This design comes from an exercise in tuning for small area, a short achievable clock period and few clock cycles on the open sky130 flow, not from production work.
Only simulation tests tie the RTL to the original design; equivalence was not proved.
The series may have gaps, and a smaller design here may also do less where the tests do not look.
Power figures rest on the tool's default switching activity, not on a simulated workload.

`design/flow/config.mk`:
```
export PLATFORM = sky130hd
export DESIGN_NAME = mips_cpu
export DESIGN_NICKNAME = mips_cpu
export VERILOG_FILES = /design/flow/design.v
export SDC_FILE = /design/flow/constraint.sdc
export NUM_CORES = 4
export LEC_CHECK = 0
export CAP_MARGIN = 20
export CORE_MARGIN = 2
export CORE_UTILIZATION = 40
export SLEW_MARGIN = 20
```
`design/flow/constraint.sdc`:
```
create_clock -name core_clock -period 6.0 [get_ports {clock}]
set_input_delay 1.2000 -clock core_clock [delete_from_list [all_inputs] [get_ports {clock}]]
set_output_delay 1.2000 -clock core_clock [all_outputs]
set_load 0.01 [all_outputs]
```
`design/flow/design.v`:
```
module mips_file (
	input clock,
	input [4:0] rd, input [3:0] we, input [31:0] D,
	input [4:0] rs, rt, output [31:0] S, T
);
	reg [7:0] R0[32], R1[32], R2[32], R3[32];
	always @(posedge clock) begin
		if (we[0])  R0[rd] <= D[7:0];
		if (we[1])  R1[rd] <= D[15:8];
		if (we[2])  R2[rd] <= D[23:16];
		if (we[3])  R3[rd] <= D[31:24];
	end
	wire [31:0] RS = {R3[rs], R2[rs], R1[rs], R0[rs]};
	wire [31:0] RT = {R3[rt], R2[rt], R1[rt], R0[rt]};
	wire [3:0] bs = (rs == rd) ? we : 4'b0;	 
	wire [3:0] bt = (rt == rd) ? we : 4'b0;
	assign S = (rs == 5'b0) ? 32'b0 : {bs[3] ? D[31:24] : RS[31:24],
					   bs[2] ? D[23:16] : RS[23:16],
					   bs[1] ? D[15: 8] : RS[15: 8],
					   bs[0] ? D[ 7: 0] : RS[ 7: 0]};
	assign T = (rt == 5'b0) ? 32'b0 : {bt[3] ? D[31:24] : RT[31:24],
					   bt[2] ? D[23:16] : RT[23:16],
					   bt[1] ? D[15: 8] : RT[15: 8],
					   bt[0] ? D[ 7: 0] : RT[ 7: 0]};
endmodule
module mips_if #(
	parameter START = 32'b0
) (
	input clock, reset,
	output reg [31:0] PC, input [31:0] op,	 
	output reg [31:0] RO, RN,		 
	input FV, input [31:0] FA		 
);
	localparam NOP = 32'b0;
	wire [31:0] next = PC + 4;		 
	always @(posedge clock) begin
		PC <= reset ? START : FV ? FA  : next;
		RO <= reset ? NOP   : FV ? NOP : op;
		RN <= next;
	end
endmodule
module mips_rf (
	input clock, input [31:0] op,
	input [4:0] ET, input [31:0] ER,	 
	input [4:0] MT, input [31:0] MR,	 
	output [4:0] rs, rt, input [31:0] GS, GT,   
	output [31:0] S, T
);
	assign rs = op[25:21];
	assign rt = op[20:16];
	assign S = (rs == 0) ? 32'b0 : (rs == ET) ? ER : (rs == MT) ? MR : GS;
	assign T = (rt == 0) ? 32'b0 : (rt == ET) ? ER : (rt == MT) ? MR : GT;
endmodule
module mips_pipe_jump (
	input clock, reset, input [31:0] op, next,
	input [31:0] S, T,				 
	output reg [31:0] result,			 
	output reg [4:0] target,			 
	output reg branch,				 
	output reg [31:0] address			 
);
	wire [5:0] C  = op[31:26];
	wire [4:0] rd = op[15:11];
	wire [5:0] F  = op[5:0];
	wire jr = !reset & C[5:0] == 6'b000000 & F[5:3] == 3'b001;
	wire ja = !reset & C[5:1] == 5'b00001;
	wire lr = jr & F[0];			 
	wire la = ja & C[0];			 
	always @(posedge clock) begin
		result  <= (lr | la) ? next + 4 : 32'b0;
		target  <= (lr ? rd : 0) | (la ? 31 : 0);
		branch  <= (jr | ja);
		address <= (jr ? S : 32'b0) | (ja ? {next[31:28], op[25:0], 2'b00} : 32'b0);
	end
endmodule
module mips_adder (
	input [2:0] F, input [31:0] S, T, output [31:0] R, output ov
);
	wire [33:0] s = {1'b0, S, F[1]} + {1'b0, F[1] ? ~T : T, F[1]};
	wire lt = F[0] ? !s[33] : (S[31] != T[31]) ? S[31] : s[32];   
	assign R  = F[2] ? {31'b0, lt} : s[32:1];   
	assign ov = F[0] ? 0 : T[31] == S[31] && T[31] != R[31];
endmodule
module mips_pipe_adder (
	input clock, reset, input [31:0] op, next,
	input [31:0] S, T,				 
	output [31:0] result,				 
	output reg [4:0] target,			 
	output [31:0] address				 
);
	wire [5:0] C  = op[31:26];
	wire [4:0] rt = op[20:16];
	wire [4:0] rd = op[15:11];
	wire [5:0] F  = op[5:0];
	wire add  = !reset & C[5:0] == 6'b000000 & F[5:4] == 2'b10 & !F[2];
	wire regi = !reset & C[5:0] == 6'b000001;
	wire cond = !reset & C[5:2] == 4'b0001;
	wire addi = !reset & C[5:2] == 4'b0010;
	wire mem  = !reset & C[5:5] == 1'b1;
	wire BO = (regi | cond);			 
	wire AO = (add | BO | addi | mem);		 
	reg AV, MV; reg [2:0] AF; reg [31:0] AS, AT;
	wire [31:0] SI = {{16 {op[15]}}, op[15:0]};	 
	always @(posedge clock) begin
		{AV, MV} <= {add | addi, BO | mem};
		if (AO)  AF <= add ? {F[3], F[1:0]} : addi ? {C[1], C[1:0]} : 3'b001;
		if (AO)  AS <= BO ? next : S;
		if (AO)  AT <= add ? T : BO ? SI << 2 : SI;
		target <= (add ? rd : 0) | (addi ? rt : 0);
	end
	wire [31:0] AR; mips_adder EX (AF, AS, AT, AR, );   
	assign result  = (AV ? AR : 32'b0);
	assign address = (MV ? AR : 32'b0);
endmodule
module mips_logic (
	input [2:0] F, input [31:0] S, T, output [31:0] R
);
	wire LU = F[2];   
	assign R = F[1] ? (F[0] ? LU ? T << 16 : ~(S | T) : S ^ T) :
			  (F[0] ? S | T : S & T);
endmodule
module mips_pipe_logic (
	input clock, reset, input [31:0] op, next,
	input [31:0] S, T,				 
	output [31:0] result,				 
	output reg [4:0] target				 
);
	wire [5:0] C  = op[31:26];
	wire [4:0] rt = op[20:16];
	wire [4:0] rd = op[15:11];
	wire [5:0] F  = op[5:0];
	wire log  = !reset & C[5:0] == 6'b000000 & F[5:2] == 4'b1001;
	wire logi = !reset & C[5:2] == 4'b0011;
	wire LO = (log | logi);				 
	reg LV; reg [2:0] LF; reg [31:0] LS, LT;
	always @(posedge clock) begin
		LV <= LO;
		if (LO)  LF <= {logi, log ? F[1:0] : C[1:0]};
		if (LO)  LS <= S;
		if (LO)  LT <= log ? T : {16'b0, op[15:0]};
		target <= (log ? rd : 0) | (logi ? rt : 0);
	end
	wire [31:0] LR; mips_logic EX (LF, LS, LT, LR);
	assign result = (LV ? LR : 32'b0);
endmodule
module mips_shift (
	input [1:0] F, input [31:0] T, input [4:0] sa, output [31:0] R
);
	wire [31:0] A = $signed(T) >>> sa;	 
	assign R = F[1] ? F[0] ? A : T >> sa : T << sa;
endmodule
module mips_pipe_shift (
	input clock, reset, input [31:0] op, next,
	input [31:0] S, T,				 
	output [31:0] result,				 
	output reg [4:0] target				 
);
	wire [5:0] C  = op[31:26];
	wire [4:0] rd = op[15:11];
	wire [4:0] sa = op[10:6];
	wire [5:0] F  = op[5:0];
	wire SO = !reset & C[5:0] == 6'b000000 & F[5:3] == 3'b000;
	reg SV; reg [1:0] SF; reg [31:0] ST; reg [4:0] SA;
	always @(posedge clock) begin
		SV <= SO;
		if (SO)  SF <= F[1:0];
		if (SO)  ST <= T;
		if (SO)  SA <= F[2] ? S[4:0] : sa;
		target <= (SO ? rd : 0);
	end
	wire [31:0] SR; mips_shift EX (SF, ST, SA, SR);
	assign result = (SV ? SR : 32'b0);
endmodule
module mips_cond (
	input [2:0] F, input [31:0] S, T, output R
);
	assign R = ((F[2] & (S == T)) | (F[1] & S[31])) ^ F[0];
endmodule
module mips_pipe_branch (
	input clock, reset, input [31:0] op, next,
	input [31:0] S, T,				 
	output reg [31:0] link,				 
	output reg [4:0] target,			 
	output branch					 
);
	wire [5:0] C  = op[31:26];
	wire [4:0] rt = op[20:16];
	wire [5:0] F  = op[5:0];
	wire regi = !reset & C[5:0] == 6'b000001;
	wire cond = !reset & C[5:2] == 4'b0001;
	wire BO = (regi | cond);			 
	wire bl = regi & rt[4];				 
	reg BV; reg [2:0] BF; reg [31:0] BS, BT;
	always @(posedge clock) begin
		BV <= BO;
		if (BO)  BF <= {C[2], C[2] == C[1], C[2] ? C[0] : rt[0]};	 
		if (BO)  BS <= S;
		if (BO)  BT <= T;
		link   <= bl ? next + 4 : 32'b0;
		target <= bl ? 31   : 0;
	end
	wire BB; mips_cond EX (BF, BS, BT, BB);
	assign branch = BV & BB;
endmodule
module mips_pipe_xfer (
	input clock, reset, input [31:0] op, next,
	input [31:0] S, T,				 
	output reg [31:0] result,			 
	output reg [4:0] target,			 
	output reg [3:0] SM, LM,			 
	output reg SE					 
);
	wire [5:0] C  = op[31:26];
	wire [4:0] rt = op[20:16];
	wire LO = !reset & C[5:3] == 3'b100;		 
	wire SO = !reset & C[5:3] == 3'b101;		 
	wire [3:0] BM = C[1] ? 15 : C[0] ? 3 : 1;	 
	always @(posedge clock) begin
		result  <= SO ? T : 32'b0;
		target  <= LO ? rt : 0;
		SM      <= SO ? BM : 0;
		LM      <= LO ? BM : 0;
		SE      <= LO ? C[2:1] == 2'b00 : SE;
	end
endmodule
module mips_mem (
	input clock,
	input [31:0] EA, ER,			 
	input [3:0] SM, LM,			 
	input SE,				 
	output [31:0] DA,			 
	output [3:0] we, output [31:0] DO,	 
	output re, input [31:0] DI,		 
	output [31:0] MR			 
);
	reg [31:0] MA, MD; reg [3:0] WE, RE; reg se;	 
	always @(posedge clock)
		{MA, MD, WE, RE, se} <= {EA, ER, SM, LM, SE};
	wire [1:0] sa = MA[1:0];
	assign DA = {MA[31:2], 2'b0};
	assign we = WE << sa;
	assign DO = MD << {sa, 3'b0};
	assign re = RE[0];
	wire [31:0] x = DI >> {sa, 3'b0};
	wire [7:0] a = RE[0] ? x[ 7: 0] : 0;
	wire [7:0] b = RE[1] ? x[15: 8] : {8 {a[7] & se}};
	wire [7:0] c = RE[2] ? x[23:16] : {8 {b[7] & se}};
	wire [7:0] d = RE[3] ? x[31:24] : {8 {b[7] & se}};
	assign MR = re ? {d, c, b, a} : MD;
endmodule
module mips_core (
	input clock, input reset,
	output reg [4:0] rd, output reg [31:0] GD,	 
	output [4:0] rs, rt, input [31:0] GS, GT,	 
	output reg [31:0] PC, input [31:0] op,		 
	output [31:0] DA,				 
	output [3:0] we, output [31:0] DO,		 
	output re, input [31:0] DI			 
);
	wire [31:0] RO, RN;		 
	wire [31:0] EA;				 
	wire EB;				 
	mips_if IC (clock, reset, PC, op, RO, RN, EB, EA);
	wire [4:0] ET; wire [31:0] ER;		 
	reg  [4:0] MT; wire [31:0] MR;		 
	wire [31:0] S, T;			 
	mips_rf RF (clock, RO, ET, ER, MT, MR, rs, rt, GS, GT, S, T);
	wire [31:0] JR, AR, LR, SR, BR, XR;	 
	wire [4:0]  JT, AT, LT, ST, BT, XT;	 
	wire        JV, BV;			 
	wire [31:0] JA, AA;			 
	wire [3:0]  SM, LM; wire SE;		 
	mips_pipe_jump   PJ (clock, reset, RO, RN, S, T, JR, JT, JV, JA);
	mips_pipe_adder  PA (clock, reset, RO, RN, S, T, AR, AT, AA);
	mips_pipe_logic  PL (clock, reset, RO, RN, S, T, LR, LT);
	mips_pipe_shift  PS (clock, reset, RO, RN, S, T, SR, ST);
	mips_pipe_branch PB (clock, reset, RO, RN, S, T, BR, BT, BV);
	mips_pipe_xfer   PX (clock, reset, RO, RN, S, T, XR, XT, SM, LM, SE);
	assign ER = JR | AR | LR | SR | BR | XR;	 
	assign ET = JT | AT | LT | ST | BT | XT;	 
	assign EB = JV | BV;				 
	assign EA = JA | AA;				 
	mips_mem MEM (clock, AA, ER, SM, LM, SE, DA, we, DO, re, DI, MR);
	always @(posedge clock)
		{MT, rd, GD} <= {ET, MT, MR};
endmodule
module mips_cpu (
	input clock, input reset,
	output [31:0] PC, input [31:0] op,		 
	output [31:0] DA,				 
	output [3:0] we, output [31:0] DO,		 
	output re, input [31:0] DI			 
);
	wire [4:0] rd, rs, rt;
	wire [31:0] GD, GS, GT;
	mips_file F (clock, rd, 4'b1111, GD, rs, rt, GS, GT);
	mips_core C (clock, reset, rd, GD, rs, rt, GS, GT, PC, op,
		     DA, we, DO, re, DI);
endmodule
```
`design/flow/run.sh`:
```
#!/bin/bash
# synth_recipe.tcl (not shown) runs the flow's synth.tcl, then flattens the netlist and writes it again
# the make line also repeats each setting of config.mk as NAME=value (left out here)
make -C /OpenROAD-flow-scripts/flow DESIGN_CONFIG=/design/flow/config.mk WORK_HOME=/design/flow/orfs CLKGATE_MAP_FILE= SYNTH_SCRIPT=/design/flow/synth_recipe.tcl finish
```
==> qor.txt, run 1 <==
Worst path max stage delay - 730 ps
static leakage - 0.02987 uW
WL/cell - 35.56 um
Ant. Diodes - 6
Req. time, crit path - 6510 ps
layout cells sized above 1 - 23.45%
Buf/Inv on CP - 2
number of CTS-inserted buffers - 176
met2 GRT Util - 46.39%
net switching power - 8491 uW
Signal buffers - 342
aggregate global routing overflow - 0
postcts setup bufs - 0
Final Util - 45.77%
Hold Slack - 329.7 ps
Hold Path Sink - C.MEM.RE[1]
Non-clk invs - 130
Worst EP arrival - 5710 ps
clock slew seen by the registers of the worst setup and hold paths - 60 ps
Final Instance Area - 90440 sq um
Tap Cells - 2640
final wirelength - 293500 um
clk buf depth - 3
vias in the first global route - 51.45k
FF+latch area - 45560 sq um
Synth Area in Compound Gates - 7.032%
worst r2r path cells - 12
Cell Rows - 163
# IOs - 167
1st-iter DRT viols - 7978
seq_cells - 1640
Initial Utilization - 40.29%
met1 usage - 36.40%
Die Wd - 450.2 um
area grow syn2layout - 13.58%
worst skew pair latency - 850 ps
clk sinks - 1640
run status - no timing/DRC/antenna violations
ys async rst share - 0%
Vias per Instance - 6.345
post-synth top area cell - edfxtp_1
commonest non-fill, non-tap cell in the layout - edfxtp_1
met3 wire length - 26250 um
largest cells by area after synthesis - edfxtp_1, mux4_2, dfxtp_1, nor2_1, mux2i_1
Post-Syn Instances - 5357
Yosys top cell area share - 47.70%
met3 usage - 5.298%
sequential power - 13500 uW
dominant kind of cell by area - registers
Clk. pwr - 11000 uW
uppermost layer routed - met5
switching share of power - 28.93%
Setup WS post-layout - 799.1 ps
Primary FF master, synth - edfxtp_1
first-pass GRT wire length - 408100 um
Power Density - 324.4 nW/um^2
flop2flop setup slack - 800 ps
grt peak-use layer - met2
count leader, synth - edfxtp_1
DR WL met2 - 140500 um
clock network power share - 37.4%
Post-synth EDFFs - 1265
fin cells - 8253
Synth top cells by count - edfxtp_1, mux4_2, nor2_1
total power - 29340 uW
Hold Path Class - flop to flop
Fill cells - 17.06k
Core Area - 197600 sq um
Worst R2R End - C.PA.AS[26]
WP depth - 12
Cells after DPL - 7925
setup_tns - 0 ps
dpl cell area - 84640 sq um
largest family of logic cells by synthesized area - multiplexers
cts hold-fix bufs - 0
CTS tree - done
CP Capture Type - flop
multi-input combinational area share - 35.41%
yosys warns - 10
Worst Tran Pin Value - 1166 ps
worst slack, placed - 1043 ps
Clock buf/inv share - 6.375%
Vias - 52.36k
leading power group - sequential cells
CTS root buf - clkbuf_16
initial antenna violation count - 20
Testbench counts for the RTL of run 1, summed over its fixed seeds: cycles 53,254.
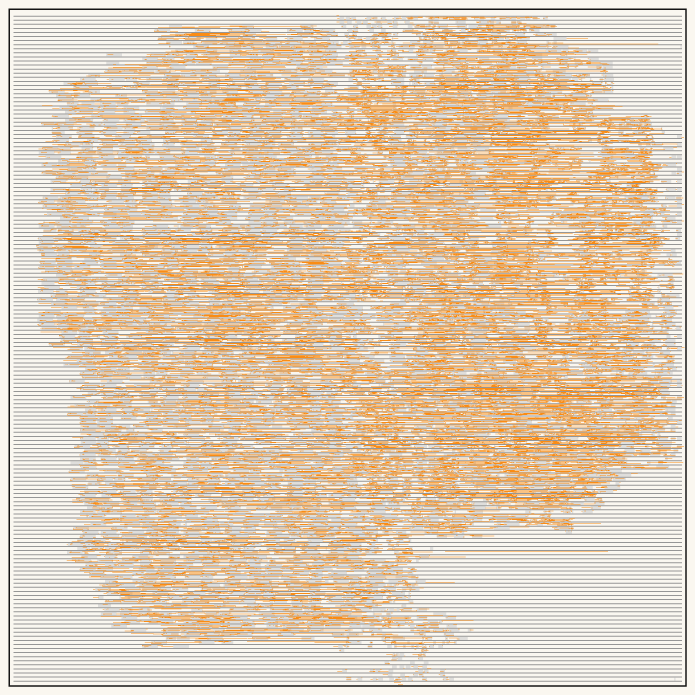
Fig. 1. Signal wires on met1 (run 1).
Scale: 1.5 px per um. Supply wires on this layer in grey.
The longest straight run is 116 um. The wires run mostly horizontal. The layer holds 37% of the routed length. The layer carries 107 mm of wire.

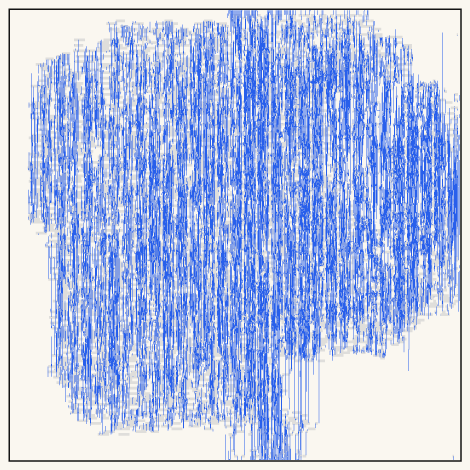
Fig. 2. M2 wires (run 1).
Scale: 1 px per um.
The wires run mostly vertical. The longest straight run is 186 um.

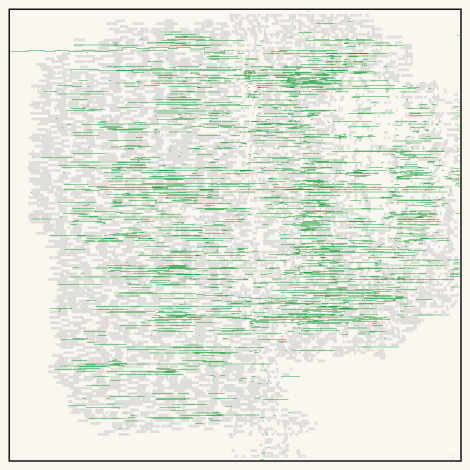
Fig. 3. The metal 3 layer (run 1).
Scale: 1 px per um.
The layer holds 8.9% of the routed length. The wires run mostly horizontal. The longest straight run is 142 um. 801 nets have wire on it.

Fig. 4: run 1, the metal 4 layer
Scale: 1.5 px per um. Supply wires on this layer in grey.
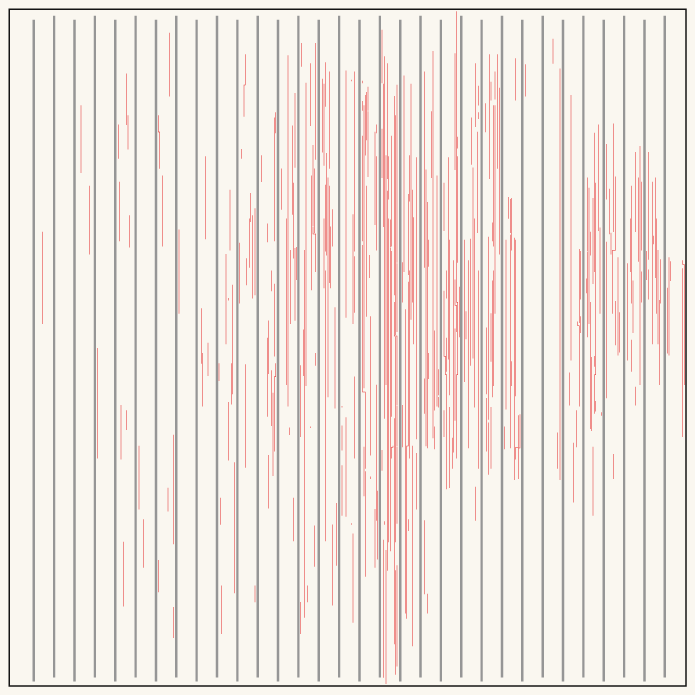

==> run 2: a larger rewrite; changed files in full <==
==> design/flow/design.v <==
module mips_file (
	input clock,
	input [4:0] rd, input [31:0] D,
	input [4:0] rs, rt, output reg [31:0] S, T
);
	wire [32*32-1:0] R;
	assign R[31:0] = 32'b0;
	genvar i;
	generate
		for (i = 1; i < 32; i = i + 1) begin : g
			reg [31:0] r;
			always @(posedge clock)
				if (rd == i)  r <= D;
			assign R[i*32 +: 32] = r;
		end
	endgenerate
	integer k;
	always @(*) begin
		S = 32'b0;
		T = 32'b0;
		for (k = 1; k < 32; k = k + 1) begin
			S = S | ({32 {rs == k}} & R[k*32 +: 32]);
			T = T | ({32 {rt == k}} & R[k*32 +: 32]);
		end
	end
endmodule
module mips_core (
	input clock, input reset,
	output reg [4:0] wd, output [31:0] WD,		 
	output [4:0] rs, rt, input [31:0] GS, GT,	 
	output [31:0] PC, input [31:0] op,		 
	output [31:0] DA,				 
	output [3:0] we, output [31:0] DO,		 
	output re, input [31:0] DI			 
);
	wire [5:0] C  = op[31:26];
	wire [4:0] rd = op[15:11];
	wire [4:0] sa = op[10:6];
	wire [5:0] F  = op[5:0];
	assign rs = op[25:21];
	assign rt = op[20:16];
	wire special = C == 6'b000000;
	wire regimm  = C == 6'b000001;
	wire jump    = C[5:1] == 5'b00001;		 
	wire cond    = C[5:2] == 4'b0001;		 
	wire addi    = C[5:2] == 4'b0010;		 
	wire logi    = C[5:2] == 4'b0011;		 
	wire load    = C[5:3] == 3'b100;
	wire store   = C[5:3] == 3'b101;
	wire shift   = special & F[5:3] == 3'b000;
	wire jr      = special & F[5:3] == 3'b001;	 
	wire add     = special & F[5:4] == 2'b10 & !F[2];
	wire log     = special & F[5:2] == 4'b1001;
	wire lr = jr & F[0];				 
	wire la = jump & C[0];				 
	wire bl = regimm & rt[4];			 
	wire [4:0] dst = (shift | add | log | lr) ? rd :
			 (addi | logi | load)     ? rt :
			 (la | bl)                ? 5'd31 : 5'd0;
	reg  [4:0]  ed;				 
	reg         ev;				 
	wire [31:0] ER;				 
	wire fs = ev & (rs == ed);
	wire ft = ev & (rt == ed);
	wire [31:0] S = fs ? ER : GS;
	wire [31:0] T = ft ? ER : GT;
	wire useT = special | cond | regimm | store;
	wire [31:0] imm = jump ? {6'b0, op[25:0]} :
			  (logi & C[1:0] == 2'b11) ? {op[15:0], 16'b0} :
			  logi ? {16'b0, op[15:0]} :
			  {{16 {op[15]}}, op[15:0]};
	reg [31:0] A, B;			 
	reg [15:0] I;				 
	reg [4:0]  SA;				 
	reg x_sum, x_slt, x_sub, x_uns;		 
	reg x_and, x_or, x_xor, x_nor, x_lui;	 
	reg x_sh, x_left, x_arith;		 
	reg x_link;				 
	reg x_load, x_store, x_se;		 
	reg [3:0] x_mask;
	reg x_br, x_j, x_jr;			 
	reg [2:0] x_bf;
	wire [1:0] LF = log ? F[1:0] : C[1:0];
	always @(posedge clock) begin
		A  <= S;
		B  <= useT ? T : imm;
		I  <= op[15:0];
		SA <= F[2] ? S[4:0] : sa;
		ed <= dst;
		ev <= !reset & dst != 5'd0;
		x_sum   <= (add & !F[3]) | (addi & !C[1]);
		x_slt   <= (add &  F[3]) | (addi &  C[1]);
		x_sub   <= add ? F[1] : C[1];
		x_uns   <= add ? F[0] : C[0];
		x_and   <= (log | logi) & LF == 2'b00;
		x_or    <= (log | logi) & LF == 2'b01;
		x_xor   <= (log | logi) & LF == 2'b10;
		x_nor   <=  log         & LF == 2'b11;
		x_lui   <=        logi  & LF == 2'b11;
		x_sh    <= shift;
		x_left  <= !F[1];
		x_arith <= F[1] & F[0];
		x_link  <= lr | la | bl;
		x_load  <= !reset & load;
		x_store <= !reset & store;
		x_se    <= C[2:1] == 2'b00;
		x_mask  <= C[1] ? 4'b1111 : C[0] ? 4'b0011 : 4'b0001;
		x_br    <= !reset & (regimm | cond);
		x_j     <= !reset & jump;
		x_jr    <= !reset & jr;
		x_bf    <= {C[2], C[2] == C[1], C[2] ? C[0] : rt[0]};
	end
	wire [32:0] s = {1'b0, A} + {1'b0, x_sub ? ~B : B} + x_sub;
	wire lt = x_uns ? !s[32] : (A[31] != B[31]) ? A[31] : s[31];
	wire [31:0] lo = ({32 {x_and}} & (A & B)) |
			 ({32 {x_or }} & (A | B)) |
			 ({32 {x_xor}} & (A ^ B)) |
			 ({32 {x_nor}} & ~(A | B)) |
			 ({32 {x_lui}} & B);
	function [31:0] rev (input [31:0] x);
		integer i;
		for (i = 0; i < 32; i = i + 1)
			rev[i] = x[31 - i];
	endfunction
	wire [31:0] sx = x_left ? rev(B) : B;
	wire [63:0] sw = {{32 {x_arith & B[31]}}, sx} >> SA;
	wire [31:0] sr = x_left ? rev(sw[31:0]) : sw[31:0];
	reg  [31:2] pc;
	wire [31:2] pc4 = pc + 1;
	assign ER = ({32 {x_sum}} & s[31:0]) |
		    {31'b0, x_slt & lt} |
		    lo |
		    ({32 {x_sh}} & sr) |
		    ({32 {x_link}} & {pc4, 2'b00});
	wire [31:0] ea = A + {{16 {I[15]}}, I};
	wire [1:0]  ba = ea[1:0];
	assign DA = {ea[31:2], 2'b00};
	assign re = x_load;
	assign we = x_store ? x_mask << ba : 4'b0;
	assign DO = {x_mask[2] ? B[31:24] : x_mask[1] ? B[15:8] : B[7:0],
		     x_mask[2] ? B[23:16] : B[7:0],
		     x_mask[1] ? B[15: 8] : B[7:0],
		     B[7:0]};
	wire [15:0] dh = ba[1] ? DI[31:16] : DI[15:0];
	wire [7:0]  db = ba[0] ? dh[15:8]  : dh[7:0];
	wire        sb = x_se & (x_mask[1] ? dh[15] : db[7]);
	wire [31:0] LD = {x_mask[2] ? DI[31:16] : {16 {sb}},
			  x_mask[1] ? dh[15:8]  : { 8 {sb}},
			  db};
	assign WD = x_load ? LD : ER;
	always @(*)
		wd = ed;
	wire eq = A == B;
	wire taken = x_br & (((x_bf[2] & eq) | (x_bf[1] & A[31])) ^ x_bf[0]);
	wire [31:2] bt = pc + {{14 {I[15]}}, I};
	always @(posedge clock)
		pc <= reset ? 30'b0 :
		      x_jr  ? A[31:2] :
		      x_j   ? {pc[31:28], B[25:0]} :
		      taken ? bt : pc4;
	assign PC = {pc, 2'b00};
endmodule
module mips_cpu (
	input clock, input reset,
	output [31:0] PC, input [31:0] op,		 
	output [31:0] DA,				 
	output [3:0] we, output [31:0] DO,		 
	output re, input [31:0] DI			 
);
	wire [4:0] rd, rs, rt;
	wire [31:0] GD, GS, GT;
	mips_file F (clock, rd, GD, rs, rt, GS, GT);
	mips_core C (clock, reset, rd, GD, rs, rt, GS, GT, PC, op,
		     DA, we, DO, re, DI);
endmodule
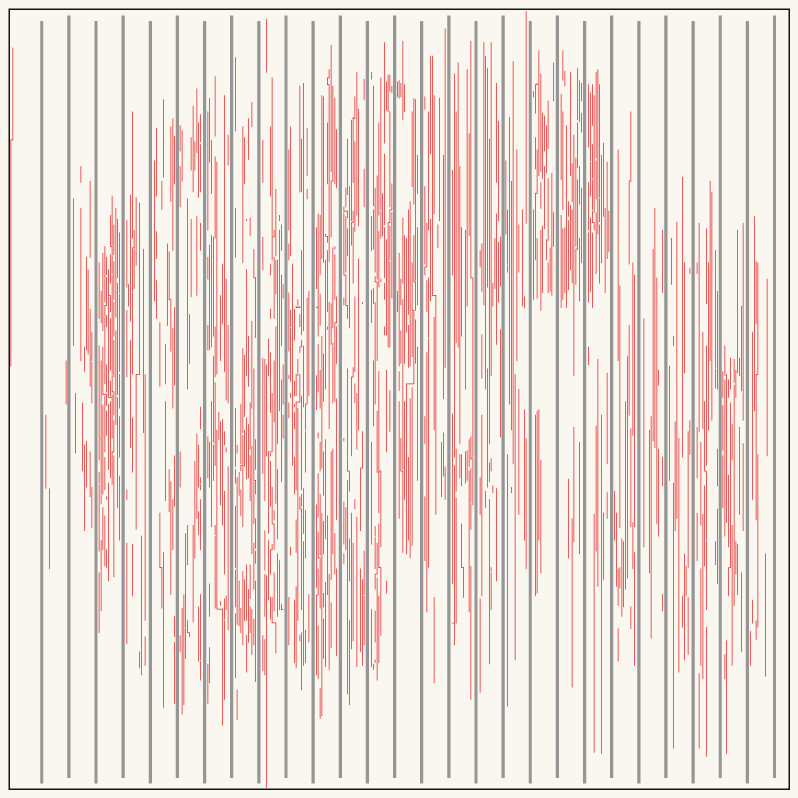
Fig. 5. The metal 4 layer (run 2).
Scale: 2 px per um. Supply wires on this layer in grey.
The longest straight run is 201 um. The wires run mostly vertical. The layer carries 32.2 mm of wire.

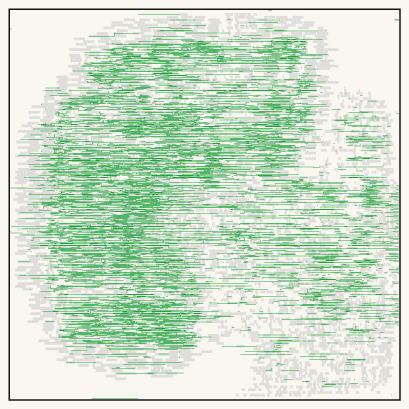
Fig. 6. The metal 3 layer (run 2).
Scale: 1 px per um.
The longest straight run is 176 um. The wires run mostly horizontal. The layer carries 52.5 mm of wire.

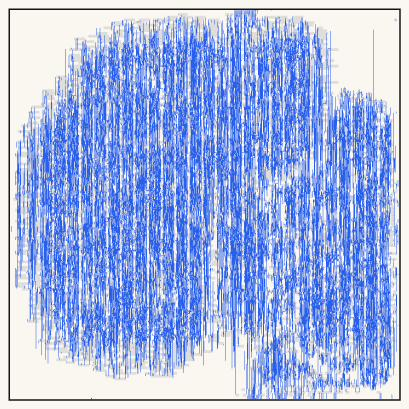
Fig. 7. M2 wires (run 2).
Scale: 1 px per um.
The longest straight run is 153 um. 4778 nets have wire on it. The wires run mostly vertical. The layer carries 133 mm of wire.

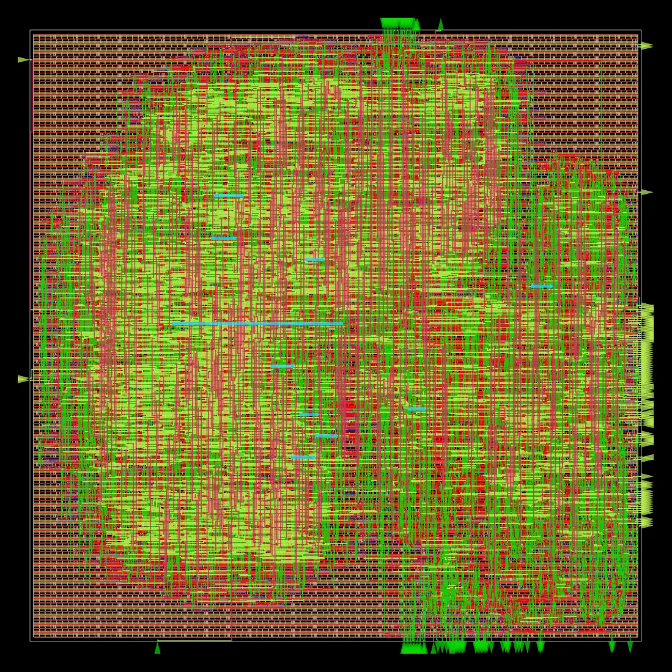
Fig. 8. Signal routing as the flow saved it (run 2).
Vias: 55.50k
WL/cell: 44.26 um
met3 wire length: 52530 um

==> qor.txt, run 2 <==
first-pass GRT wire length - 437800 um (+7.3%)
clock network power share - 36.4% (-1.0 points)
Clock buf/inv share - 5.783% (-0.59 points)
Core Area - 147500 sq um (-25%)
FF+latch area - 32700 sq um (-28%)
Largest Register - F.g.r
clock slew seen by the registers of the worst setup and hold paths - 60 ps (about the same)
Hold Path Sink - C.pc[11]
Req. time, crit path - 4800 ps (-1710 ps)
number of CTS-inserted buffers - 117 (-34%)
Non-clk invs - 105 (-19%)
switching share of power - 30.86% (+1.9 points)
commonest non-fill, non-tap cell in the layout - edfxtp_1
Tap Cells - 1930 (-27%)
Max Slew Vio Count - 0
setup_tns - 0 ps (unchanged)
WP depth - 11 (-1)
yosys warns - 2 (-8)
aggregate global routing overflow - 0 (unchanged)
postcts setup bufs - 0 (unchanged)
# IOs - 167 (unchanged)
layout cells sized above 1 - 14.20% (-9.3 points)
final wirelength - 328200 um (+12%)
cts hold-fix bufs - 0 (unchanged)
Signal buf overhead - 6.387%
post-synthesis mux area share - 4.663%
largest family of logic cells by synthesized area - compound AO/OA/AOI/OAI gates
flop2flop setup slack - 820 ps (+20 ps)
Worst R2R End - F.g[29].r[25]
fin cells - 7415 (-10%)
worst skew pair latency - 830 ps (-20 ps)
largest cells by area after synthesis - edfxtp_1, a22oi_1, dfxtp_1, ha_1, nand2_1
clk buf depth - 3 (unchanged)
Final Setup Violations - 0
seq_cells - 1137 (-31%)
worst slack, placed - 822.6 ps (-220.2 ps)
Ant. Diodes - 13 (+7)
Cells after DPL - 7182 (-9.4%)
worst r2r path cells - 12 (unchanged)
die area - 151500 sq um
Worst EP arrival - 4580 ps (-1130 ps)
Hold Path Class - flop to flop
cells along the critical path - ha_1, a21o_1, a21oi_1, a2bb2oi_1, o211ai_1, o211ai_1, o21ai_0, a221o_1, a21oi_1, xnor2_1, clkdlybuf4s50_1
area grow syn2layout - 17.12%
total power - 21280 uW (-27%)
sequential power - 9200 uW (-32%)
leading power group - sequential cells
CTS root buf - clkbuf_16
Cell Rows - 141 (-13%)
Cell Area, Synth - 59360 sq um
Power Density - 306.0 nW/um^2 (-5.7%)
uppermost layer routed - met5
Primary FF master, synth - edfxtp_1
vias in the first global route - 51.55k (+0.19%)
net switching power - 6566 uW (-23%)
Final Instance Area - 69520 sq um (-23%)
Die Wd - 389.2 um (-14%)
dpl cell area - 65350 sq um (-23%)
Signal buffers - 494 (+44%)
Fill cells - 13.30k (-22%)
1st-pass router iterations - 10
grt peak-use layer - met2
clk sinks - 1137 (-31%)
Hold Slack - 607.1 ps (+277.4 ps)
met1 usage - 51.45% (+15 points)
Final Util - 47.14% (+1.4 points)
static leakage - 0.02463 uW (-18%)
Buf/Inv on CP - 1 (-1)
CP Capture Type - primary output
Final #Nets - 5602
Worst path max stage delay - 750 ps (+20 ps)
Slew headroom - 13.91%
HPWL Detailed - 214000 um
gr usage total - 41.98%
Post-synth EDFFs - 992 (-22%)
Worst Tran Pin Value - 1278 ps (+111.8 ps)
Vias per Instance - 7.485 (+18%)
count leader, synth - edfxtp_1
Clk. pwr - 7750 uW (-30%)
met3 usage - 16.53% (+11 points)
run status - no timing/DRC/antenna violations
ys async rst share - 0% (unchanged)
Initial Utilization - 40.25% (-0.048 points)
Post-Syn Instances - 5153 (-3.8%)
multi-input combinational area share - 36.71% (+1.3 points)
initial antenna violation count - 21 (+5.0%)
dominant kind of cell by area - registers
Synth top cells by count - edfxtp_1, a22oi_1, nand2_1
Hold Path Depth - 2
Yosys top cell area share - 50.19% (+2.5 points)
CTS tree - done
1st-iter DRT viols - 11.56k (+45%)
#MultiIn Comb - 3520
Synth Area in Compound Gates - 21.01% (+14 points)
RSZ-0062 raised after global routing - false
post-synth top area cell - edfxtp_1
Setup WS post-layout - 217.6 ps (-581.5 ps)
worst setup path endpoint - DA[31]
DR WL met2 - 132600 um (-5.6%)
startpoint types - flop
Hold Fails Final Rpt - 0
met2 GRT Util - 59.82% (+13 points)
Testbench counts for the RTL of run 2, summed over its fixed seeds: cycles 48,819.
Fig. 9: run 2, signal wires on met1
Scale: 1.5 px per um. Supply wires on this layer in grey.
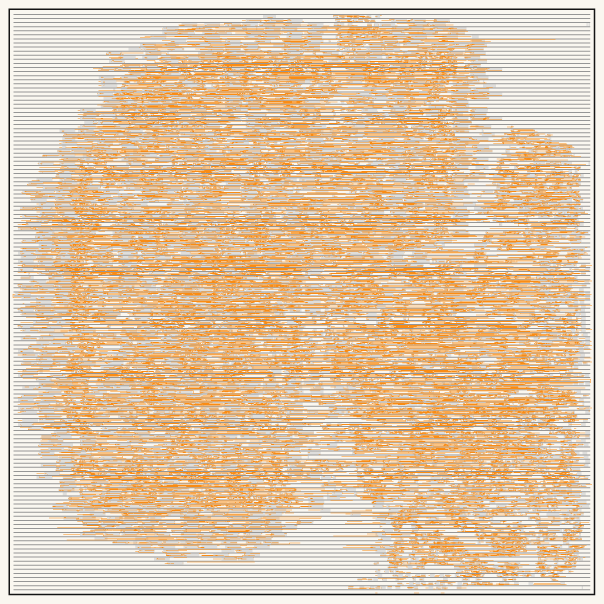

==> run 3: changes to the inputs <==
--- a/design/flow/design.v
+++ b/design/flow/design.v
@@ -57,13 +57,13 @@
 	wire [4:0] dst = (shift | add | log | lr) ? rd :
 			 (addi | logi | load)     ? rt :
 			 (la | bl)                ? 5'd31 : 5'd0;
-	reg  [4:0]  ed;				 
-	reg         ev;				 
-	wire [31:0] ER;				 
-	wire fs = ev & (rs == ed);
-	wire ft = ev & (rt == ed);
-	wire [31:0] S = fs ? ER : GS;
-	wire [31:0] T = ft ? ER : GT;
+	reg  [4:0]  ed, md;			 
+	reg         ev, mv;			 
+	wire [31:0] ER, MR;			 
+	wire fse = ev & (rs == ed), fsm = mv & (rs == md);
+	wire fte = ev & (rt == ed), ftm = mv & (rt == md);
+	wire [31:0] S = fse ? ER : fsm ? MR : GS;
+	wire [31:0] T = fte ? ER : ftm ? MR : GT;
 	wire useT = special | cond | regimm | store;
 	wire [31:0] imm = jump ? {6'b0, op[25:0]} :
 			  (logi & C[1:0] == 2'b11) ? {op[15:0], 16'b0} :
@@ -133,23 +133,39 @@
 		    ({32 {x_sh}} & sr) |
 		    ({32 {x_link}} & {pc4, 2'b00});
 	wire [31:0] ea = A + {{16 {I[15]}}, I};
-	wire [1:0]  ba = ea[1:0];
-	assign DA = {ea[31:2], 2'b00};
-	assign re = x_load;
-	assign we = x_store ? x_mask << ba : 4'b0;
-	assign DO = {x_mask[2] ? B[31:24] : x_mask[1] ? B[15:8] : B[7:0],
-		     x_mask[2] ? B[23:16] : B[7:0],
-		     x_mask[1] ? B[15: 8] : B[7:0],
-		     B[7:0]};
+	wire [31:0] SD = {x_mask[2] ? B[31:24] : x_mask[1] ? B[15:8] : B[7:0],
+			  x_mask[2] ? B[23:16] : B[7:0],
+			  x_mask[1] ? B[15: 8] : B[7:0],
+			  B[7:0]};
+	reg [31:0] MA, M;			 
+	reg [3:0]  m_we;
+	reg        m_load, m_se;
+	reg [2:1]  m_mask;
+	always @(posedge clock) begin
+		MA     <= ea;
+		M      <= x_store ? SD : ER;	 
+		m_we   <= x_store ? x_mask << ea[1:0] : 4'b0;
+		m_load <= x_load;
+		m_se   <= x_se;
+		m_mask <= x_mask[2:1];
+		md <= ed;
+		mv <= ev;
+	end
+	wire [1:0] ba = MA[1:0];
+	assign DA = {MA[31:2], 2'b00};
+	assign re = m_load;
+	assign we = m_we;
+	assign DO = M;
 	wire [15:0] dh = ba[1] ? DI[31:16] : DI[15:0];
 	wire [7:0]  db = ba[0] ? dh[15:8]  : dh[7:0];
-	wire        sb = x_se & (x_mask[1] ? dh[15] : db[7]);
-	wire [31:0] LD = {x_mask[2] ? DI[31:16] : {16 {sb}},
-			  x_mask[1] ? dh[15:8]  : { 8 {sb}},
+	wire        sb = m_se & (m_mask[1] ? dh[15] : db[7]);
+	wire [31:0] LD = {m_mask[2] ? DI[31:16] : {16 {sb}},
+			  m_mask[1] ? dh[15:8]  : { 8 {sb}},
 			  db};
-	assign WD = x_load ? LD : ER;
+	assign MR = m_load ? LD : M;
+	assign WD = MR;
 	always @(*)
-		wd = ed;
+		wd = md;
 	wire eq = A == B;
 	wire taken = x_br & (((x_bf[2] & eq) | (x_bf[1] & A[31])) ^ x_bf[0]);
 	wire [31:2] bt = pc + {{14 {I[15]}}, I};
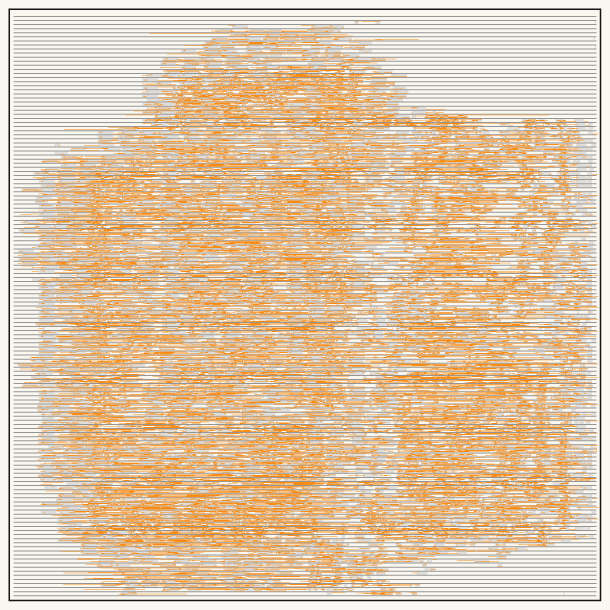
Fig. 10. Signal wires on met1 (run 3).
Scale: 1.5 px per um. Supply wires on this layer in grey.
The wires run mostly horizontal. The longest straight run is 125 um. The layer carries 107 mm of wire. 5128 nets have wire on it.

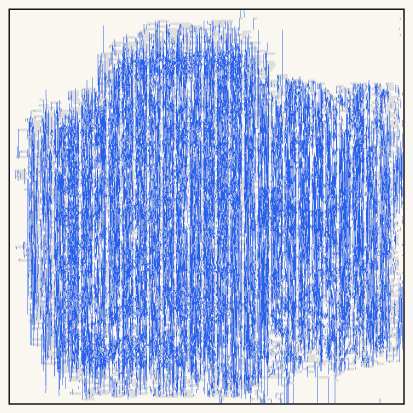
Fig. 11. M2 wires (run 3).
Scale: 1 px per um.
4625 nets have wire on it. The layer holds 40% of the routed length. The longest straight run is 135 um.

==> qor.txt, run 3 <==
run status - no timing/DRC/antenna violations
Initial Utilization - 40.37% (+0.12 points)
post-synthesis sequential area ratio - 56.52%
clock slew seen by the registers of the worst setup and hold paths - 60 ps (about the same)
Hold Fails Final Rpt - 0 (unchanged)
Hold Path Depth - 0 (-2)
commonest non-fill, non-tap cell in the layout - edfxtp_1
worst setup path endpoint - C.B[16]
1st-pass router iterations - 13 (+3)
Die Wd - 393.2 um (+1.0%)
WL/cell - 44.12 um (-0.33%)
layout cells sized above 1 - 13.63% (-0.57 points)
Setup WS post-layout - 1178 ps (+959.9 ps)
CP Capture Type - flop
# IOs - 167 (unchanged)
worst slack, placed - 803.7 ps (-18.89 ps)
Synth Area in Simple Gates - 8.234%
XOR/XNOR share of the synthesized area - 2.284%
static leakage - 0.02477 uW (+0.55%)
clk buf depth - 3 (unchanged)
Slew headroom - 9.240% (-4.7 points)
die area - 154600 sq um (+2.1%)
crit path max-delay cell type - nor3_1
Final #Nets - 5454 (-2.6%)
number of CTS-inserted buffers - 134 (+15%)
multi-input combinational area share - 35.24% (-1.5 points)
dpl cell area - 66480 sq um (+1.7%)
Max Slew Vio Count - 0 (unchanged)
total power - 22800 uW (+7.2%)
WP depth - 12 (+1)
Tap Cells - 2016 (+4.5%)
initial antenna violation count - 22 (+4.8%)
grt peak-use layer - met2
net switching power - 6971 uW (+6.2%)
count leader, synth - edfxtp_1
Core Area - 150100 sq um (+1.8%)
met1 usage - 47.83% (-3.6 points)
CP top delay family - simple AND/OR/NAND/NOR gates
sequential power - 9930 uW (+7.9%)
largest cells by area after synthesis - edfxtp_1, dfxtp_1, a22oi_1, a221oi_1, a22o_1
Hold Path Class - flop to flop
ys async rst share - 0% (unchanged)
post-synthesis mux area share - 4.546% (-0.12 points)
Post-synth EDFFs - 992 (unchanged)
Worst EP arrival - 5430 ps (+850 ps)
Final Util - 47.38% (+0.24 points)
clock network power share - 37.6% (+1.2 points)
Primary FF master, synth - edfxtp_1
Vias per Instance - 7.503 (+0.24%)
Vias - 55.26k (-0.43%)
gr usage total - 41.14% (-0.84 points)
met3 usage - 17.75% (+1.2 points)
Worst Tran Pin Value - 1358 ps (+80.26 ps)
cts hold-fix bufs - 0 (unchanged)
flop2flop setup slack - 1190 ps (+370 ps)
postcts setup bufs - 0 (unchanged)
Signal buf overhead - 5.949% (-0.44 points)
Final Setup Violations - 0 (unchanged)
#MultiIn Comb - 3308 (-6.0%)
clk sinks - 1215 (+6.9%)
Cell Area, Synth - 60600 sq um (+2.1%)
Hold Path Sink - C.m_load
max reg flops - 992
Fill cells - 13.33k (+0.20%)
Synth top cells by count - edfxtp_1, a22oi_1, nor2_1
CTS root buf - clkbuf_16
leading power group - sequential cells
Clk. pwr - 8570 uW (+11%)
cells along the critical path - clkdlybuf4s50_1, nand2b_1, nor2_4, buf_4, a22o_1, a221oi_1, nand4_1, nor3_1, buf_4, nand2_1, o21ai_0, a221oi_1
dominant kind of cell by area - registers
aggregate global routing overflow - 0 (unchanged)
Non-clk invs - 117 (+11%)
post-synth top area cell - edfxtp_1
uppermost layer routed - met5
Signal buffers - 451 (-8.7%)
Synth Area in Compound Gates - 21.45% (+0.45 points)
met2 GRT Util - 58.76% (-1.1 points)
final wirelength - 324900 um (-1.0%)
worst skew pair latency - 840 ps (about the same)
Final Instance Area - 71130 sq um (+2.3%)
Worst R2R End - C.B[29]
Cells after DPL - 7104 (-1.1%)
Ant. Diodes - 16 (+3)
setup_tns - 0 ps (unchanged)
1st-iter DRT viols - 11.77k (+1.8%)
Req. time, crit path - 6610 ps (+1810 ps)
first-pass GRT wire length - 435400 um (-0.55%)
FF+latch area - 34260 sq um (+4.8%)
worst flop-to-flop path startpoint - C.B[6]
chip height - 393.2 um
HPWL Detailed - 208300 um (-2.7%)
met3 wire length - 51480 um (-2.0%)
area grow syn2layout - 17.38%
largest family of logic cells by synthesized area - compound AO/OA/AOI/OAI gates
DR WL met2 - 130300 um (-1.7%)
vias in the first global route - 51.73k (+0.35%)
Cell Rows - 142 (+0.71%)
Worst Clk Skew - 46.49 ps
seq_cells - 1215 (+6.9%)
Largest Register - F.g.r
worst r2r path cells - 12 (unchanged)
Power Density - 320.5 nW/um^2 (+4.7%)
Post-Syn Instances - 5047 (-2.1%)
fin cells - 7365 (-0.67%)
RSZ-0062 raised after global routing - false
Worst path max stage delay - 890 ps (+140 ps)
switching share of power - 30.58% (-0.28 points)
startpoint types - input pin
Yosys top cell area share - 49.16% (-1.0 points)
CTS tree - done
Post-DRT Antenna Nets - 0
Buf/Inv on CP - 3 (+2)
yosys warns - 2 (unchanged)
Hold Slack - 326.5 ps (-280.6 ps)
Clock buf/inv share - 6.420% (+0.64 points)
Testbench counts for the RTL of run 3, summed over its fixed seeds: cycles 48,867.
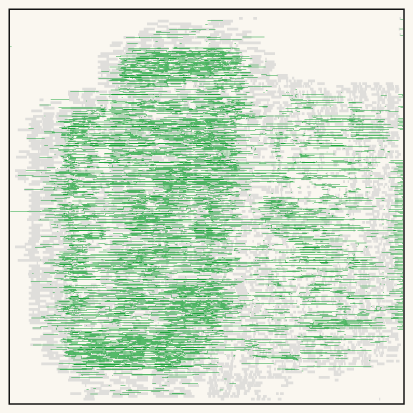
Fig. 12. The metal 3 layer (run 3).
Scale: 1 px per um.
The wires run mostly horizontal. The layer holds 16% of the routed length. The longest straight run is 291 um.

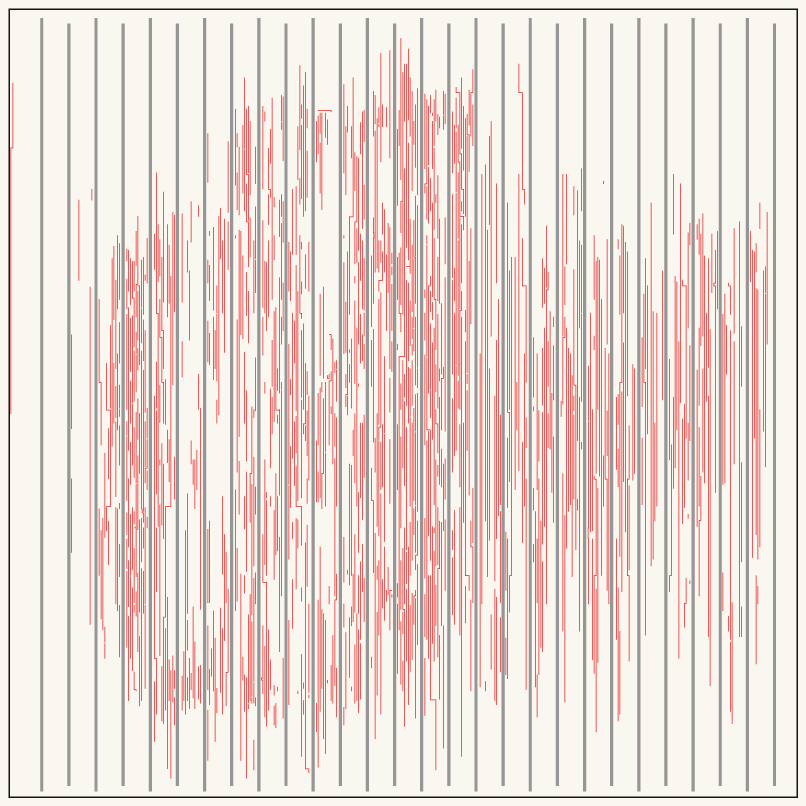
Fig. 13. The metal 4 layer (run 3).
Scale: 2 px per um. Supply wires on this layer in grey.
The layer carries 36.0 mm of wire. The layer holds 11% of the routed length. The wires run mostly vertical.

Fig. 14: run 3, signal routing as the flow saved it
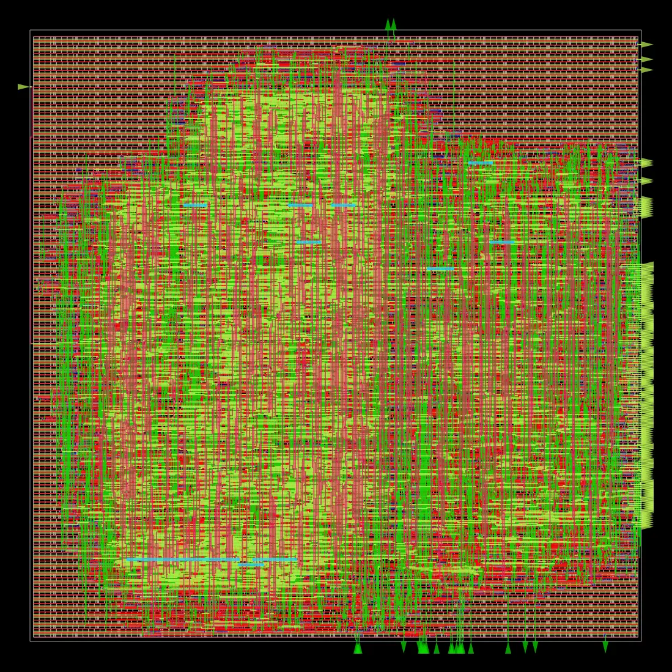

==> run 4: changes to the inputs <==
--- a/design/flow/design.v
+++ b/design/flow/design.v
@@ -74,7 +74,7 @@
 	reg [4:0]  SA;				 
 	reg x_sum, x_slt, x_sub, x_uns;		 
 	reg x_and, x_or, x_xor, x_nor, x_lui;	 
-	reg x_sh, x_left, x_arith;		 
+	reg x_shl, x_shr, x_arith;		 
 	reg x_link;				 
 	reg x_load, x_store, x_se;		 
 	reg [3:0] x_mask;
@@ -97,9 +97,9 @@
 		x_xor   <= (log | logi) & LF == 2'b10;
 		x_nor   <=  log         & LF == 2'b11;
 		x_lui   <=        logi  & LF == 2'b11;
-		x_sh    <= shift;
-		x_left  <= !F[1];
-		x_arith <= F[1] & F[0];
+		x_shl   <= shift & !F[1];
+		x_shr   <= shift &  F[1];
+		x_arith <= shift & F[1] & F[0];
 		x_link  <= lr | la | bl;
 		x_load  <= !reset & load;
 		x_store <= !reset & store;
@@ -110,29 +110,56 @@
 		x_jr    <= !reset & jr;
 		x_bf    <= {C[2], C[2] == C[1], C[2] ? C[0] : rt[0]};
 	end
-	wire [32:0] s = {1'b0, A} + {1'b0, x_sub ? ~B : B} + x_sub;
+	function [32:0] add32 (input [31:0] a, b, input c);
+		reg [32:0] g, p, t;
+		integer i, d;
+		begin
+			g = {a & b, c};
+			p = {a ^ b, 1'b0};
+			t = p;
+			for (d = 1; d < 33; d = d * 2) begin
+				for (i = 32; i >= d; i = i - 1) begin
+					g[i] = g[i] | (p[i] & g[i - d]);
+					p[i] = p[i] & p[i - d];
+				end
+			end
+			add32 = {g[32], t[32:1] ^ g[31:0]};
+		end
+	endfunction
+	wire [32:0] s = add32(A, x_sub ? ~B : B, x_sub);
 	wire lt = x_uns ? !s[32] : (A[31] != B[31]) ? A[31] : s[31];
 	wire [31:0] lo = ({32 {x_and}} & (A & B)) |
 			 ({32 {x_or }} & (A | B)) |
 			 ({32 {x_xor}} & (A ^ B)) |
 			 ({32 {x_nor}} & ~(A | B)) |
 			 ({32 {x_lui}} & B);
-	function [31:0] rev (input [31:0] x);
-		integer i;
-		for (i = 0; i < 32; i = i + 1)
-			rev[i] = x[31 - i];
+	function [31:0] bshift (input [31:0] x, input [4:0] n,
+			       input l, r, f);
+		reg [31:0] v, y;
+		integer i, k;
+		begin
+			v = x;
+			for (k = 0; k < 5; k = k + 1) begin
+				for (i = 0; i < 32; i = i + 1)
+					y[i] = (n[k] & l & (i >= (1 << k) ? v[i - (1 << k)] : 1'b0)) |
+					       (n[k] & (k == 0 ? r : !l) &
+						(i + (1 << k) < 32 ? v[i + (1 << k)] : f)) |
+					       (!n[k] & (k == 0 ? l | r : 1'b1) & v[i]);
+				v = y;
+			end
+			bshift = v;
+		end
 	endfunction
-	wire [31:0] sx = x_left ? rev(B) : B;
-	wire [63:0] sw = {{32 {x_arith & B[31]}}, sx} >> SA;
-	wire [31:0] sr = x_left ? rev(sw[31:0]) : sw[31:0];
+	wire [31:0] sr = bshift(B, SA, x_shl, x_shr, x_arith & B[31]);
 	reg  [31:2] pc;
 	wire [31:2] pc4 = pc + 1;
 	assign ER = ({32 {x_sum}} & s[31:0]) |
 		    {31'b0, x_slt & lt} |
 		    lo |
-		    ({32 {x_sh}} & sr) |
+		    sr |
 		    ({32 {x_link}} & {pc4, 2'b00});
-	wire [31:0] ea = A + {{16 {I[15]}}, I};
+	wire [32:0] eas = add32(A, {{16 {I[15]}}, I}, 1'b0);
+	wire [31:0] ea = eas[31:0];
 	wire [31:0] SD = {x_mask[2] ? B[31:24] : x_mask[1] ? B[15:8] : B[7:0],
 			  x_mask[2] ? B[23:16] : B[7:0],
 			  x_mask[1] ? B[15: 8] : B[7:0],
--- a/design/flow/config.mk
+++ b/design/flow/config.mk
@@ -8,4 +8,5 @@
 export CAP_MARGIN = 20
 export CORE_MARGIN = 2
 export CORE_UTILIZATION = 40
+export SETUP_SLACK_MARGIN = 3
 export SLEW_MARGIN = 20
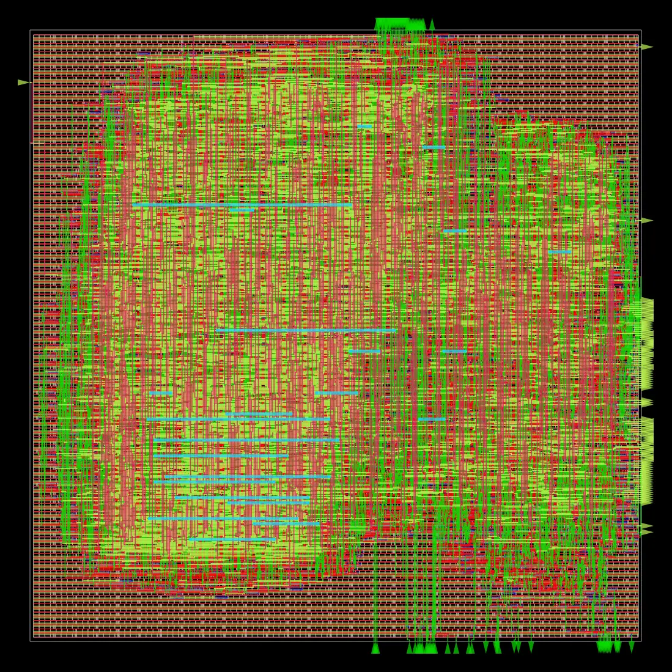
Fig. 15. Signal routing as the flow saved it (run 4).
uppermost layer routed: met5
gr usage total: 45.45%
met1 WL: 116300 um
WL/cell: 44.86 um
final wirelength: 371700 um

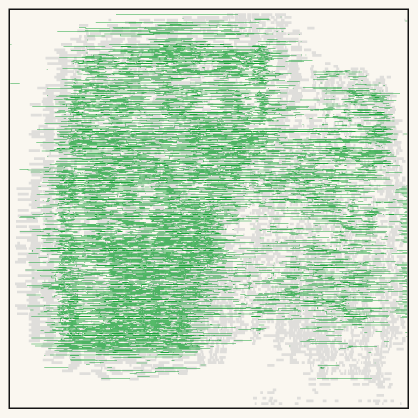
Fig. 16. The metal 3 layer (run 4).
Scale: 1 px per um.
The longest straight run is 229 um. The layer holds 18% of the routed length. 1533 nets have wire on it. The layer carries 66.9 mm of wire.

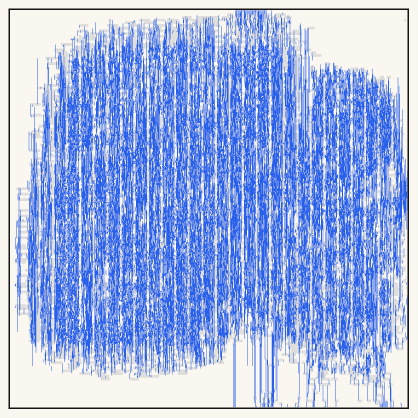
Fig. 17. M2 wires (run 4).
Scale: 1 px per um.
5521 nets have wire on it. The layer carries 143 mm of wire.

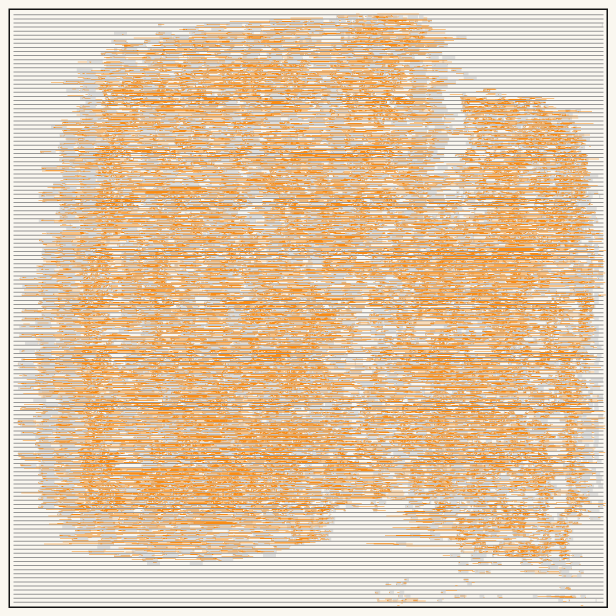
Fig. 18. Signal wires on met1 (run 4).
Scale: 1.5 px per um. Supply wires on this layer in grey.
The layer carries 116 mm of wire. 5991 nets have wire on it. The layer holds 31% of the routed length. The wires run mostly horizontal. The longest straight run is 123 um.

==> qor.txt, run 4 <==
run status - no timing/DRC/antenna violations
Post-Syn Instances - 5454 (+8.1%)
area grow syn2layout - 30.22%
CTS tree - done
grt peak-use layer - met2
Buf/Inv on CP - 2 (-1)
Post-synth EDFFs - 992 (unchanged)
# IOs - 167 (unchanged)
startpoint types - flop
Clk. pwr - 8600 uW (about the same)
Power Density - 311.0 nW/um^2 (-3.0%)
ys async rst share - 0% (unchanged)
Final Instance Area - 80700 sq um (+13%)
Setup WS post-layout - 2473 ps (+1295 ps)
Signal buf overhead - 11.41% (+5.5 points)
Final Util - 52.38% (+5.0 points)
sequential power - 10400 uW (+5%)
Final #Nets - 6330 (+16%)
Hold Path Depth - 0 (unchanged)
Worst path max stage delay - 510 ps (-380 ps)
first-pass GRT wire length - 490900 um (+13%)
worst skew pair latency - 840 ps (about the same)
RSZ-0062 raised after global routing - true
worst slack, placed - 193.2 ps (-610.5 ps)
Final Setup Violations - 0 (unchanged)
Clock buf/inv share - 5.611% (-0.81 points)
CP top delay family - compound AO/OA/AOI/OAI gates
commonest non-fill, non-tap cell in the layout - edfxtp_1
chip height - 397.6 um (+1.1%)
yosys warns - 2 (unchanged)
post-synthesis sequential area ratio - 55.27% (-1.2 points)
Primary FF master, synth - edfxtp_1
Core Area - 154000 sq um (+2.6%)
met2 GRT Util - 61.13% (+2.4 points)
clk sinks - 1215 (unchanged)
static leakage - 0.02916 uW (+18%)
aggregate global routing overflow - 0 (unchanged)
met3 usage - 25.26% (+7.5 points)
Cell Rows - 144 (+1.4%)
WP depth - 12 (unchanged)
dpl cell area - 67840 sq um (+2.0%)
postcts setup bufs - 406 (+406)
Synth Area in Simple Gates - 10.17% (+1.9 points)
Post-DRT Antenna Nets - 0 (unchanged)
number of CTS-inserted buffers - 134 (unchanged)
largest cells by area after synthesis - edfxtp_1, a22oi_1, dfxtp_1, ha_1, nand2_1
clock network power share - 34.3% (-3.3 points)
multi-input combinational area share - 36.37% (+1.1 points)
Cells after DPL - 7514 (+5.8%)
cts hold-fix bufs - 0 (unchanged)
Max Slew Vio Count - 0 (unchanged)
XOR/XNOR share of the synthesized area - 2.134% (-0.15 points)
DR WL met2 - 142600 um (+9.4%)
vias in the first global route - 57.43k (+11%)
Synth Area in Compound Gates - 22.70% (+1.2 points)
crit path max-delay cell type - a221oi_4
post-synth top area cell - edfxtp_1
1st-iter DRT viols - 13.88k (+18%)
clk buf depth - 3 (unchanged)
initial antenna violation count - 49 (+120%)
Cell Area, Synth - 61970 sq um (+2.3%)
Die Wd - 397.6 um (+1.1%)
net switching power - 8217 uW (+18%)
flop2flop setup slack - 2470 ps (+1280 ps)
setup_tns - 0 ps (unchanged)
dominant kind of cell by area - registers
1st-pass router iterations - 17 (+4)
Worst R2R End - C.B[0]
Worst Clk Skew - 72.20 ps (+25.72 ps)
seq_cells - 1215 (unchanged)
Testbench counts for the RTL of run 4, summed over its fixed seeds: cycles 48,867.
Fig. 19: run 4, the metal 4 layer
Scale: 2 px per um. Supply wires on this layer in grey.
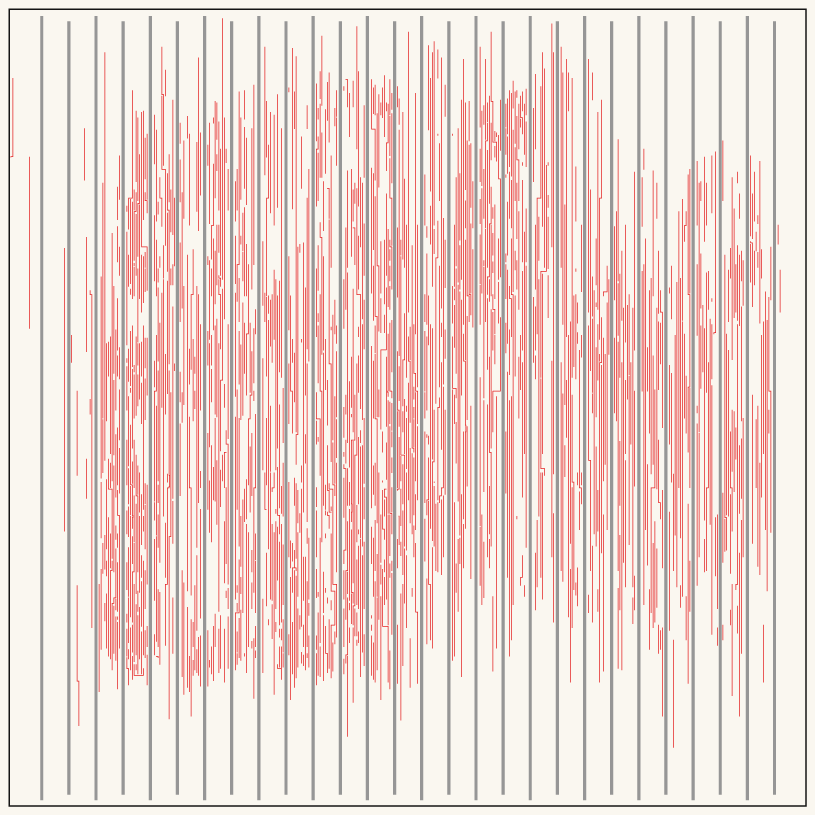

==> run 5: changes to the inputs <==
--- a/design/flow/config.mk
+++ b/design/flow/config.mk
@@ -8,5 +8,6 @@
 export CAP_MARGIN = 20
 export CORE_MARGIN = 2
 export CORE_UTILIZATION = 40
-export SETUP_SLACK_MARGIN = 3
+export SETUP_SLACK_MARGIN = 3.5
 export SLEW_MARGIN = 20
+export TNS_END_PERCENT = 0
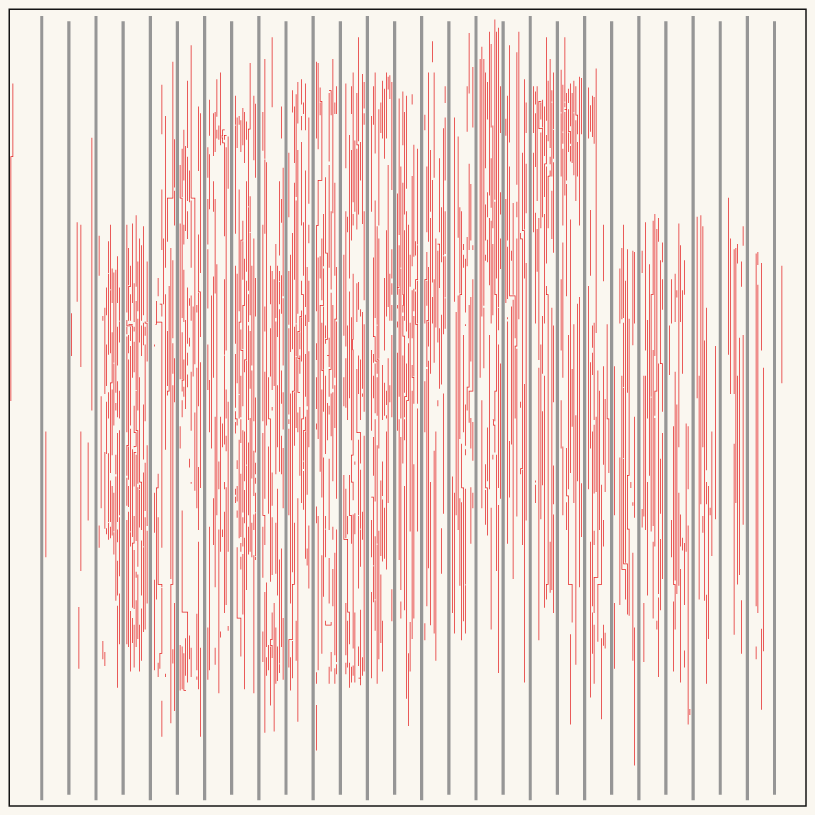
Fig. 20. The metal 4 layer (run 5).
Scale: 2 px per um. Supply wires on this layer in grey.
The layer holds 11% of the routed length. The wires run mostly vertical.

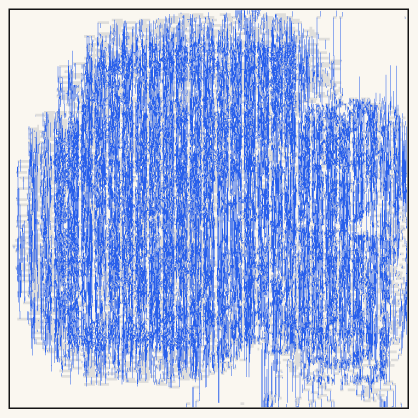
Fig. 21. M2 wires (run 5).
Scale: 1 px per um.
The wires run mostly vertical. The layer holds 39% of the routed length.

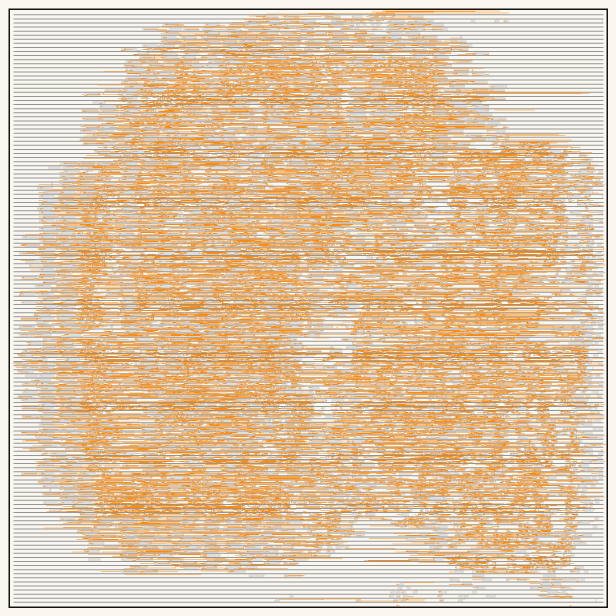
Fig. 22. Signal wires on met1 (run 5).
Scale: 1.5 px per um. Supply wires on this layer in grey.
The wires run mostly horizontal. 5739 nets have wire on it.

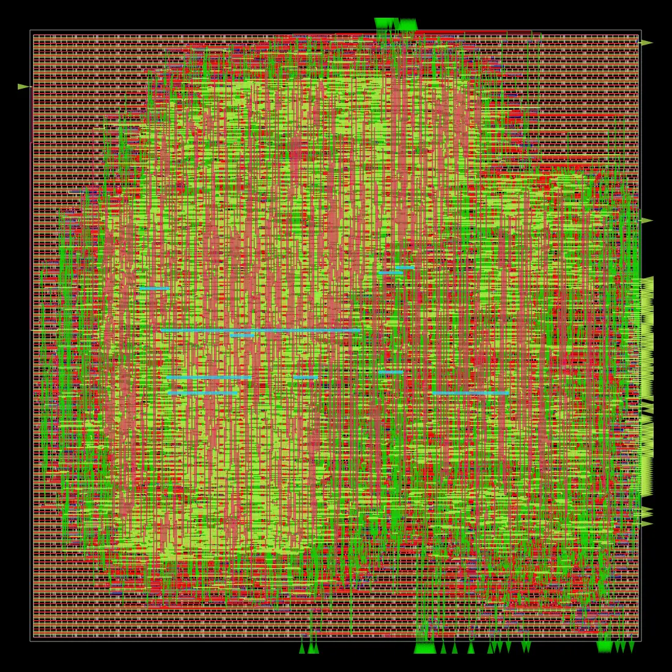
Fig. 23. Signal routing as the flow saved it (run 5).
final wirelength: 355600 um
gr usage total: 43.71%

==> qor.txt, run 5 <==
run status - no timing/DRC/antenna violations
initial antenna violation count - 24 (-51%)
CP top delay family - multiplexers
Core Area - 154000 sq um (unchanged)
DR WL met2 - 138700 um (-2.7%)
htree depth - 4
most frequent cells in the layout - edfxtp_1, a22oi_1, nand2_1
leading power group - sequential cells
Setup WS post-layout - 2260 ps (-212.5 ps)
flop2flop setup slack - 2290 ps (-180 ps)
clock slew seen by the registers of the worst setup and hold paths - 60 ps
net switching power - 7703 uW (-6.2%)
multi-input combinational area share - 35.87% (-0.50 points)
Int Power - 16440 uW
number of CTS-inserted buffers - 136 (+1.5%)
Synth Area in Compound Gates - 22.70% (unchanged)
Max Slew Vio Count - 0 (unchanged)
clock buf count - 164
yosys warns - 2 (unchanged)
Clock buf/inv share - 6.107% (+0.50 points)
worst flop-to-flop path startpoint - C.A[14]
setup_tns - 0 ps (unchanged)
met2 GRT Util - 60.02% (-1.1 points)
Non-clk invs - 111
XOR/XNOR share of the synthesized area - 2.134% (unchanged)
crit path max-delay cell type - mux2i_2
static leakage - 0.02684 uW (-8.0%)
fin cells - 8004
1st-iter DRT viols - 12.81k (-7.7%)
largest net degree at the start of global routing - 67
Max Cap Viol - 0
Flop pwr share - 43.3%
met3 wire length - 62470 um
Synth Area per Inst - 11.36 sq um
Initial Utilization - 40.23%
Power Density - 321.8 nW/um^2 (+3.5%)
Seq area share - 45.74%
fin crit period - 3740 ps
Primary FF master, synth - edfxtp_1
met1 WL - 115400 um (-0.73%)
RSZ-0062 raised after global routing - true
chip height - 397.6 um (unchanged)
dominant kind of cell by area - registers
Synth Area in Simple Gates - 10.17% (unchanged)
Worst R2R End - C.B[14]
postcts setup bufs - 154 (-62%)
clk buf depth - 3 (unchanged)
WP depth - 9 (-3)
Fill cells - 13.67k
met3 usage - 22.36% (-2.9 points)
startpoint types - input pin
Post-synth EDFFs - 992 (unchanged)
CP Capture Type - flop
Cell Rows - 144 (unchanged)
clk sinks - 1215 (unchanged)
Buf/Inv on CP - 2 (unchanged)
count leader, synth - edfxtp_1
Worst path max stage delay - 710 ps (+200 ps)
Post-Syn Instances - 5454 (unchanged)
Yosys top cell area share - 48.07%
post-synthesis sequential area ratio - 55.27% (unchanged)
Worst Clk Skew - 66.87 ps (-5.330 ps)
Final period util - 62.33%
sequential power - 10400 uW (about the same)
CTS tree - done
first-pass GRT wire length - 472200 um (-3.8%)
Worst Tran Pin Value - 1250 ps
layout cells sized above 1 - 18.57%
uppermost layer routed - met5
aggregate global routing overflow - 0 (unchanged)
WL/cell - 44.43 um (-0.97%)
die area - 158100 sq um
Clk. pwr - 8740 uW (+2%)
Hold Path Depth - 0 (unchanged)
Worst Setup SP - DI[27]
Vias per Instance - 7.534
cells along the critical path - clkdlybuf4s50_1, mux4_2, mux2i_2, clkinvlp_4, nor2_1, a31oi_2, nand2_1, o21ai_1, mux2_2
dpl cell area - 67920 sq um (+0.11%)
commonest non-fill, non-tap cell in the layout - edfxtp_1
Worst EP arrival - 4470 ps
Final Instance Area - 75030 sq um (-7.0%)
post-synth top area cell - edfxtp_1
# IOs - 167 (unchanged)
Final Setup Violations - 0 (unchanged)
area grow syn2layout - 21.07%
Hold Fails Final Rpt - 0
Cells after DPL - 7548 (+0.45%)
Die Wd - 397.6 um (unchanged)
seq_cells - 1215 (unchanged)
cts hold-fix bufs - 0 (unchanged)
worst slack, placed - 316.0 ps (+122.8 ps)
Final Util - 48.70% (-3.7 points)
Post-DRT Antenna Nets - 0 (unchanged)
Placer Congestion - 1.113
1st-pass router iterations - 21 (+4)
grt peak-use layer - met2
clock network power share - 36.2% (+1.9 points)
Final #Nets - 6059 (-4.3%)
Cell Area, Synth - 61970 sq um (unchanged)
#MultiIn Comb - 3698
worst skew pair latency - 870 ps (+30 ps)
largest cells by area after synthesis - edfxtp_1, a22oi_1, dfxtp_1, ha_1, nand2_1
ys async rst share - 0% (unchanged)
Signal buf overhead - 8.260% (-3.2 points)
Hold Path Class - flop to flop
vias in the first global route - 55.33k (-3.7%)
Fig. 24: run 5, the metal 3 layer
Scale: 1 px per um.
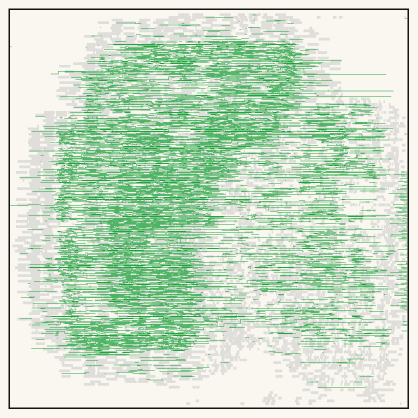

==> run 6: changes to the inputs <==
--- a/design/flow/design.v
+++ b/design/flow/design.v
@@ -62,17 +62,32 @@
 	wire [31:0] ER, MR;			 
 	wire fse = ev & (rs == ed), fsm = mv & (rs == md);
 	wire fte = ev & (rt == ed), ftm = mv & (rt == md);
-	wire [31:0] S = fse ? ER : fsm ? MR : GS;
-	wire [31:0] T = fte ? ER : ftm ? MR : GT;
 	wire useT = special | cond | regimm | store;
 	wire [31:0] imm = jump ? {6'b0, op[25:0]} :
 			  (logi & C[1:0] == 2'b11) ? {op[15:0], 16'b0} :
 			  logi ? {16'b0, op[15:0]} :
 			  {{16 {op[15]}}, op[15:0]};
+	wire [31:0] AS;				 
+	wire        AL;				 
+	wire [31:0] EO;				 
+	reg x_sum, x_slt;
+	function [31:0] opsel (input fe, fm, ra, input [31:0] i,
+			       input xs, xl, input [31:0] as, input al,
+			       input [31:0] eo, mr);
+		opsel = ({32 {fe & xs}} & as) |
+			{31'b0, fe & xl & al} |
+			({32 {fe}} & eo) |
+			({32 {!fe & fm}} & mr) |
+			({32 {!fe & !fm & ra}} & i);
+	endfunction
+	wire [31:0] S  = opsel(fse, fsm, 1'b1, GS, x_sum, x_slt, AS, AL, EO, MR);
+	wire [31:0] BN = opsel(useT & fte, useT & ftm, useT, GT,
+			       x_sum, x_slt, AS, AL, EO, MR) |
+			 ({32 {!useT}} & imm);
 	reg [31:0] A, B;			 
 	reg [15:0] I;				 
 	reg [4:0]  SA;				 
-	reg x_sum, x_slt, x_sub, x_uns;		 
+	reg x_sub, x_uns;			 
 	reg x_and, x_or, x_xor, x_nor, x_lui;	 
 	reg x_shl, x_shr, x_arith;		 
 	reg x_link;				 
@@ -83,7 +98,7 @@
 	wire [1:0] LF = log ? F[1:0] : C[1:0];
 	always @(posedge clock) begin
 		A  <= S;
-		B  <= useT ? T : imm;
+		B  <= BN;
 		I  <= op[15:0];
 		SA <= F[2] ? S[4:0] : sa;
 		ed <= dst;
@@ -153,11 +168,10 @@
 	wire [31:0] sr = bshift(B, SA, x_shl, x_shr, x_arith & B[31]);
 	reg  [31:2] pc;
 	wire [31:2] pc4 = pc + 1;
-	assign ER = ({32 {x_sum}} & s[31:0]) |
-		    {31'b0, x_slt & lt} |
-		    lo |
-		    sr |
-		    ({32 {x_link}} & {pc4, 2'b00});
+	assign AS = s[31:0];
+	assign AL = lt;
+	assign EO = lo | sr | ({32 {x_link}} & {pc4, 2'b00});
+	assign ER = ({32 {x_sum}} & s[31:0]) | {31'b0, x_slt & lt} | EO;
 	wire [32:0] eas = add32(A, {{16 {I[15]}}, I}, 1'b0);
 	wire [31:0] ea = eas[31:0];
 	wire [31:0] SD = {x_mask[2] ? B[31:24] : x_mask[1] ? B[15:8] : B[7:0],
--- a/design/flow/config.mk
+++ b/design/flow/config.mk
@@ -8,6 +8,5 @@
 export CAP_MARGIN = 20
 export CORE_MARGIN = 2
 export CORE_UTILIZATION = 40
-export SETUP_SLACK_MARGIN = 3.5
+export SETUP_SLACK_MARGIN = 3
 export SLEW_MARGIN = 20
-export TNS_END_PERCENT = 0
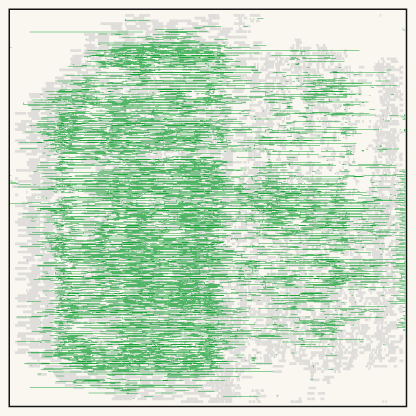
Fig. 25. The metal 3 layer (run 6).
Scale: 1 px per um.
The layer carries 65.6 mm of wire. 1470 nets have wire on it. The layer holds 17% of the routed length. The longest straight run is 222 um. The wires run mostly horizontal.

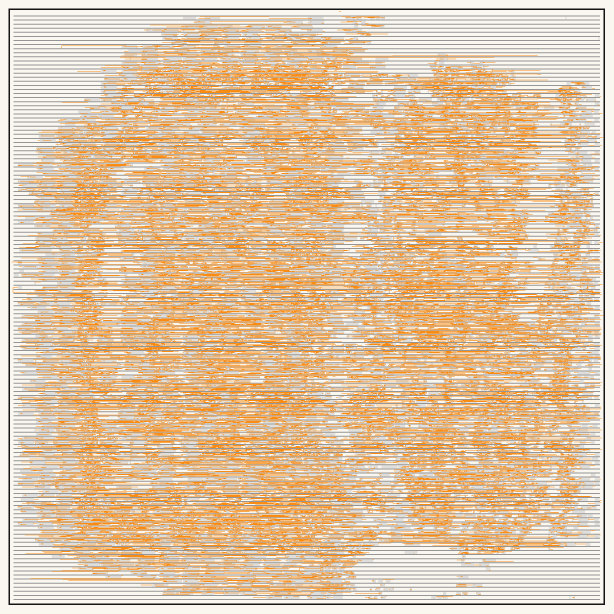
Fig. 26. Signal wires on met1 (run 6).
Scale: 1.5 px per um. Supply wires on this layer in grey.
The wires run mostly horizontal. 5712 nets have wire on it. The layer carries 120 mm of wire.

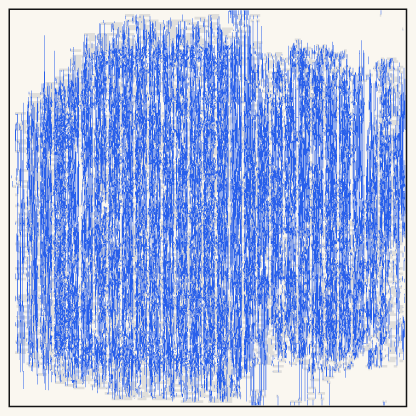
Fig. 27. M2 wires (run 6).
Scale: 1 px per um.
The wires run mostly vertical. The layer carries 148 mm of wire. The layer holds 39% of the routed length. 5289 nets have wire on it. The longest straight run is 180 um.

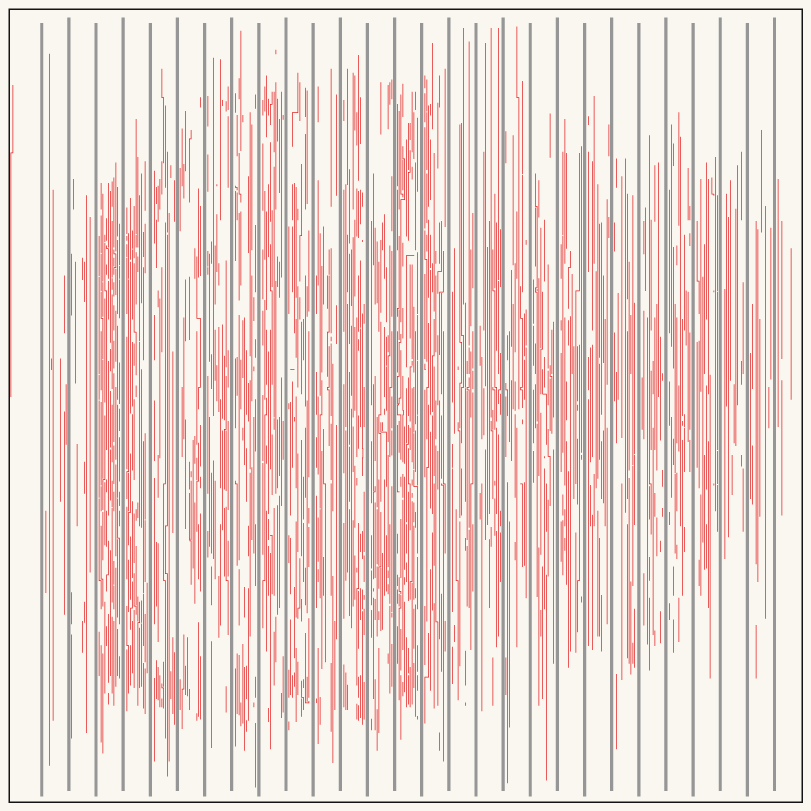
Fig. 28. The metal 4 layer (run 6).
Scale: 2 px per um. Supply wires on this layer in grey.
591 nets have wire on it. The layer carries 44.0 mm of wire.

==> qor.txt, run 6 <==
clock network power share - 34.7% (-1.5 points)
Cells after DPL - 7297 (-3.3%)
total power - 25380 uW
DR WL met2 - 147800 um (+6.6%)
final wirelength - 377700 um (+6.2%)
crit path max-delay cell type - a221oi_1
Worst Clk Skew - 68.10 ps (+1.225 ps)
Non-clk invs - 112 (+0.90%)
DRC violations left - 0
largest net degree at the start of global routing - 54 (-19%)
die area - 156600 sq um (-0.96%)
RSZ-0062 raised after global routing - true
yosys warns - 2 (unchanged)
clock buf count - 174 (+6.1%)
Tap Cells - 2030
met1 usage - 51.47%
leading power group - sequential cells
Unique masters post-synth - 94
gr usage total - 46.64% (+2.9 points)
fin crit period - 3704 ps (-35.54 ps)
Peak Freq - 0.2700 GHz
worst skew pair latency - 830 ps (-40 ps)
WP depth - 12 (+3)
clk buf depth - 3 (unchanged)
max reg flops - 992
1st-iter DRT viols - 12.53k (-2.2%)
switching share of power - 32.40%
initial antenna violation count - 33 (+38%)
htree depth - 4 (unchanged)
seq_cells - 1215 (unchanged)
CTS root buf - clkbuf_16
Worst R2R End - C.A[25]
Final period util - 61.74% (-0.59 points)
Clock buf/inv share - 5.758% (-0.35 points)
largest cells by area after synthesis - edfxtp_1, dfxtp_1, a22oi_1, a221oi_1, a22o_1
Slew headroom - 2.388%
Core Area - 152100 sq um (-1.3%)
Final #Nets - 6033 (-0.43%)
uppermost layer routed - met5
Clk. pwr - 8800 uW (+0.7%)
commonest non-fill, non-tap cell in the layout - edfxtp_1
critical path class - flop to flop
count leader, synth - edfxtp_1
Vias per Instance - 7.682 (+2.0%)
met3 wire length - 65630 um (+5.1%)
cells along the critical path - buf_12, buf_8, buf_4, mux2_2, a221oi_1, a221oi_4, mux2_2, a211oi_1, o21a_1, o21ai_0, a21oi_4, o21ai_2
Cell Area, Synth - 61370 sq um (-0.97%)
Buf/Inv on CP - 3 (+1)
Synth Area in Compound Gates - 23.40% (+0.70 points)
worst slack, placed - 639.7 ps (+323.7 ps)
Yosys top cell area share - 48.54% (+0.47 points)
#MultiIn Comb - 3509 (-5.1%)
Int Power - 17160 uW (+4.3%)
Synth Area in Simple Gates - 8.616% (-1.5 points)
worst setup path endpoint - C.A[25]
net switching power - 8224 uW (+6.8%)
Initial Utilization - 40.35% (+0.12 points)
Fill cells - 12.93k (-5.4%)
sequential power - 10400 uW (about the same)
setup_tns - 0 ps (unchanged)
Flop pwr share - 40.9% (-2.4 points)
Worst Tran Pin Value - 1449 ps (+199.2 ps)
Placer Congestion - 1.081 (-2.8%)
fin cells - 7968 (-0.45%)
postcts setup bufs - 297 (+93%)
combinational power share - 24.4%
dpl cell area - 67270 sq um (-0.95%)
Post-synth EDFFs - 992 (unchanged)
number of CTS-inserted buffers - 134 (-1.5%)
Final Setup Violations - 0 (unchanged)
met2 GRT Util - 64.62% (+4.6 points)
Hold Path Depth - 0 (unchanged)
CTS tree - done
Primary FF master, synth - edfxtp_1
CP Capture Type - flop
worst hold start - C.x_load
post-synthesis sequential area ratio - 55.81% (+0.54 points)
XOR/XNOR share of the synthesized area - 2.226% (+0.092 points)
Final Instance Area - 79290 sq um (+5.7%)
Hold Path Class - flop to flop
Cell Rows - 143 (-0.69%)
layout cells sized above 1 - 27.46% (+8.9 points)
multi-input combinational area share - 36.52% (+0.65 points)
area grow syn2layout - 29.20%
Setup WS post-layout - 2296 ps (+35.54 ps)
Hold Fails Final Rpt - 0 (unchanged)
worst flop-to-flop path startpoint - C.SA[0]
met1 WL - 119600 um (+3.6%)
Final Util - 52.14% (+3.4 points)
static leakage - 0.02795 uW (+4.2%)
CP most frequent cell - mux2_2
synthesized flop and latch total - 1215
Power Density - 320.1 nW/um^2 (-0.53%)
1st-pass router iterations - 17 (-19%)
CP top delay family - compound AO/OA/AOI/OAI gates
I/O Buffers - 162
dominant kind of cell by area - registers
flop2flop setup slack - 2300 ps (about the same)
met3 usage - 25.46% (+3.1 points)
Vias - 61.21k
post_cts resized - 735
cts hold-fix bufs - 0 (unchanged)
adder-cell share of the synthesized area - 3.307%
Ant. Diodes - 27
first-pass GRT wire length - 497400 um (+5.4%)
# IOs - 167 (unchanged)
Seq area share - 43.49% (-2.3 points)
post-synthesis mux area share - 2.983%
Req. time, crit path - 6650 ps
Max Cap Viol - 0 (unchanged)
vias in the first global route - 56.87k (+2.8%)
Worst EP arrival - 4360 ps (-110 ps)
Post-DRT Antenna Nets - 0 (unchanged)
WL/cell - 47.40 um (+6.7%)
FF+latch area - 34480 sq um
Die Wd - 395.7 um (-0.48%)
Synth Area per Inst - 11.69 sq um (+2.9%)
clock slew seen by the registers of the worst setup and hold paths - 70 ps (about the same)
Signal buf overhead - 10.38% (+2.1 points)
Worst Setup SP - C.SA[0]
Max Slew Vio Count - 0 (unchanged)
ys async rst share - 0% (unchanged)
comb pwr - 6200 uW
run status - no timing/DRC/antenna violations
chip height - 395.7 um (-0.48%)
Post-Syn Instances - 5248 (-3.8%)
clk sinks - 1215 (unchanged)
most frequent cells in the layout - edfxtp_1, buf_4, a22oi_1
aggregate global routing overflow - 0 (unchanged)
post-synth top area cell - edfxtp_1
startpoint types - flop
Worst path max stage delay - 580 ps (-130 ps)
Hold Slack - 328.9 ps
grt peak-use layer - met2
Testbench counts for the RTL of run 6, summed over its fixed seeds: cycles 48,867.
Fig. 29: run 6, signal routing as the flow saved it
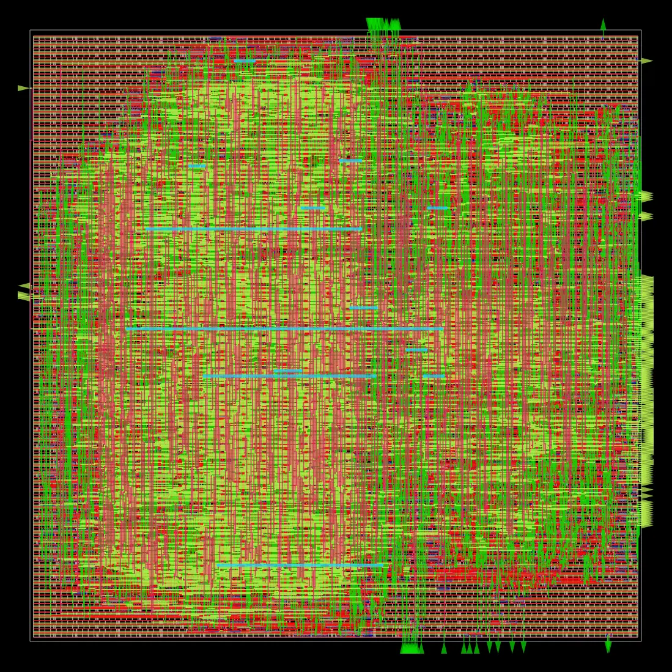

==> run 7: changes to the inputs <==
--- a/design/flow/config.mk
+++ b/design/flow/config.mk
@@ -8,5 +8,6 @@
 export CAP_MARGIN = 20
 export CORE_MARGIN = 2
 export CORE_UTILIZATION = 40
-export SETUP_SLACK_MARGIN = 3
+export SETUP_SLACK_MARGIN = 3.5
 export SLEW_MARGIN = 20
+export TNS_END_PERCENT = 0
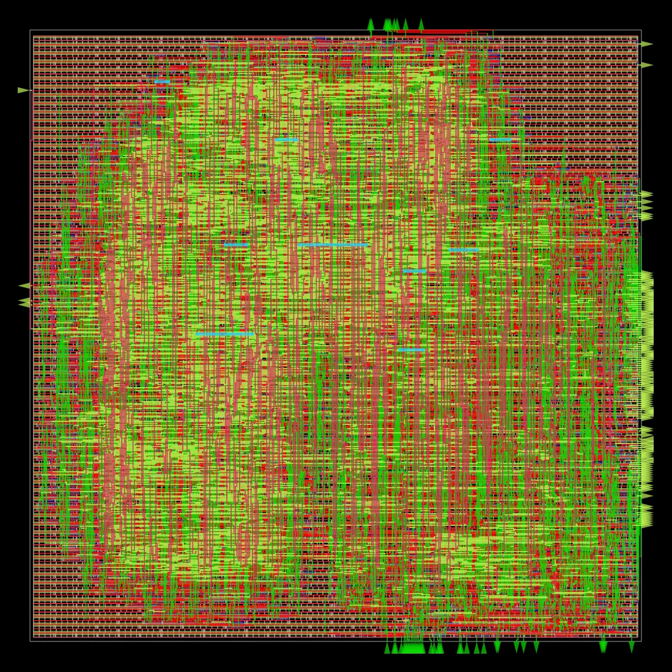
Fig. 30. Signal routing as the flow saved it (run 7).
gr usage total: 42.80%
met1 WL: 119700 um
Vias: 57.67k

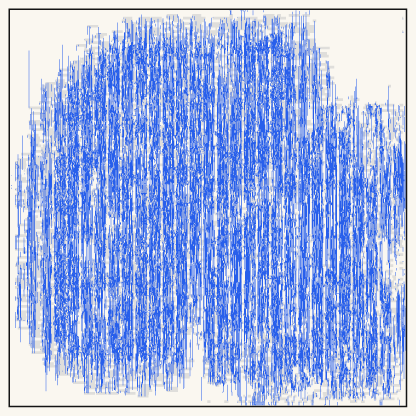
Fig. 31. M2 wires (run 7).
Scale: 1 px per um.
The layer holds 40% of the routed length. 4999 nets have wire on it. The wires run mostly vertical. The longest straight run is 149 um. The layer carries 139 mm of wire.

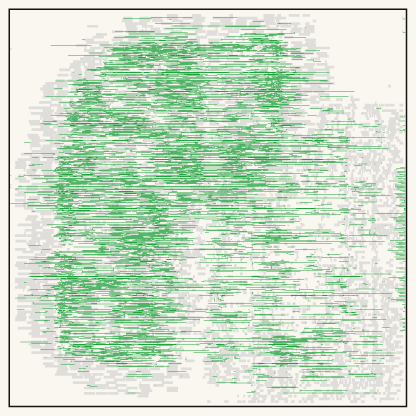
Fig. 32. The metal 3 layer (run 7).
Scale: 1 px per um.
The longest straight run is 224 um. The layer holds 16% of the routed length.

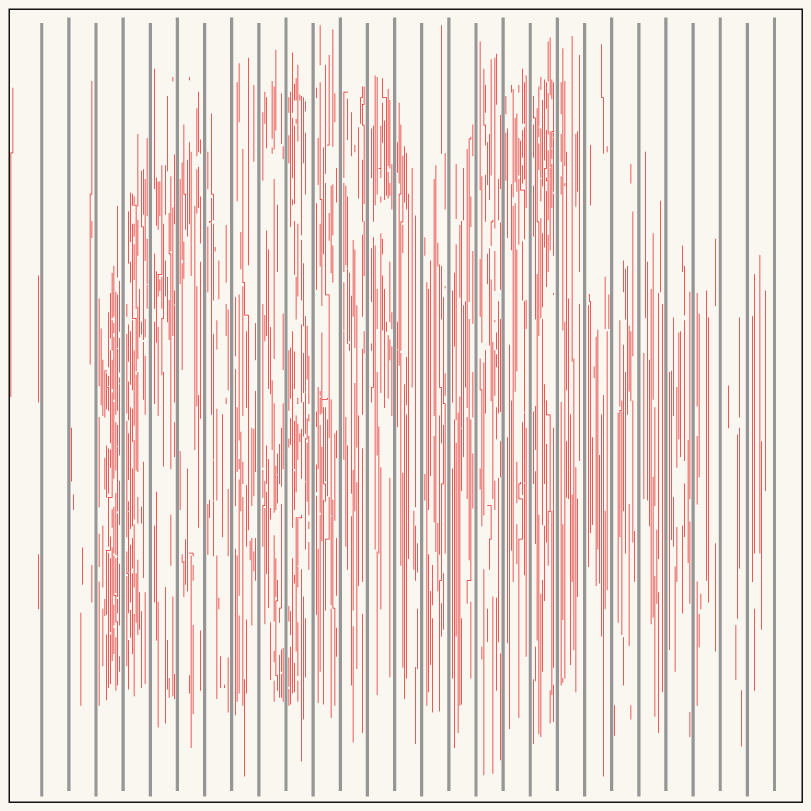
Fig. 33. The metal 4 layer (run 7).
Scale: 2 px per um. Supply wires on this layer in grey.
The layer carries 34.4 mm of wire. The longest straight run is 212 um. The layer holds 9.9% of the routed length.

==> qor.txt, run 7 <==
run status - no timing/DRC/antenna violations
Post-synth EDFFs - 992 (unchanged)
initial antenna violation count - 14 (-58%)
clk sinks - 1215 (unchanged)
1st-pass router iterations - 14 (-3)
worst skew pair latency - 820 ps (about the same)
post_cts resized - 112 (-85%)
DRC violations left - 0 (unchanged)
adder-cell share of the synthesized area - 3.307% (unchanged)
ys async rst share - 0% (unchanged)
count leader, synth - edfxtp_1
CTS root buf - clkbuf_16
synthesized flop and latch total - 1215 (unchanged)
Clock buf/inv share - 6.223% (+0.46 points)
met3 usage - 17.62% (-7.8 points)
clk buf depth - 3 (unchanged)
Primary FF master, synth - edfxtp_1
CTS tree - done
Slew headroom - 15.47% (+13 points)
aggregate global routing overflow - 0 (unchanged)
first-pass GRT wire length - 461100 um (-7.3%)
startpoint types - flop
Worst R2R End - C.A[7]
Placer Congestion - 1.061 (-1.8%)
Initial Utilization - 40.35% (unchanged)
Unique masters post-synth - 94 (unchanged)
clock slew seen by the registers of the worst setup and hold paths - 60 ps (about the same)
I/O Buffers - 162 (unchanged)
leading power group - sequential cells
setup_tns - 0 ps (unchanged)
vias in the first global route - 53.52k (-5.9%)
Vias per Instance - 7.496 (-2.4%)
sequential power - 10300 uW (about the same)
Clk. pwr - 8680 uW (-1%)
Seq area share - 46.54% (+3.1 points)
die area - 156600 sq um (unchanged)
1st-iter DRT viols - 11.88k (-5.2%)
Req. time, crit path - 6680 ps (+30 ps)
Post-DRT Antenna Nets - 0 (unchanged)
flop2flop setup slack - 2140 ps (-160 ps)
Synth Area in Compound Gates - 23.40% (unchanged)
largest cells by area after synthesis - edfxtp_1, dfxtp_1, a22oi_1, a221oi_1, a22o_1
max reg flops - 992 (unchanged)
# IOs - 167 (unchanged)
Final #Nets - 5765 (-4.4%)
Worst Tran Pin Value - 1255 ps (-194.1 ps)
fin cells - 7694 (-3.4%)
FF+latch area - 34310 sq um (-0.48%)
CP Capture Type - flop
Fill cells - 13.57k (+5.0%)
CP top delay family - compound AO/OA/AOI/OAI gates
Max Slew Vio Count - 0 (unchanged)
Worst EP arrival - 4540 ps (+180 ps)
Post-Syn Instances - 5248 (unchanged)
post-synthesis mux area share - 2.983% (unchanged)
worst flop-to-flop path startpoint - C.x_sub
Hold Path Depth - 0 (unchanged)
met1 usage - 52.14% (+0.67 points)
largest net degree at the start of global routing - 64 (+19%)
clock network power share - 36.1% (+1.4 points)
Signal buf overhead - 7.358% (-3.0 points)
DR WL met2 - 139200 um (-5.8%)
postcts setup bufs - 60 (-80%)
yosys warns - 2 (unchanged)
worst slack, placed - 362.4 ps (-277.3 ps)
clock buf count - 174 (unchanged)
Non-clk invs - 111 (-0.89%)
Worst Clk Skew - 68.36 ps (+0.2620 ps)
Ant. Diodes - 16 (-41%)
multi-input combinational area share - 35.81% (-0.71 points)
Yosys top cell area share - 48.54% (unchanged)
area grow syn2layout - 20.14%
Synth Area in Simple Gates - 8.616% (unchanged)
layout cells sized above 1 - 17.48% (-10 points)
Setup WS post-layout - 2140 ps (-155.3 ps)
Final Instance Area - 73730 sq um (-7.0%)
Max Cap Viol - 0 (unchanged)
net switching power - 7676 uW (-6.7%)
Peak Freq - 0.2591 GHz (-4.0%)
Buf/Inv on CP - 2 (-1)
worst setup path endpoint - C.A[7]
dominant kind of cell by area - registers
WL/cell - 45.20 um (-4.6%)
post-synth top area cell - edfxtp_1
total power - 24050 uW (-5.2%)
Synth Area per Inst - 11.69 sq um (unchanged)
cts hold-fix bufs - 0 (unchanged)
most frequent cells in the layout - edfxtp_1, a22oi_1, buf_4
number of CTS-inserted buffers - 137 (+2.2%)
met2 GRT Util - 60.51% (-4.1 points)
htree depth - 4 (unchanged)
RSZ-0062 raised after global routing - true
Hold Slack - 324.6 ps (-4.306 ps)
Worst Setup SP - C.x_sub
commonest non-fill, non-tap cell in the layout - edfxtp_1
Die Wd - 395.7 um (unchanged)
uppermost layer routed - met5
post-synthesis sequential area ratio - 55.81% (unchanged)
WP depth - 11 (-1)
Fig. 34: run 7, signal wires on met1
Scale: 1.5 px per um. Supply wires on this layer in grey.
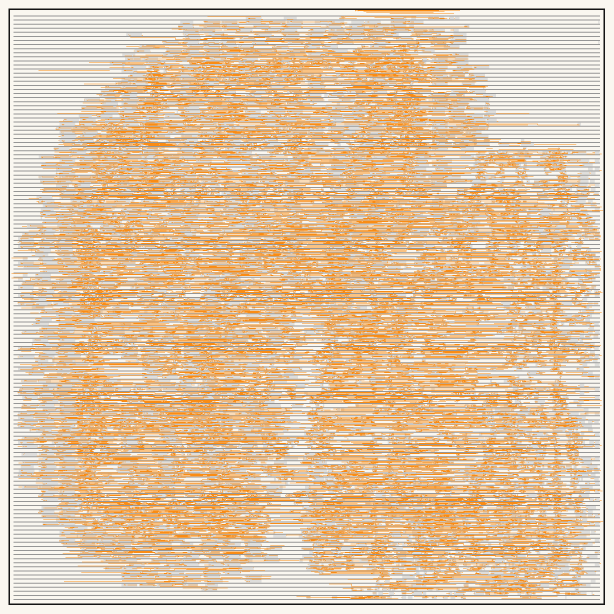

==> run 8: changes to the inputs <==
--- a/design/flow/config.mk
+++ b/design/flow/config.mk
@@ -7,7 +7,7 @@
 export LEC_CHECK = 0
 export CAP_MARGIN = 20
 export CORE_MARGIN = 2
-export CORE_UTILIZATION = 40
+export CORE_UTILIZATION = 50
 export SETUP_SLACK_MARGIN = 3.5
 export SLEW_MARGIN = 20
 export TNS_END_PERCENT = 0
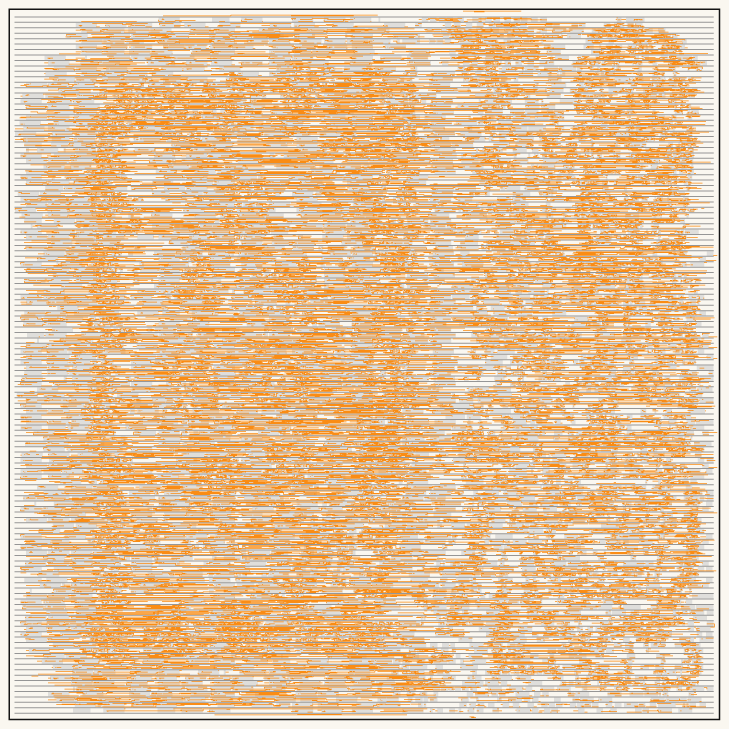
Fig. 35. Signal wires on met1 (run 8).
Scale: 2 px per um. Supply wires on this layer in grey.
The layer carries 104 mm of wire. The longest straight run is 160 um. 5483 nets have wire on it. The wires run mostly horizontal.

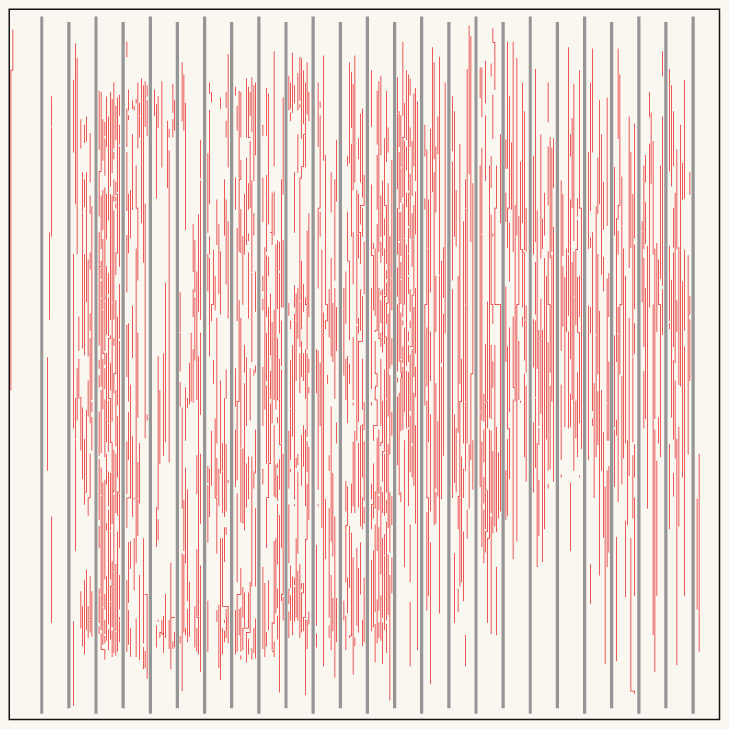
Fig. 36. The metal 4 layer (run 8).
Scale: 2 px per um. Supply wires on this layer in grey.
The longest straight run is 274 um. 523 nets have wire on it. The layer holds 11% of the routed length.

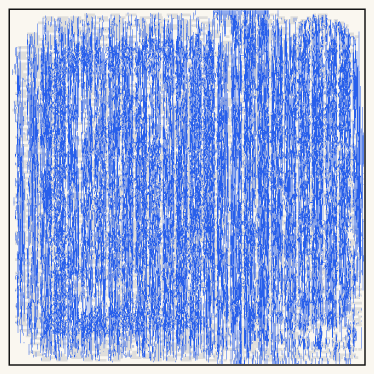
Fig. 37. M2 wires (run 8).
Scale: 1 px per um.
The longest straight run is 211 um. The wires run mostly vertical. The layer carries 133 mm of wire. The layer holds 41% of the routed length.

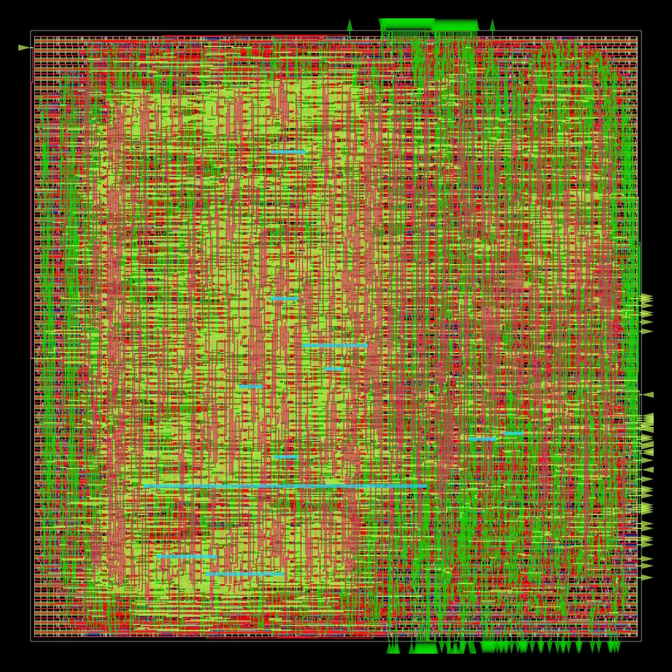
Fig. 38. Signal routing as the flow saved it (run 8).
WL/cell: 45.01 um
met3 wire length: 52710 um

==> qor.txt, run 8 <==
Vias per Instance - 7.989 (+6.6%)
Vias - 58.03k (+0.61%)
largest family of logic cells by synthesized area - compound AO/OA/AOI/OAI gates
Max Slew Vio Count - 0 (unchanged)
aggregate global routing overflow - 0 (unchanged)
worst slack, placed - 869.0 ps (+506.6 ps)
layout cells sized above 1 - 18.04% (+0.56 points)
DR WL met2 - 132800 um (-4.6%)
Placer Congestion - 1.062 (+0.11%)
net switching power - 7295 uW (-5.0%)
Initial Utilization - 50.42% (+10 points)
adder-cell share of the synthesized area - 3.307% (unchanged)
clock buf count - 169 (-2.9%)
Req. time, crit path - 6670 ps (about the same)
Hold Path Sink - C.m_load
Synth Area per Inst - 11.69 sq um (unchanged)
FF+latch area - 34350 sq um (+0.12%)
worst hold start - C.x_load
commonest non-fill, non-tap cell in the layout - edfxtp_1
Power Density - 324.1 nW/um^2
clk buf depth - 3 (unchanged)
uppermost layer routed - met5
I/O Buffers - 162 (unchanged)
postcts setup bufs - 74 (+23%)
fin crit period - 3741 ps
Buf/Inv on CP - 2 (unchanged)
post-synthesis mux area share - 2.983% (unchanged)
Hold Path Depth - 0 (unchanged)
Primary FF master, synth - edfxtp_1
startpoint types - flop
Multi-input gate area - 26610 sq um
Peak Freq - 0.2673 GHz (+3.2%)
synthesized flop and latch total - 1215 (unchanged)
Fill cells - 9778 (-28%)
post-synth top area cell - edfxtp_1
Hold Slack - 354.4 ps (+29.79 ps)
cts hold-fix bufs - 0 (unchanged)
Int Power - 16400 uW
Cells after DPL - 6895
Worst path max stage delay - 680 ps
worst flop-to-flop path startpoint - C.x_sub
CP Capture Type - flop
yosys warns - 2 (unchanged)
total power - 23690 uW (-1.5%)
Synth Area in Compound Gates - 23.40% (unchanged)
worst-path fanout max - 7
Non-clk invs - 111 (unchanged)
Max Cap Viol - 0 (unchanged)
Final period util - 62.35%
Cell Area, Synth - 61370 sq um
Final #Nets - 5742 (-0.40%)
CP most frequent cell - mux2_2
Unique masters post-synth - 94 (unchanged)
clock network power share - 35.5% (-0.6 points)
post-synthesis sequential area ratio - 55.81% (unchanged)
Hold Fails Final Rpt - 0
Cell Rows - 128
multi-input combinational area share - 36.41% (+0.59 points)
largest net degree at the start of global routing - 63 (-1.6%)
flop2flop setup slack - 2260 ps (+120 ps)
DRC violations left - 0 (unchanged)
Flop pwr share - 44.0%
final wirelength - 326900 um
met2 GRT Util - 72.62% (+12 points)
Hold Path Class - flop to flop
worst setup path endpoint - C.SA[4]
met1 usage - 57.72% (+5.6 points)
static leakage - 0.02547 uW
Worst Tran Pin Value - 1402 ps (+147.6 ps)
post_cts resized - 184 (+64%)
critical path class - flop to flop
Final Util - 60.05%
die area - 125600 sq um (-20%)
Synth top cells by count - edfxtp_1, a22oi_1, nor2_1
dominant kind of cell by area - registers
max reg flops - 992 (unchanged)
Seq area share - 47.00% (+0.46 points)
fin cells - 7263 (-5.6%)
seq_cells - 1215
setup_tns - 0 ps (unchanged)
Die Wd - 354.3 um (-10%)
gr usage total - 50.66% (+7.9 points)
switching share of power - 30.79%
Signal buffers - 561
Tap Cells - 1625
Clk. pwr - 8410 uW (-3.1%)
CTS root buf - clkbuf_16
largest cells by area after synthesis - edfxtp_1, dfxtp_1, a22oi_1, a221oi_1, a22o_1
Worst EP arrival - 4410 ps (-130 ps)
HPWL Detailed - 211500 um
grt peak-use layer - met2
leading power group - sequential cells
cells along the critical path - buf_8, xor2_1, ha_1, and3_4, a221oi_4, buf_4, xnor2_1, a221oi_1, o221ai_2, mux2_2, mux2_2
Post-Syn Instances - 5248 (unchanged)
comb pwr - 4870 uW
#MultiIn Comb - 3495
chip height - 354.3 um
run status - no timing/DRC/antenna violations
most frequent cells in the layout - edfxtp_1, a22oi_1, buf_4
clock slew seen by the registers of the worst setup and hold paths - 70 ps (about the same)
Core Area - 121700 sq um
Signal buf overhead - 7.159% (-0.20 points)
crit path max-delay cell type - a221oi_1
1st-iter DRT viols - 13.10k (+10%)
WP depth - 11 (unchanged)
CTS tree - done
1st-pass router iterations - 14 (unchanged)
Largest Register - F.g.r
Setup WS post-layout - 2259 ps (+118.4 ps)
first-pass GRT wire length - 439500 um (-4.7%)
combinational power share - 20.6%
met3 usage - 24.04% (+6.4 points)
Worst Setup SP - C.x_sub
sequential power - 10400 uW (about the same)
Post-DRT Antenna Nets - 0 (unchanged)
Final Setup Violations - 0
ys async rst share - 0% (unchanged)
XOR/XNOR share of the synthesized area - 2.226%
# IOs - 167 (unchanged)
worst r2r path cells - 11
CP top delay family - compound AO/OA/AOI/OAI gates
Worst R2R End - C.SA[4]
Worst Clk Skew - 27.10 ps (-41.26 ps)
worst skew pair latency - 810 ps (about the same)
vias in the first global route - 53.56k (+0.065%)
count leader, synth - edfxtp_1
RSZ-0062 raised after global routing - true
dpl cell area - 66720 sq um
clk sinks - 1215 (unchanged)
Yosys top cell area share - 48.54% (unchanged)
Slew headroom - 6.411% (-9.1 points)
number of CTS-inserted buffers - 131 (-4.4%)
Post-synth EDFFs - 992 (unchanged)
Clock buf/inv share - 5.980% (-0.24 points)
met1 WL - 104400 um (-13%)
htree depth - 4 (unchanged)
area grow syn2layout - 19.10%
Synth Area in Simple Gates - 8.616% (unchanged)
Final Instance Area - 73090 sq um (-0.87%)
initial antenna violation count - 24 (+10)
maximum vdd drop - 0.4135 mV
Ant. Diodes - 22 (+6)

[what the ideal ports hide]
How much do the figures lean on ideal ports? The routed layouts below were timed once more, with nothing changed but the port constraints. Step 1 (the two cells are an assumption about what drives the block):
set clk [get_ports {clock}]
set_driving_cell -lib_cell sky130_fd_sc_hd__clkbuf_16 $clk
set_driving_cell -lib_cell sky130_fd_sc_hd__buf_2 [delete_from_list [all_inputs] $clk]
Step 2 also shifts input and output timing later by t, the mid clock arrival at the registers, as if the neighbouring blocks saw the same clock. Slacks: no drivers / after step 1 / after step 2; pairs: no drivers / after step 1.
| run | shift t [ns] | slack for setup (ns) | hold slack, ns |
|---|---|---|---|
| run 1 | 0.920 | 0.799 / 0.799 / 0.799 | 0.330 / 0.330 / 0.330 |
| run 2 | 0.865 | 0.218 / 0.139 / 0.153 | 0.607 / 0.607 / 0.607 |
| run 3 | 0.889 | 1.178 / 1.188 / 0.342 | 0.326 / 0.326 / 0.326 |
| run 4 | 0.895 | 2.473 / 2.473 / 1.650 | 0.330 / 0.330 / 0.330 |
| run 5 | 0.914 | 2.260 / 2.235 / 1.320 | 0.334 / 0.334 / 0.334 |
| run 6 | 0.877 | 2.296 / 2.296 / 1.626 | 0.329 / 0.329 / 0.329 |
| run 7 | 0.867 | 2.140 / 2.140 / 1.332 | 0.325 / 0.325 / 0.325 |
| run 8 | 0.873 | 2.259 / 2.206 / 1.333 | 0.354 / 0.354 / 0.354 |
After both steps every run listed still meets setup and hold. For run 5, which loses most, drivers alone change the setup slack by -0.025 ns; drivers and shift together by -0.940 ns.
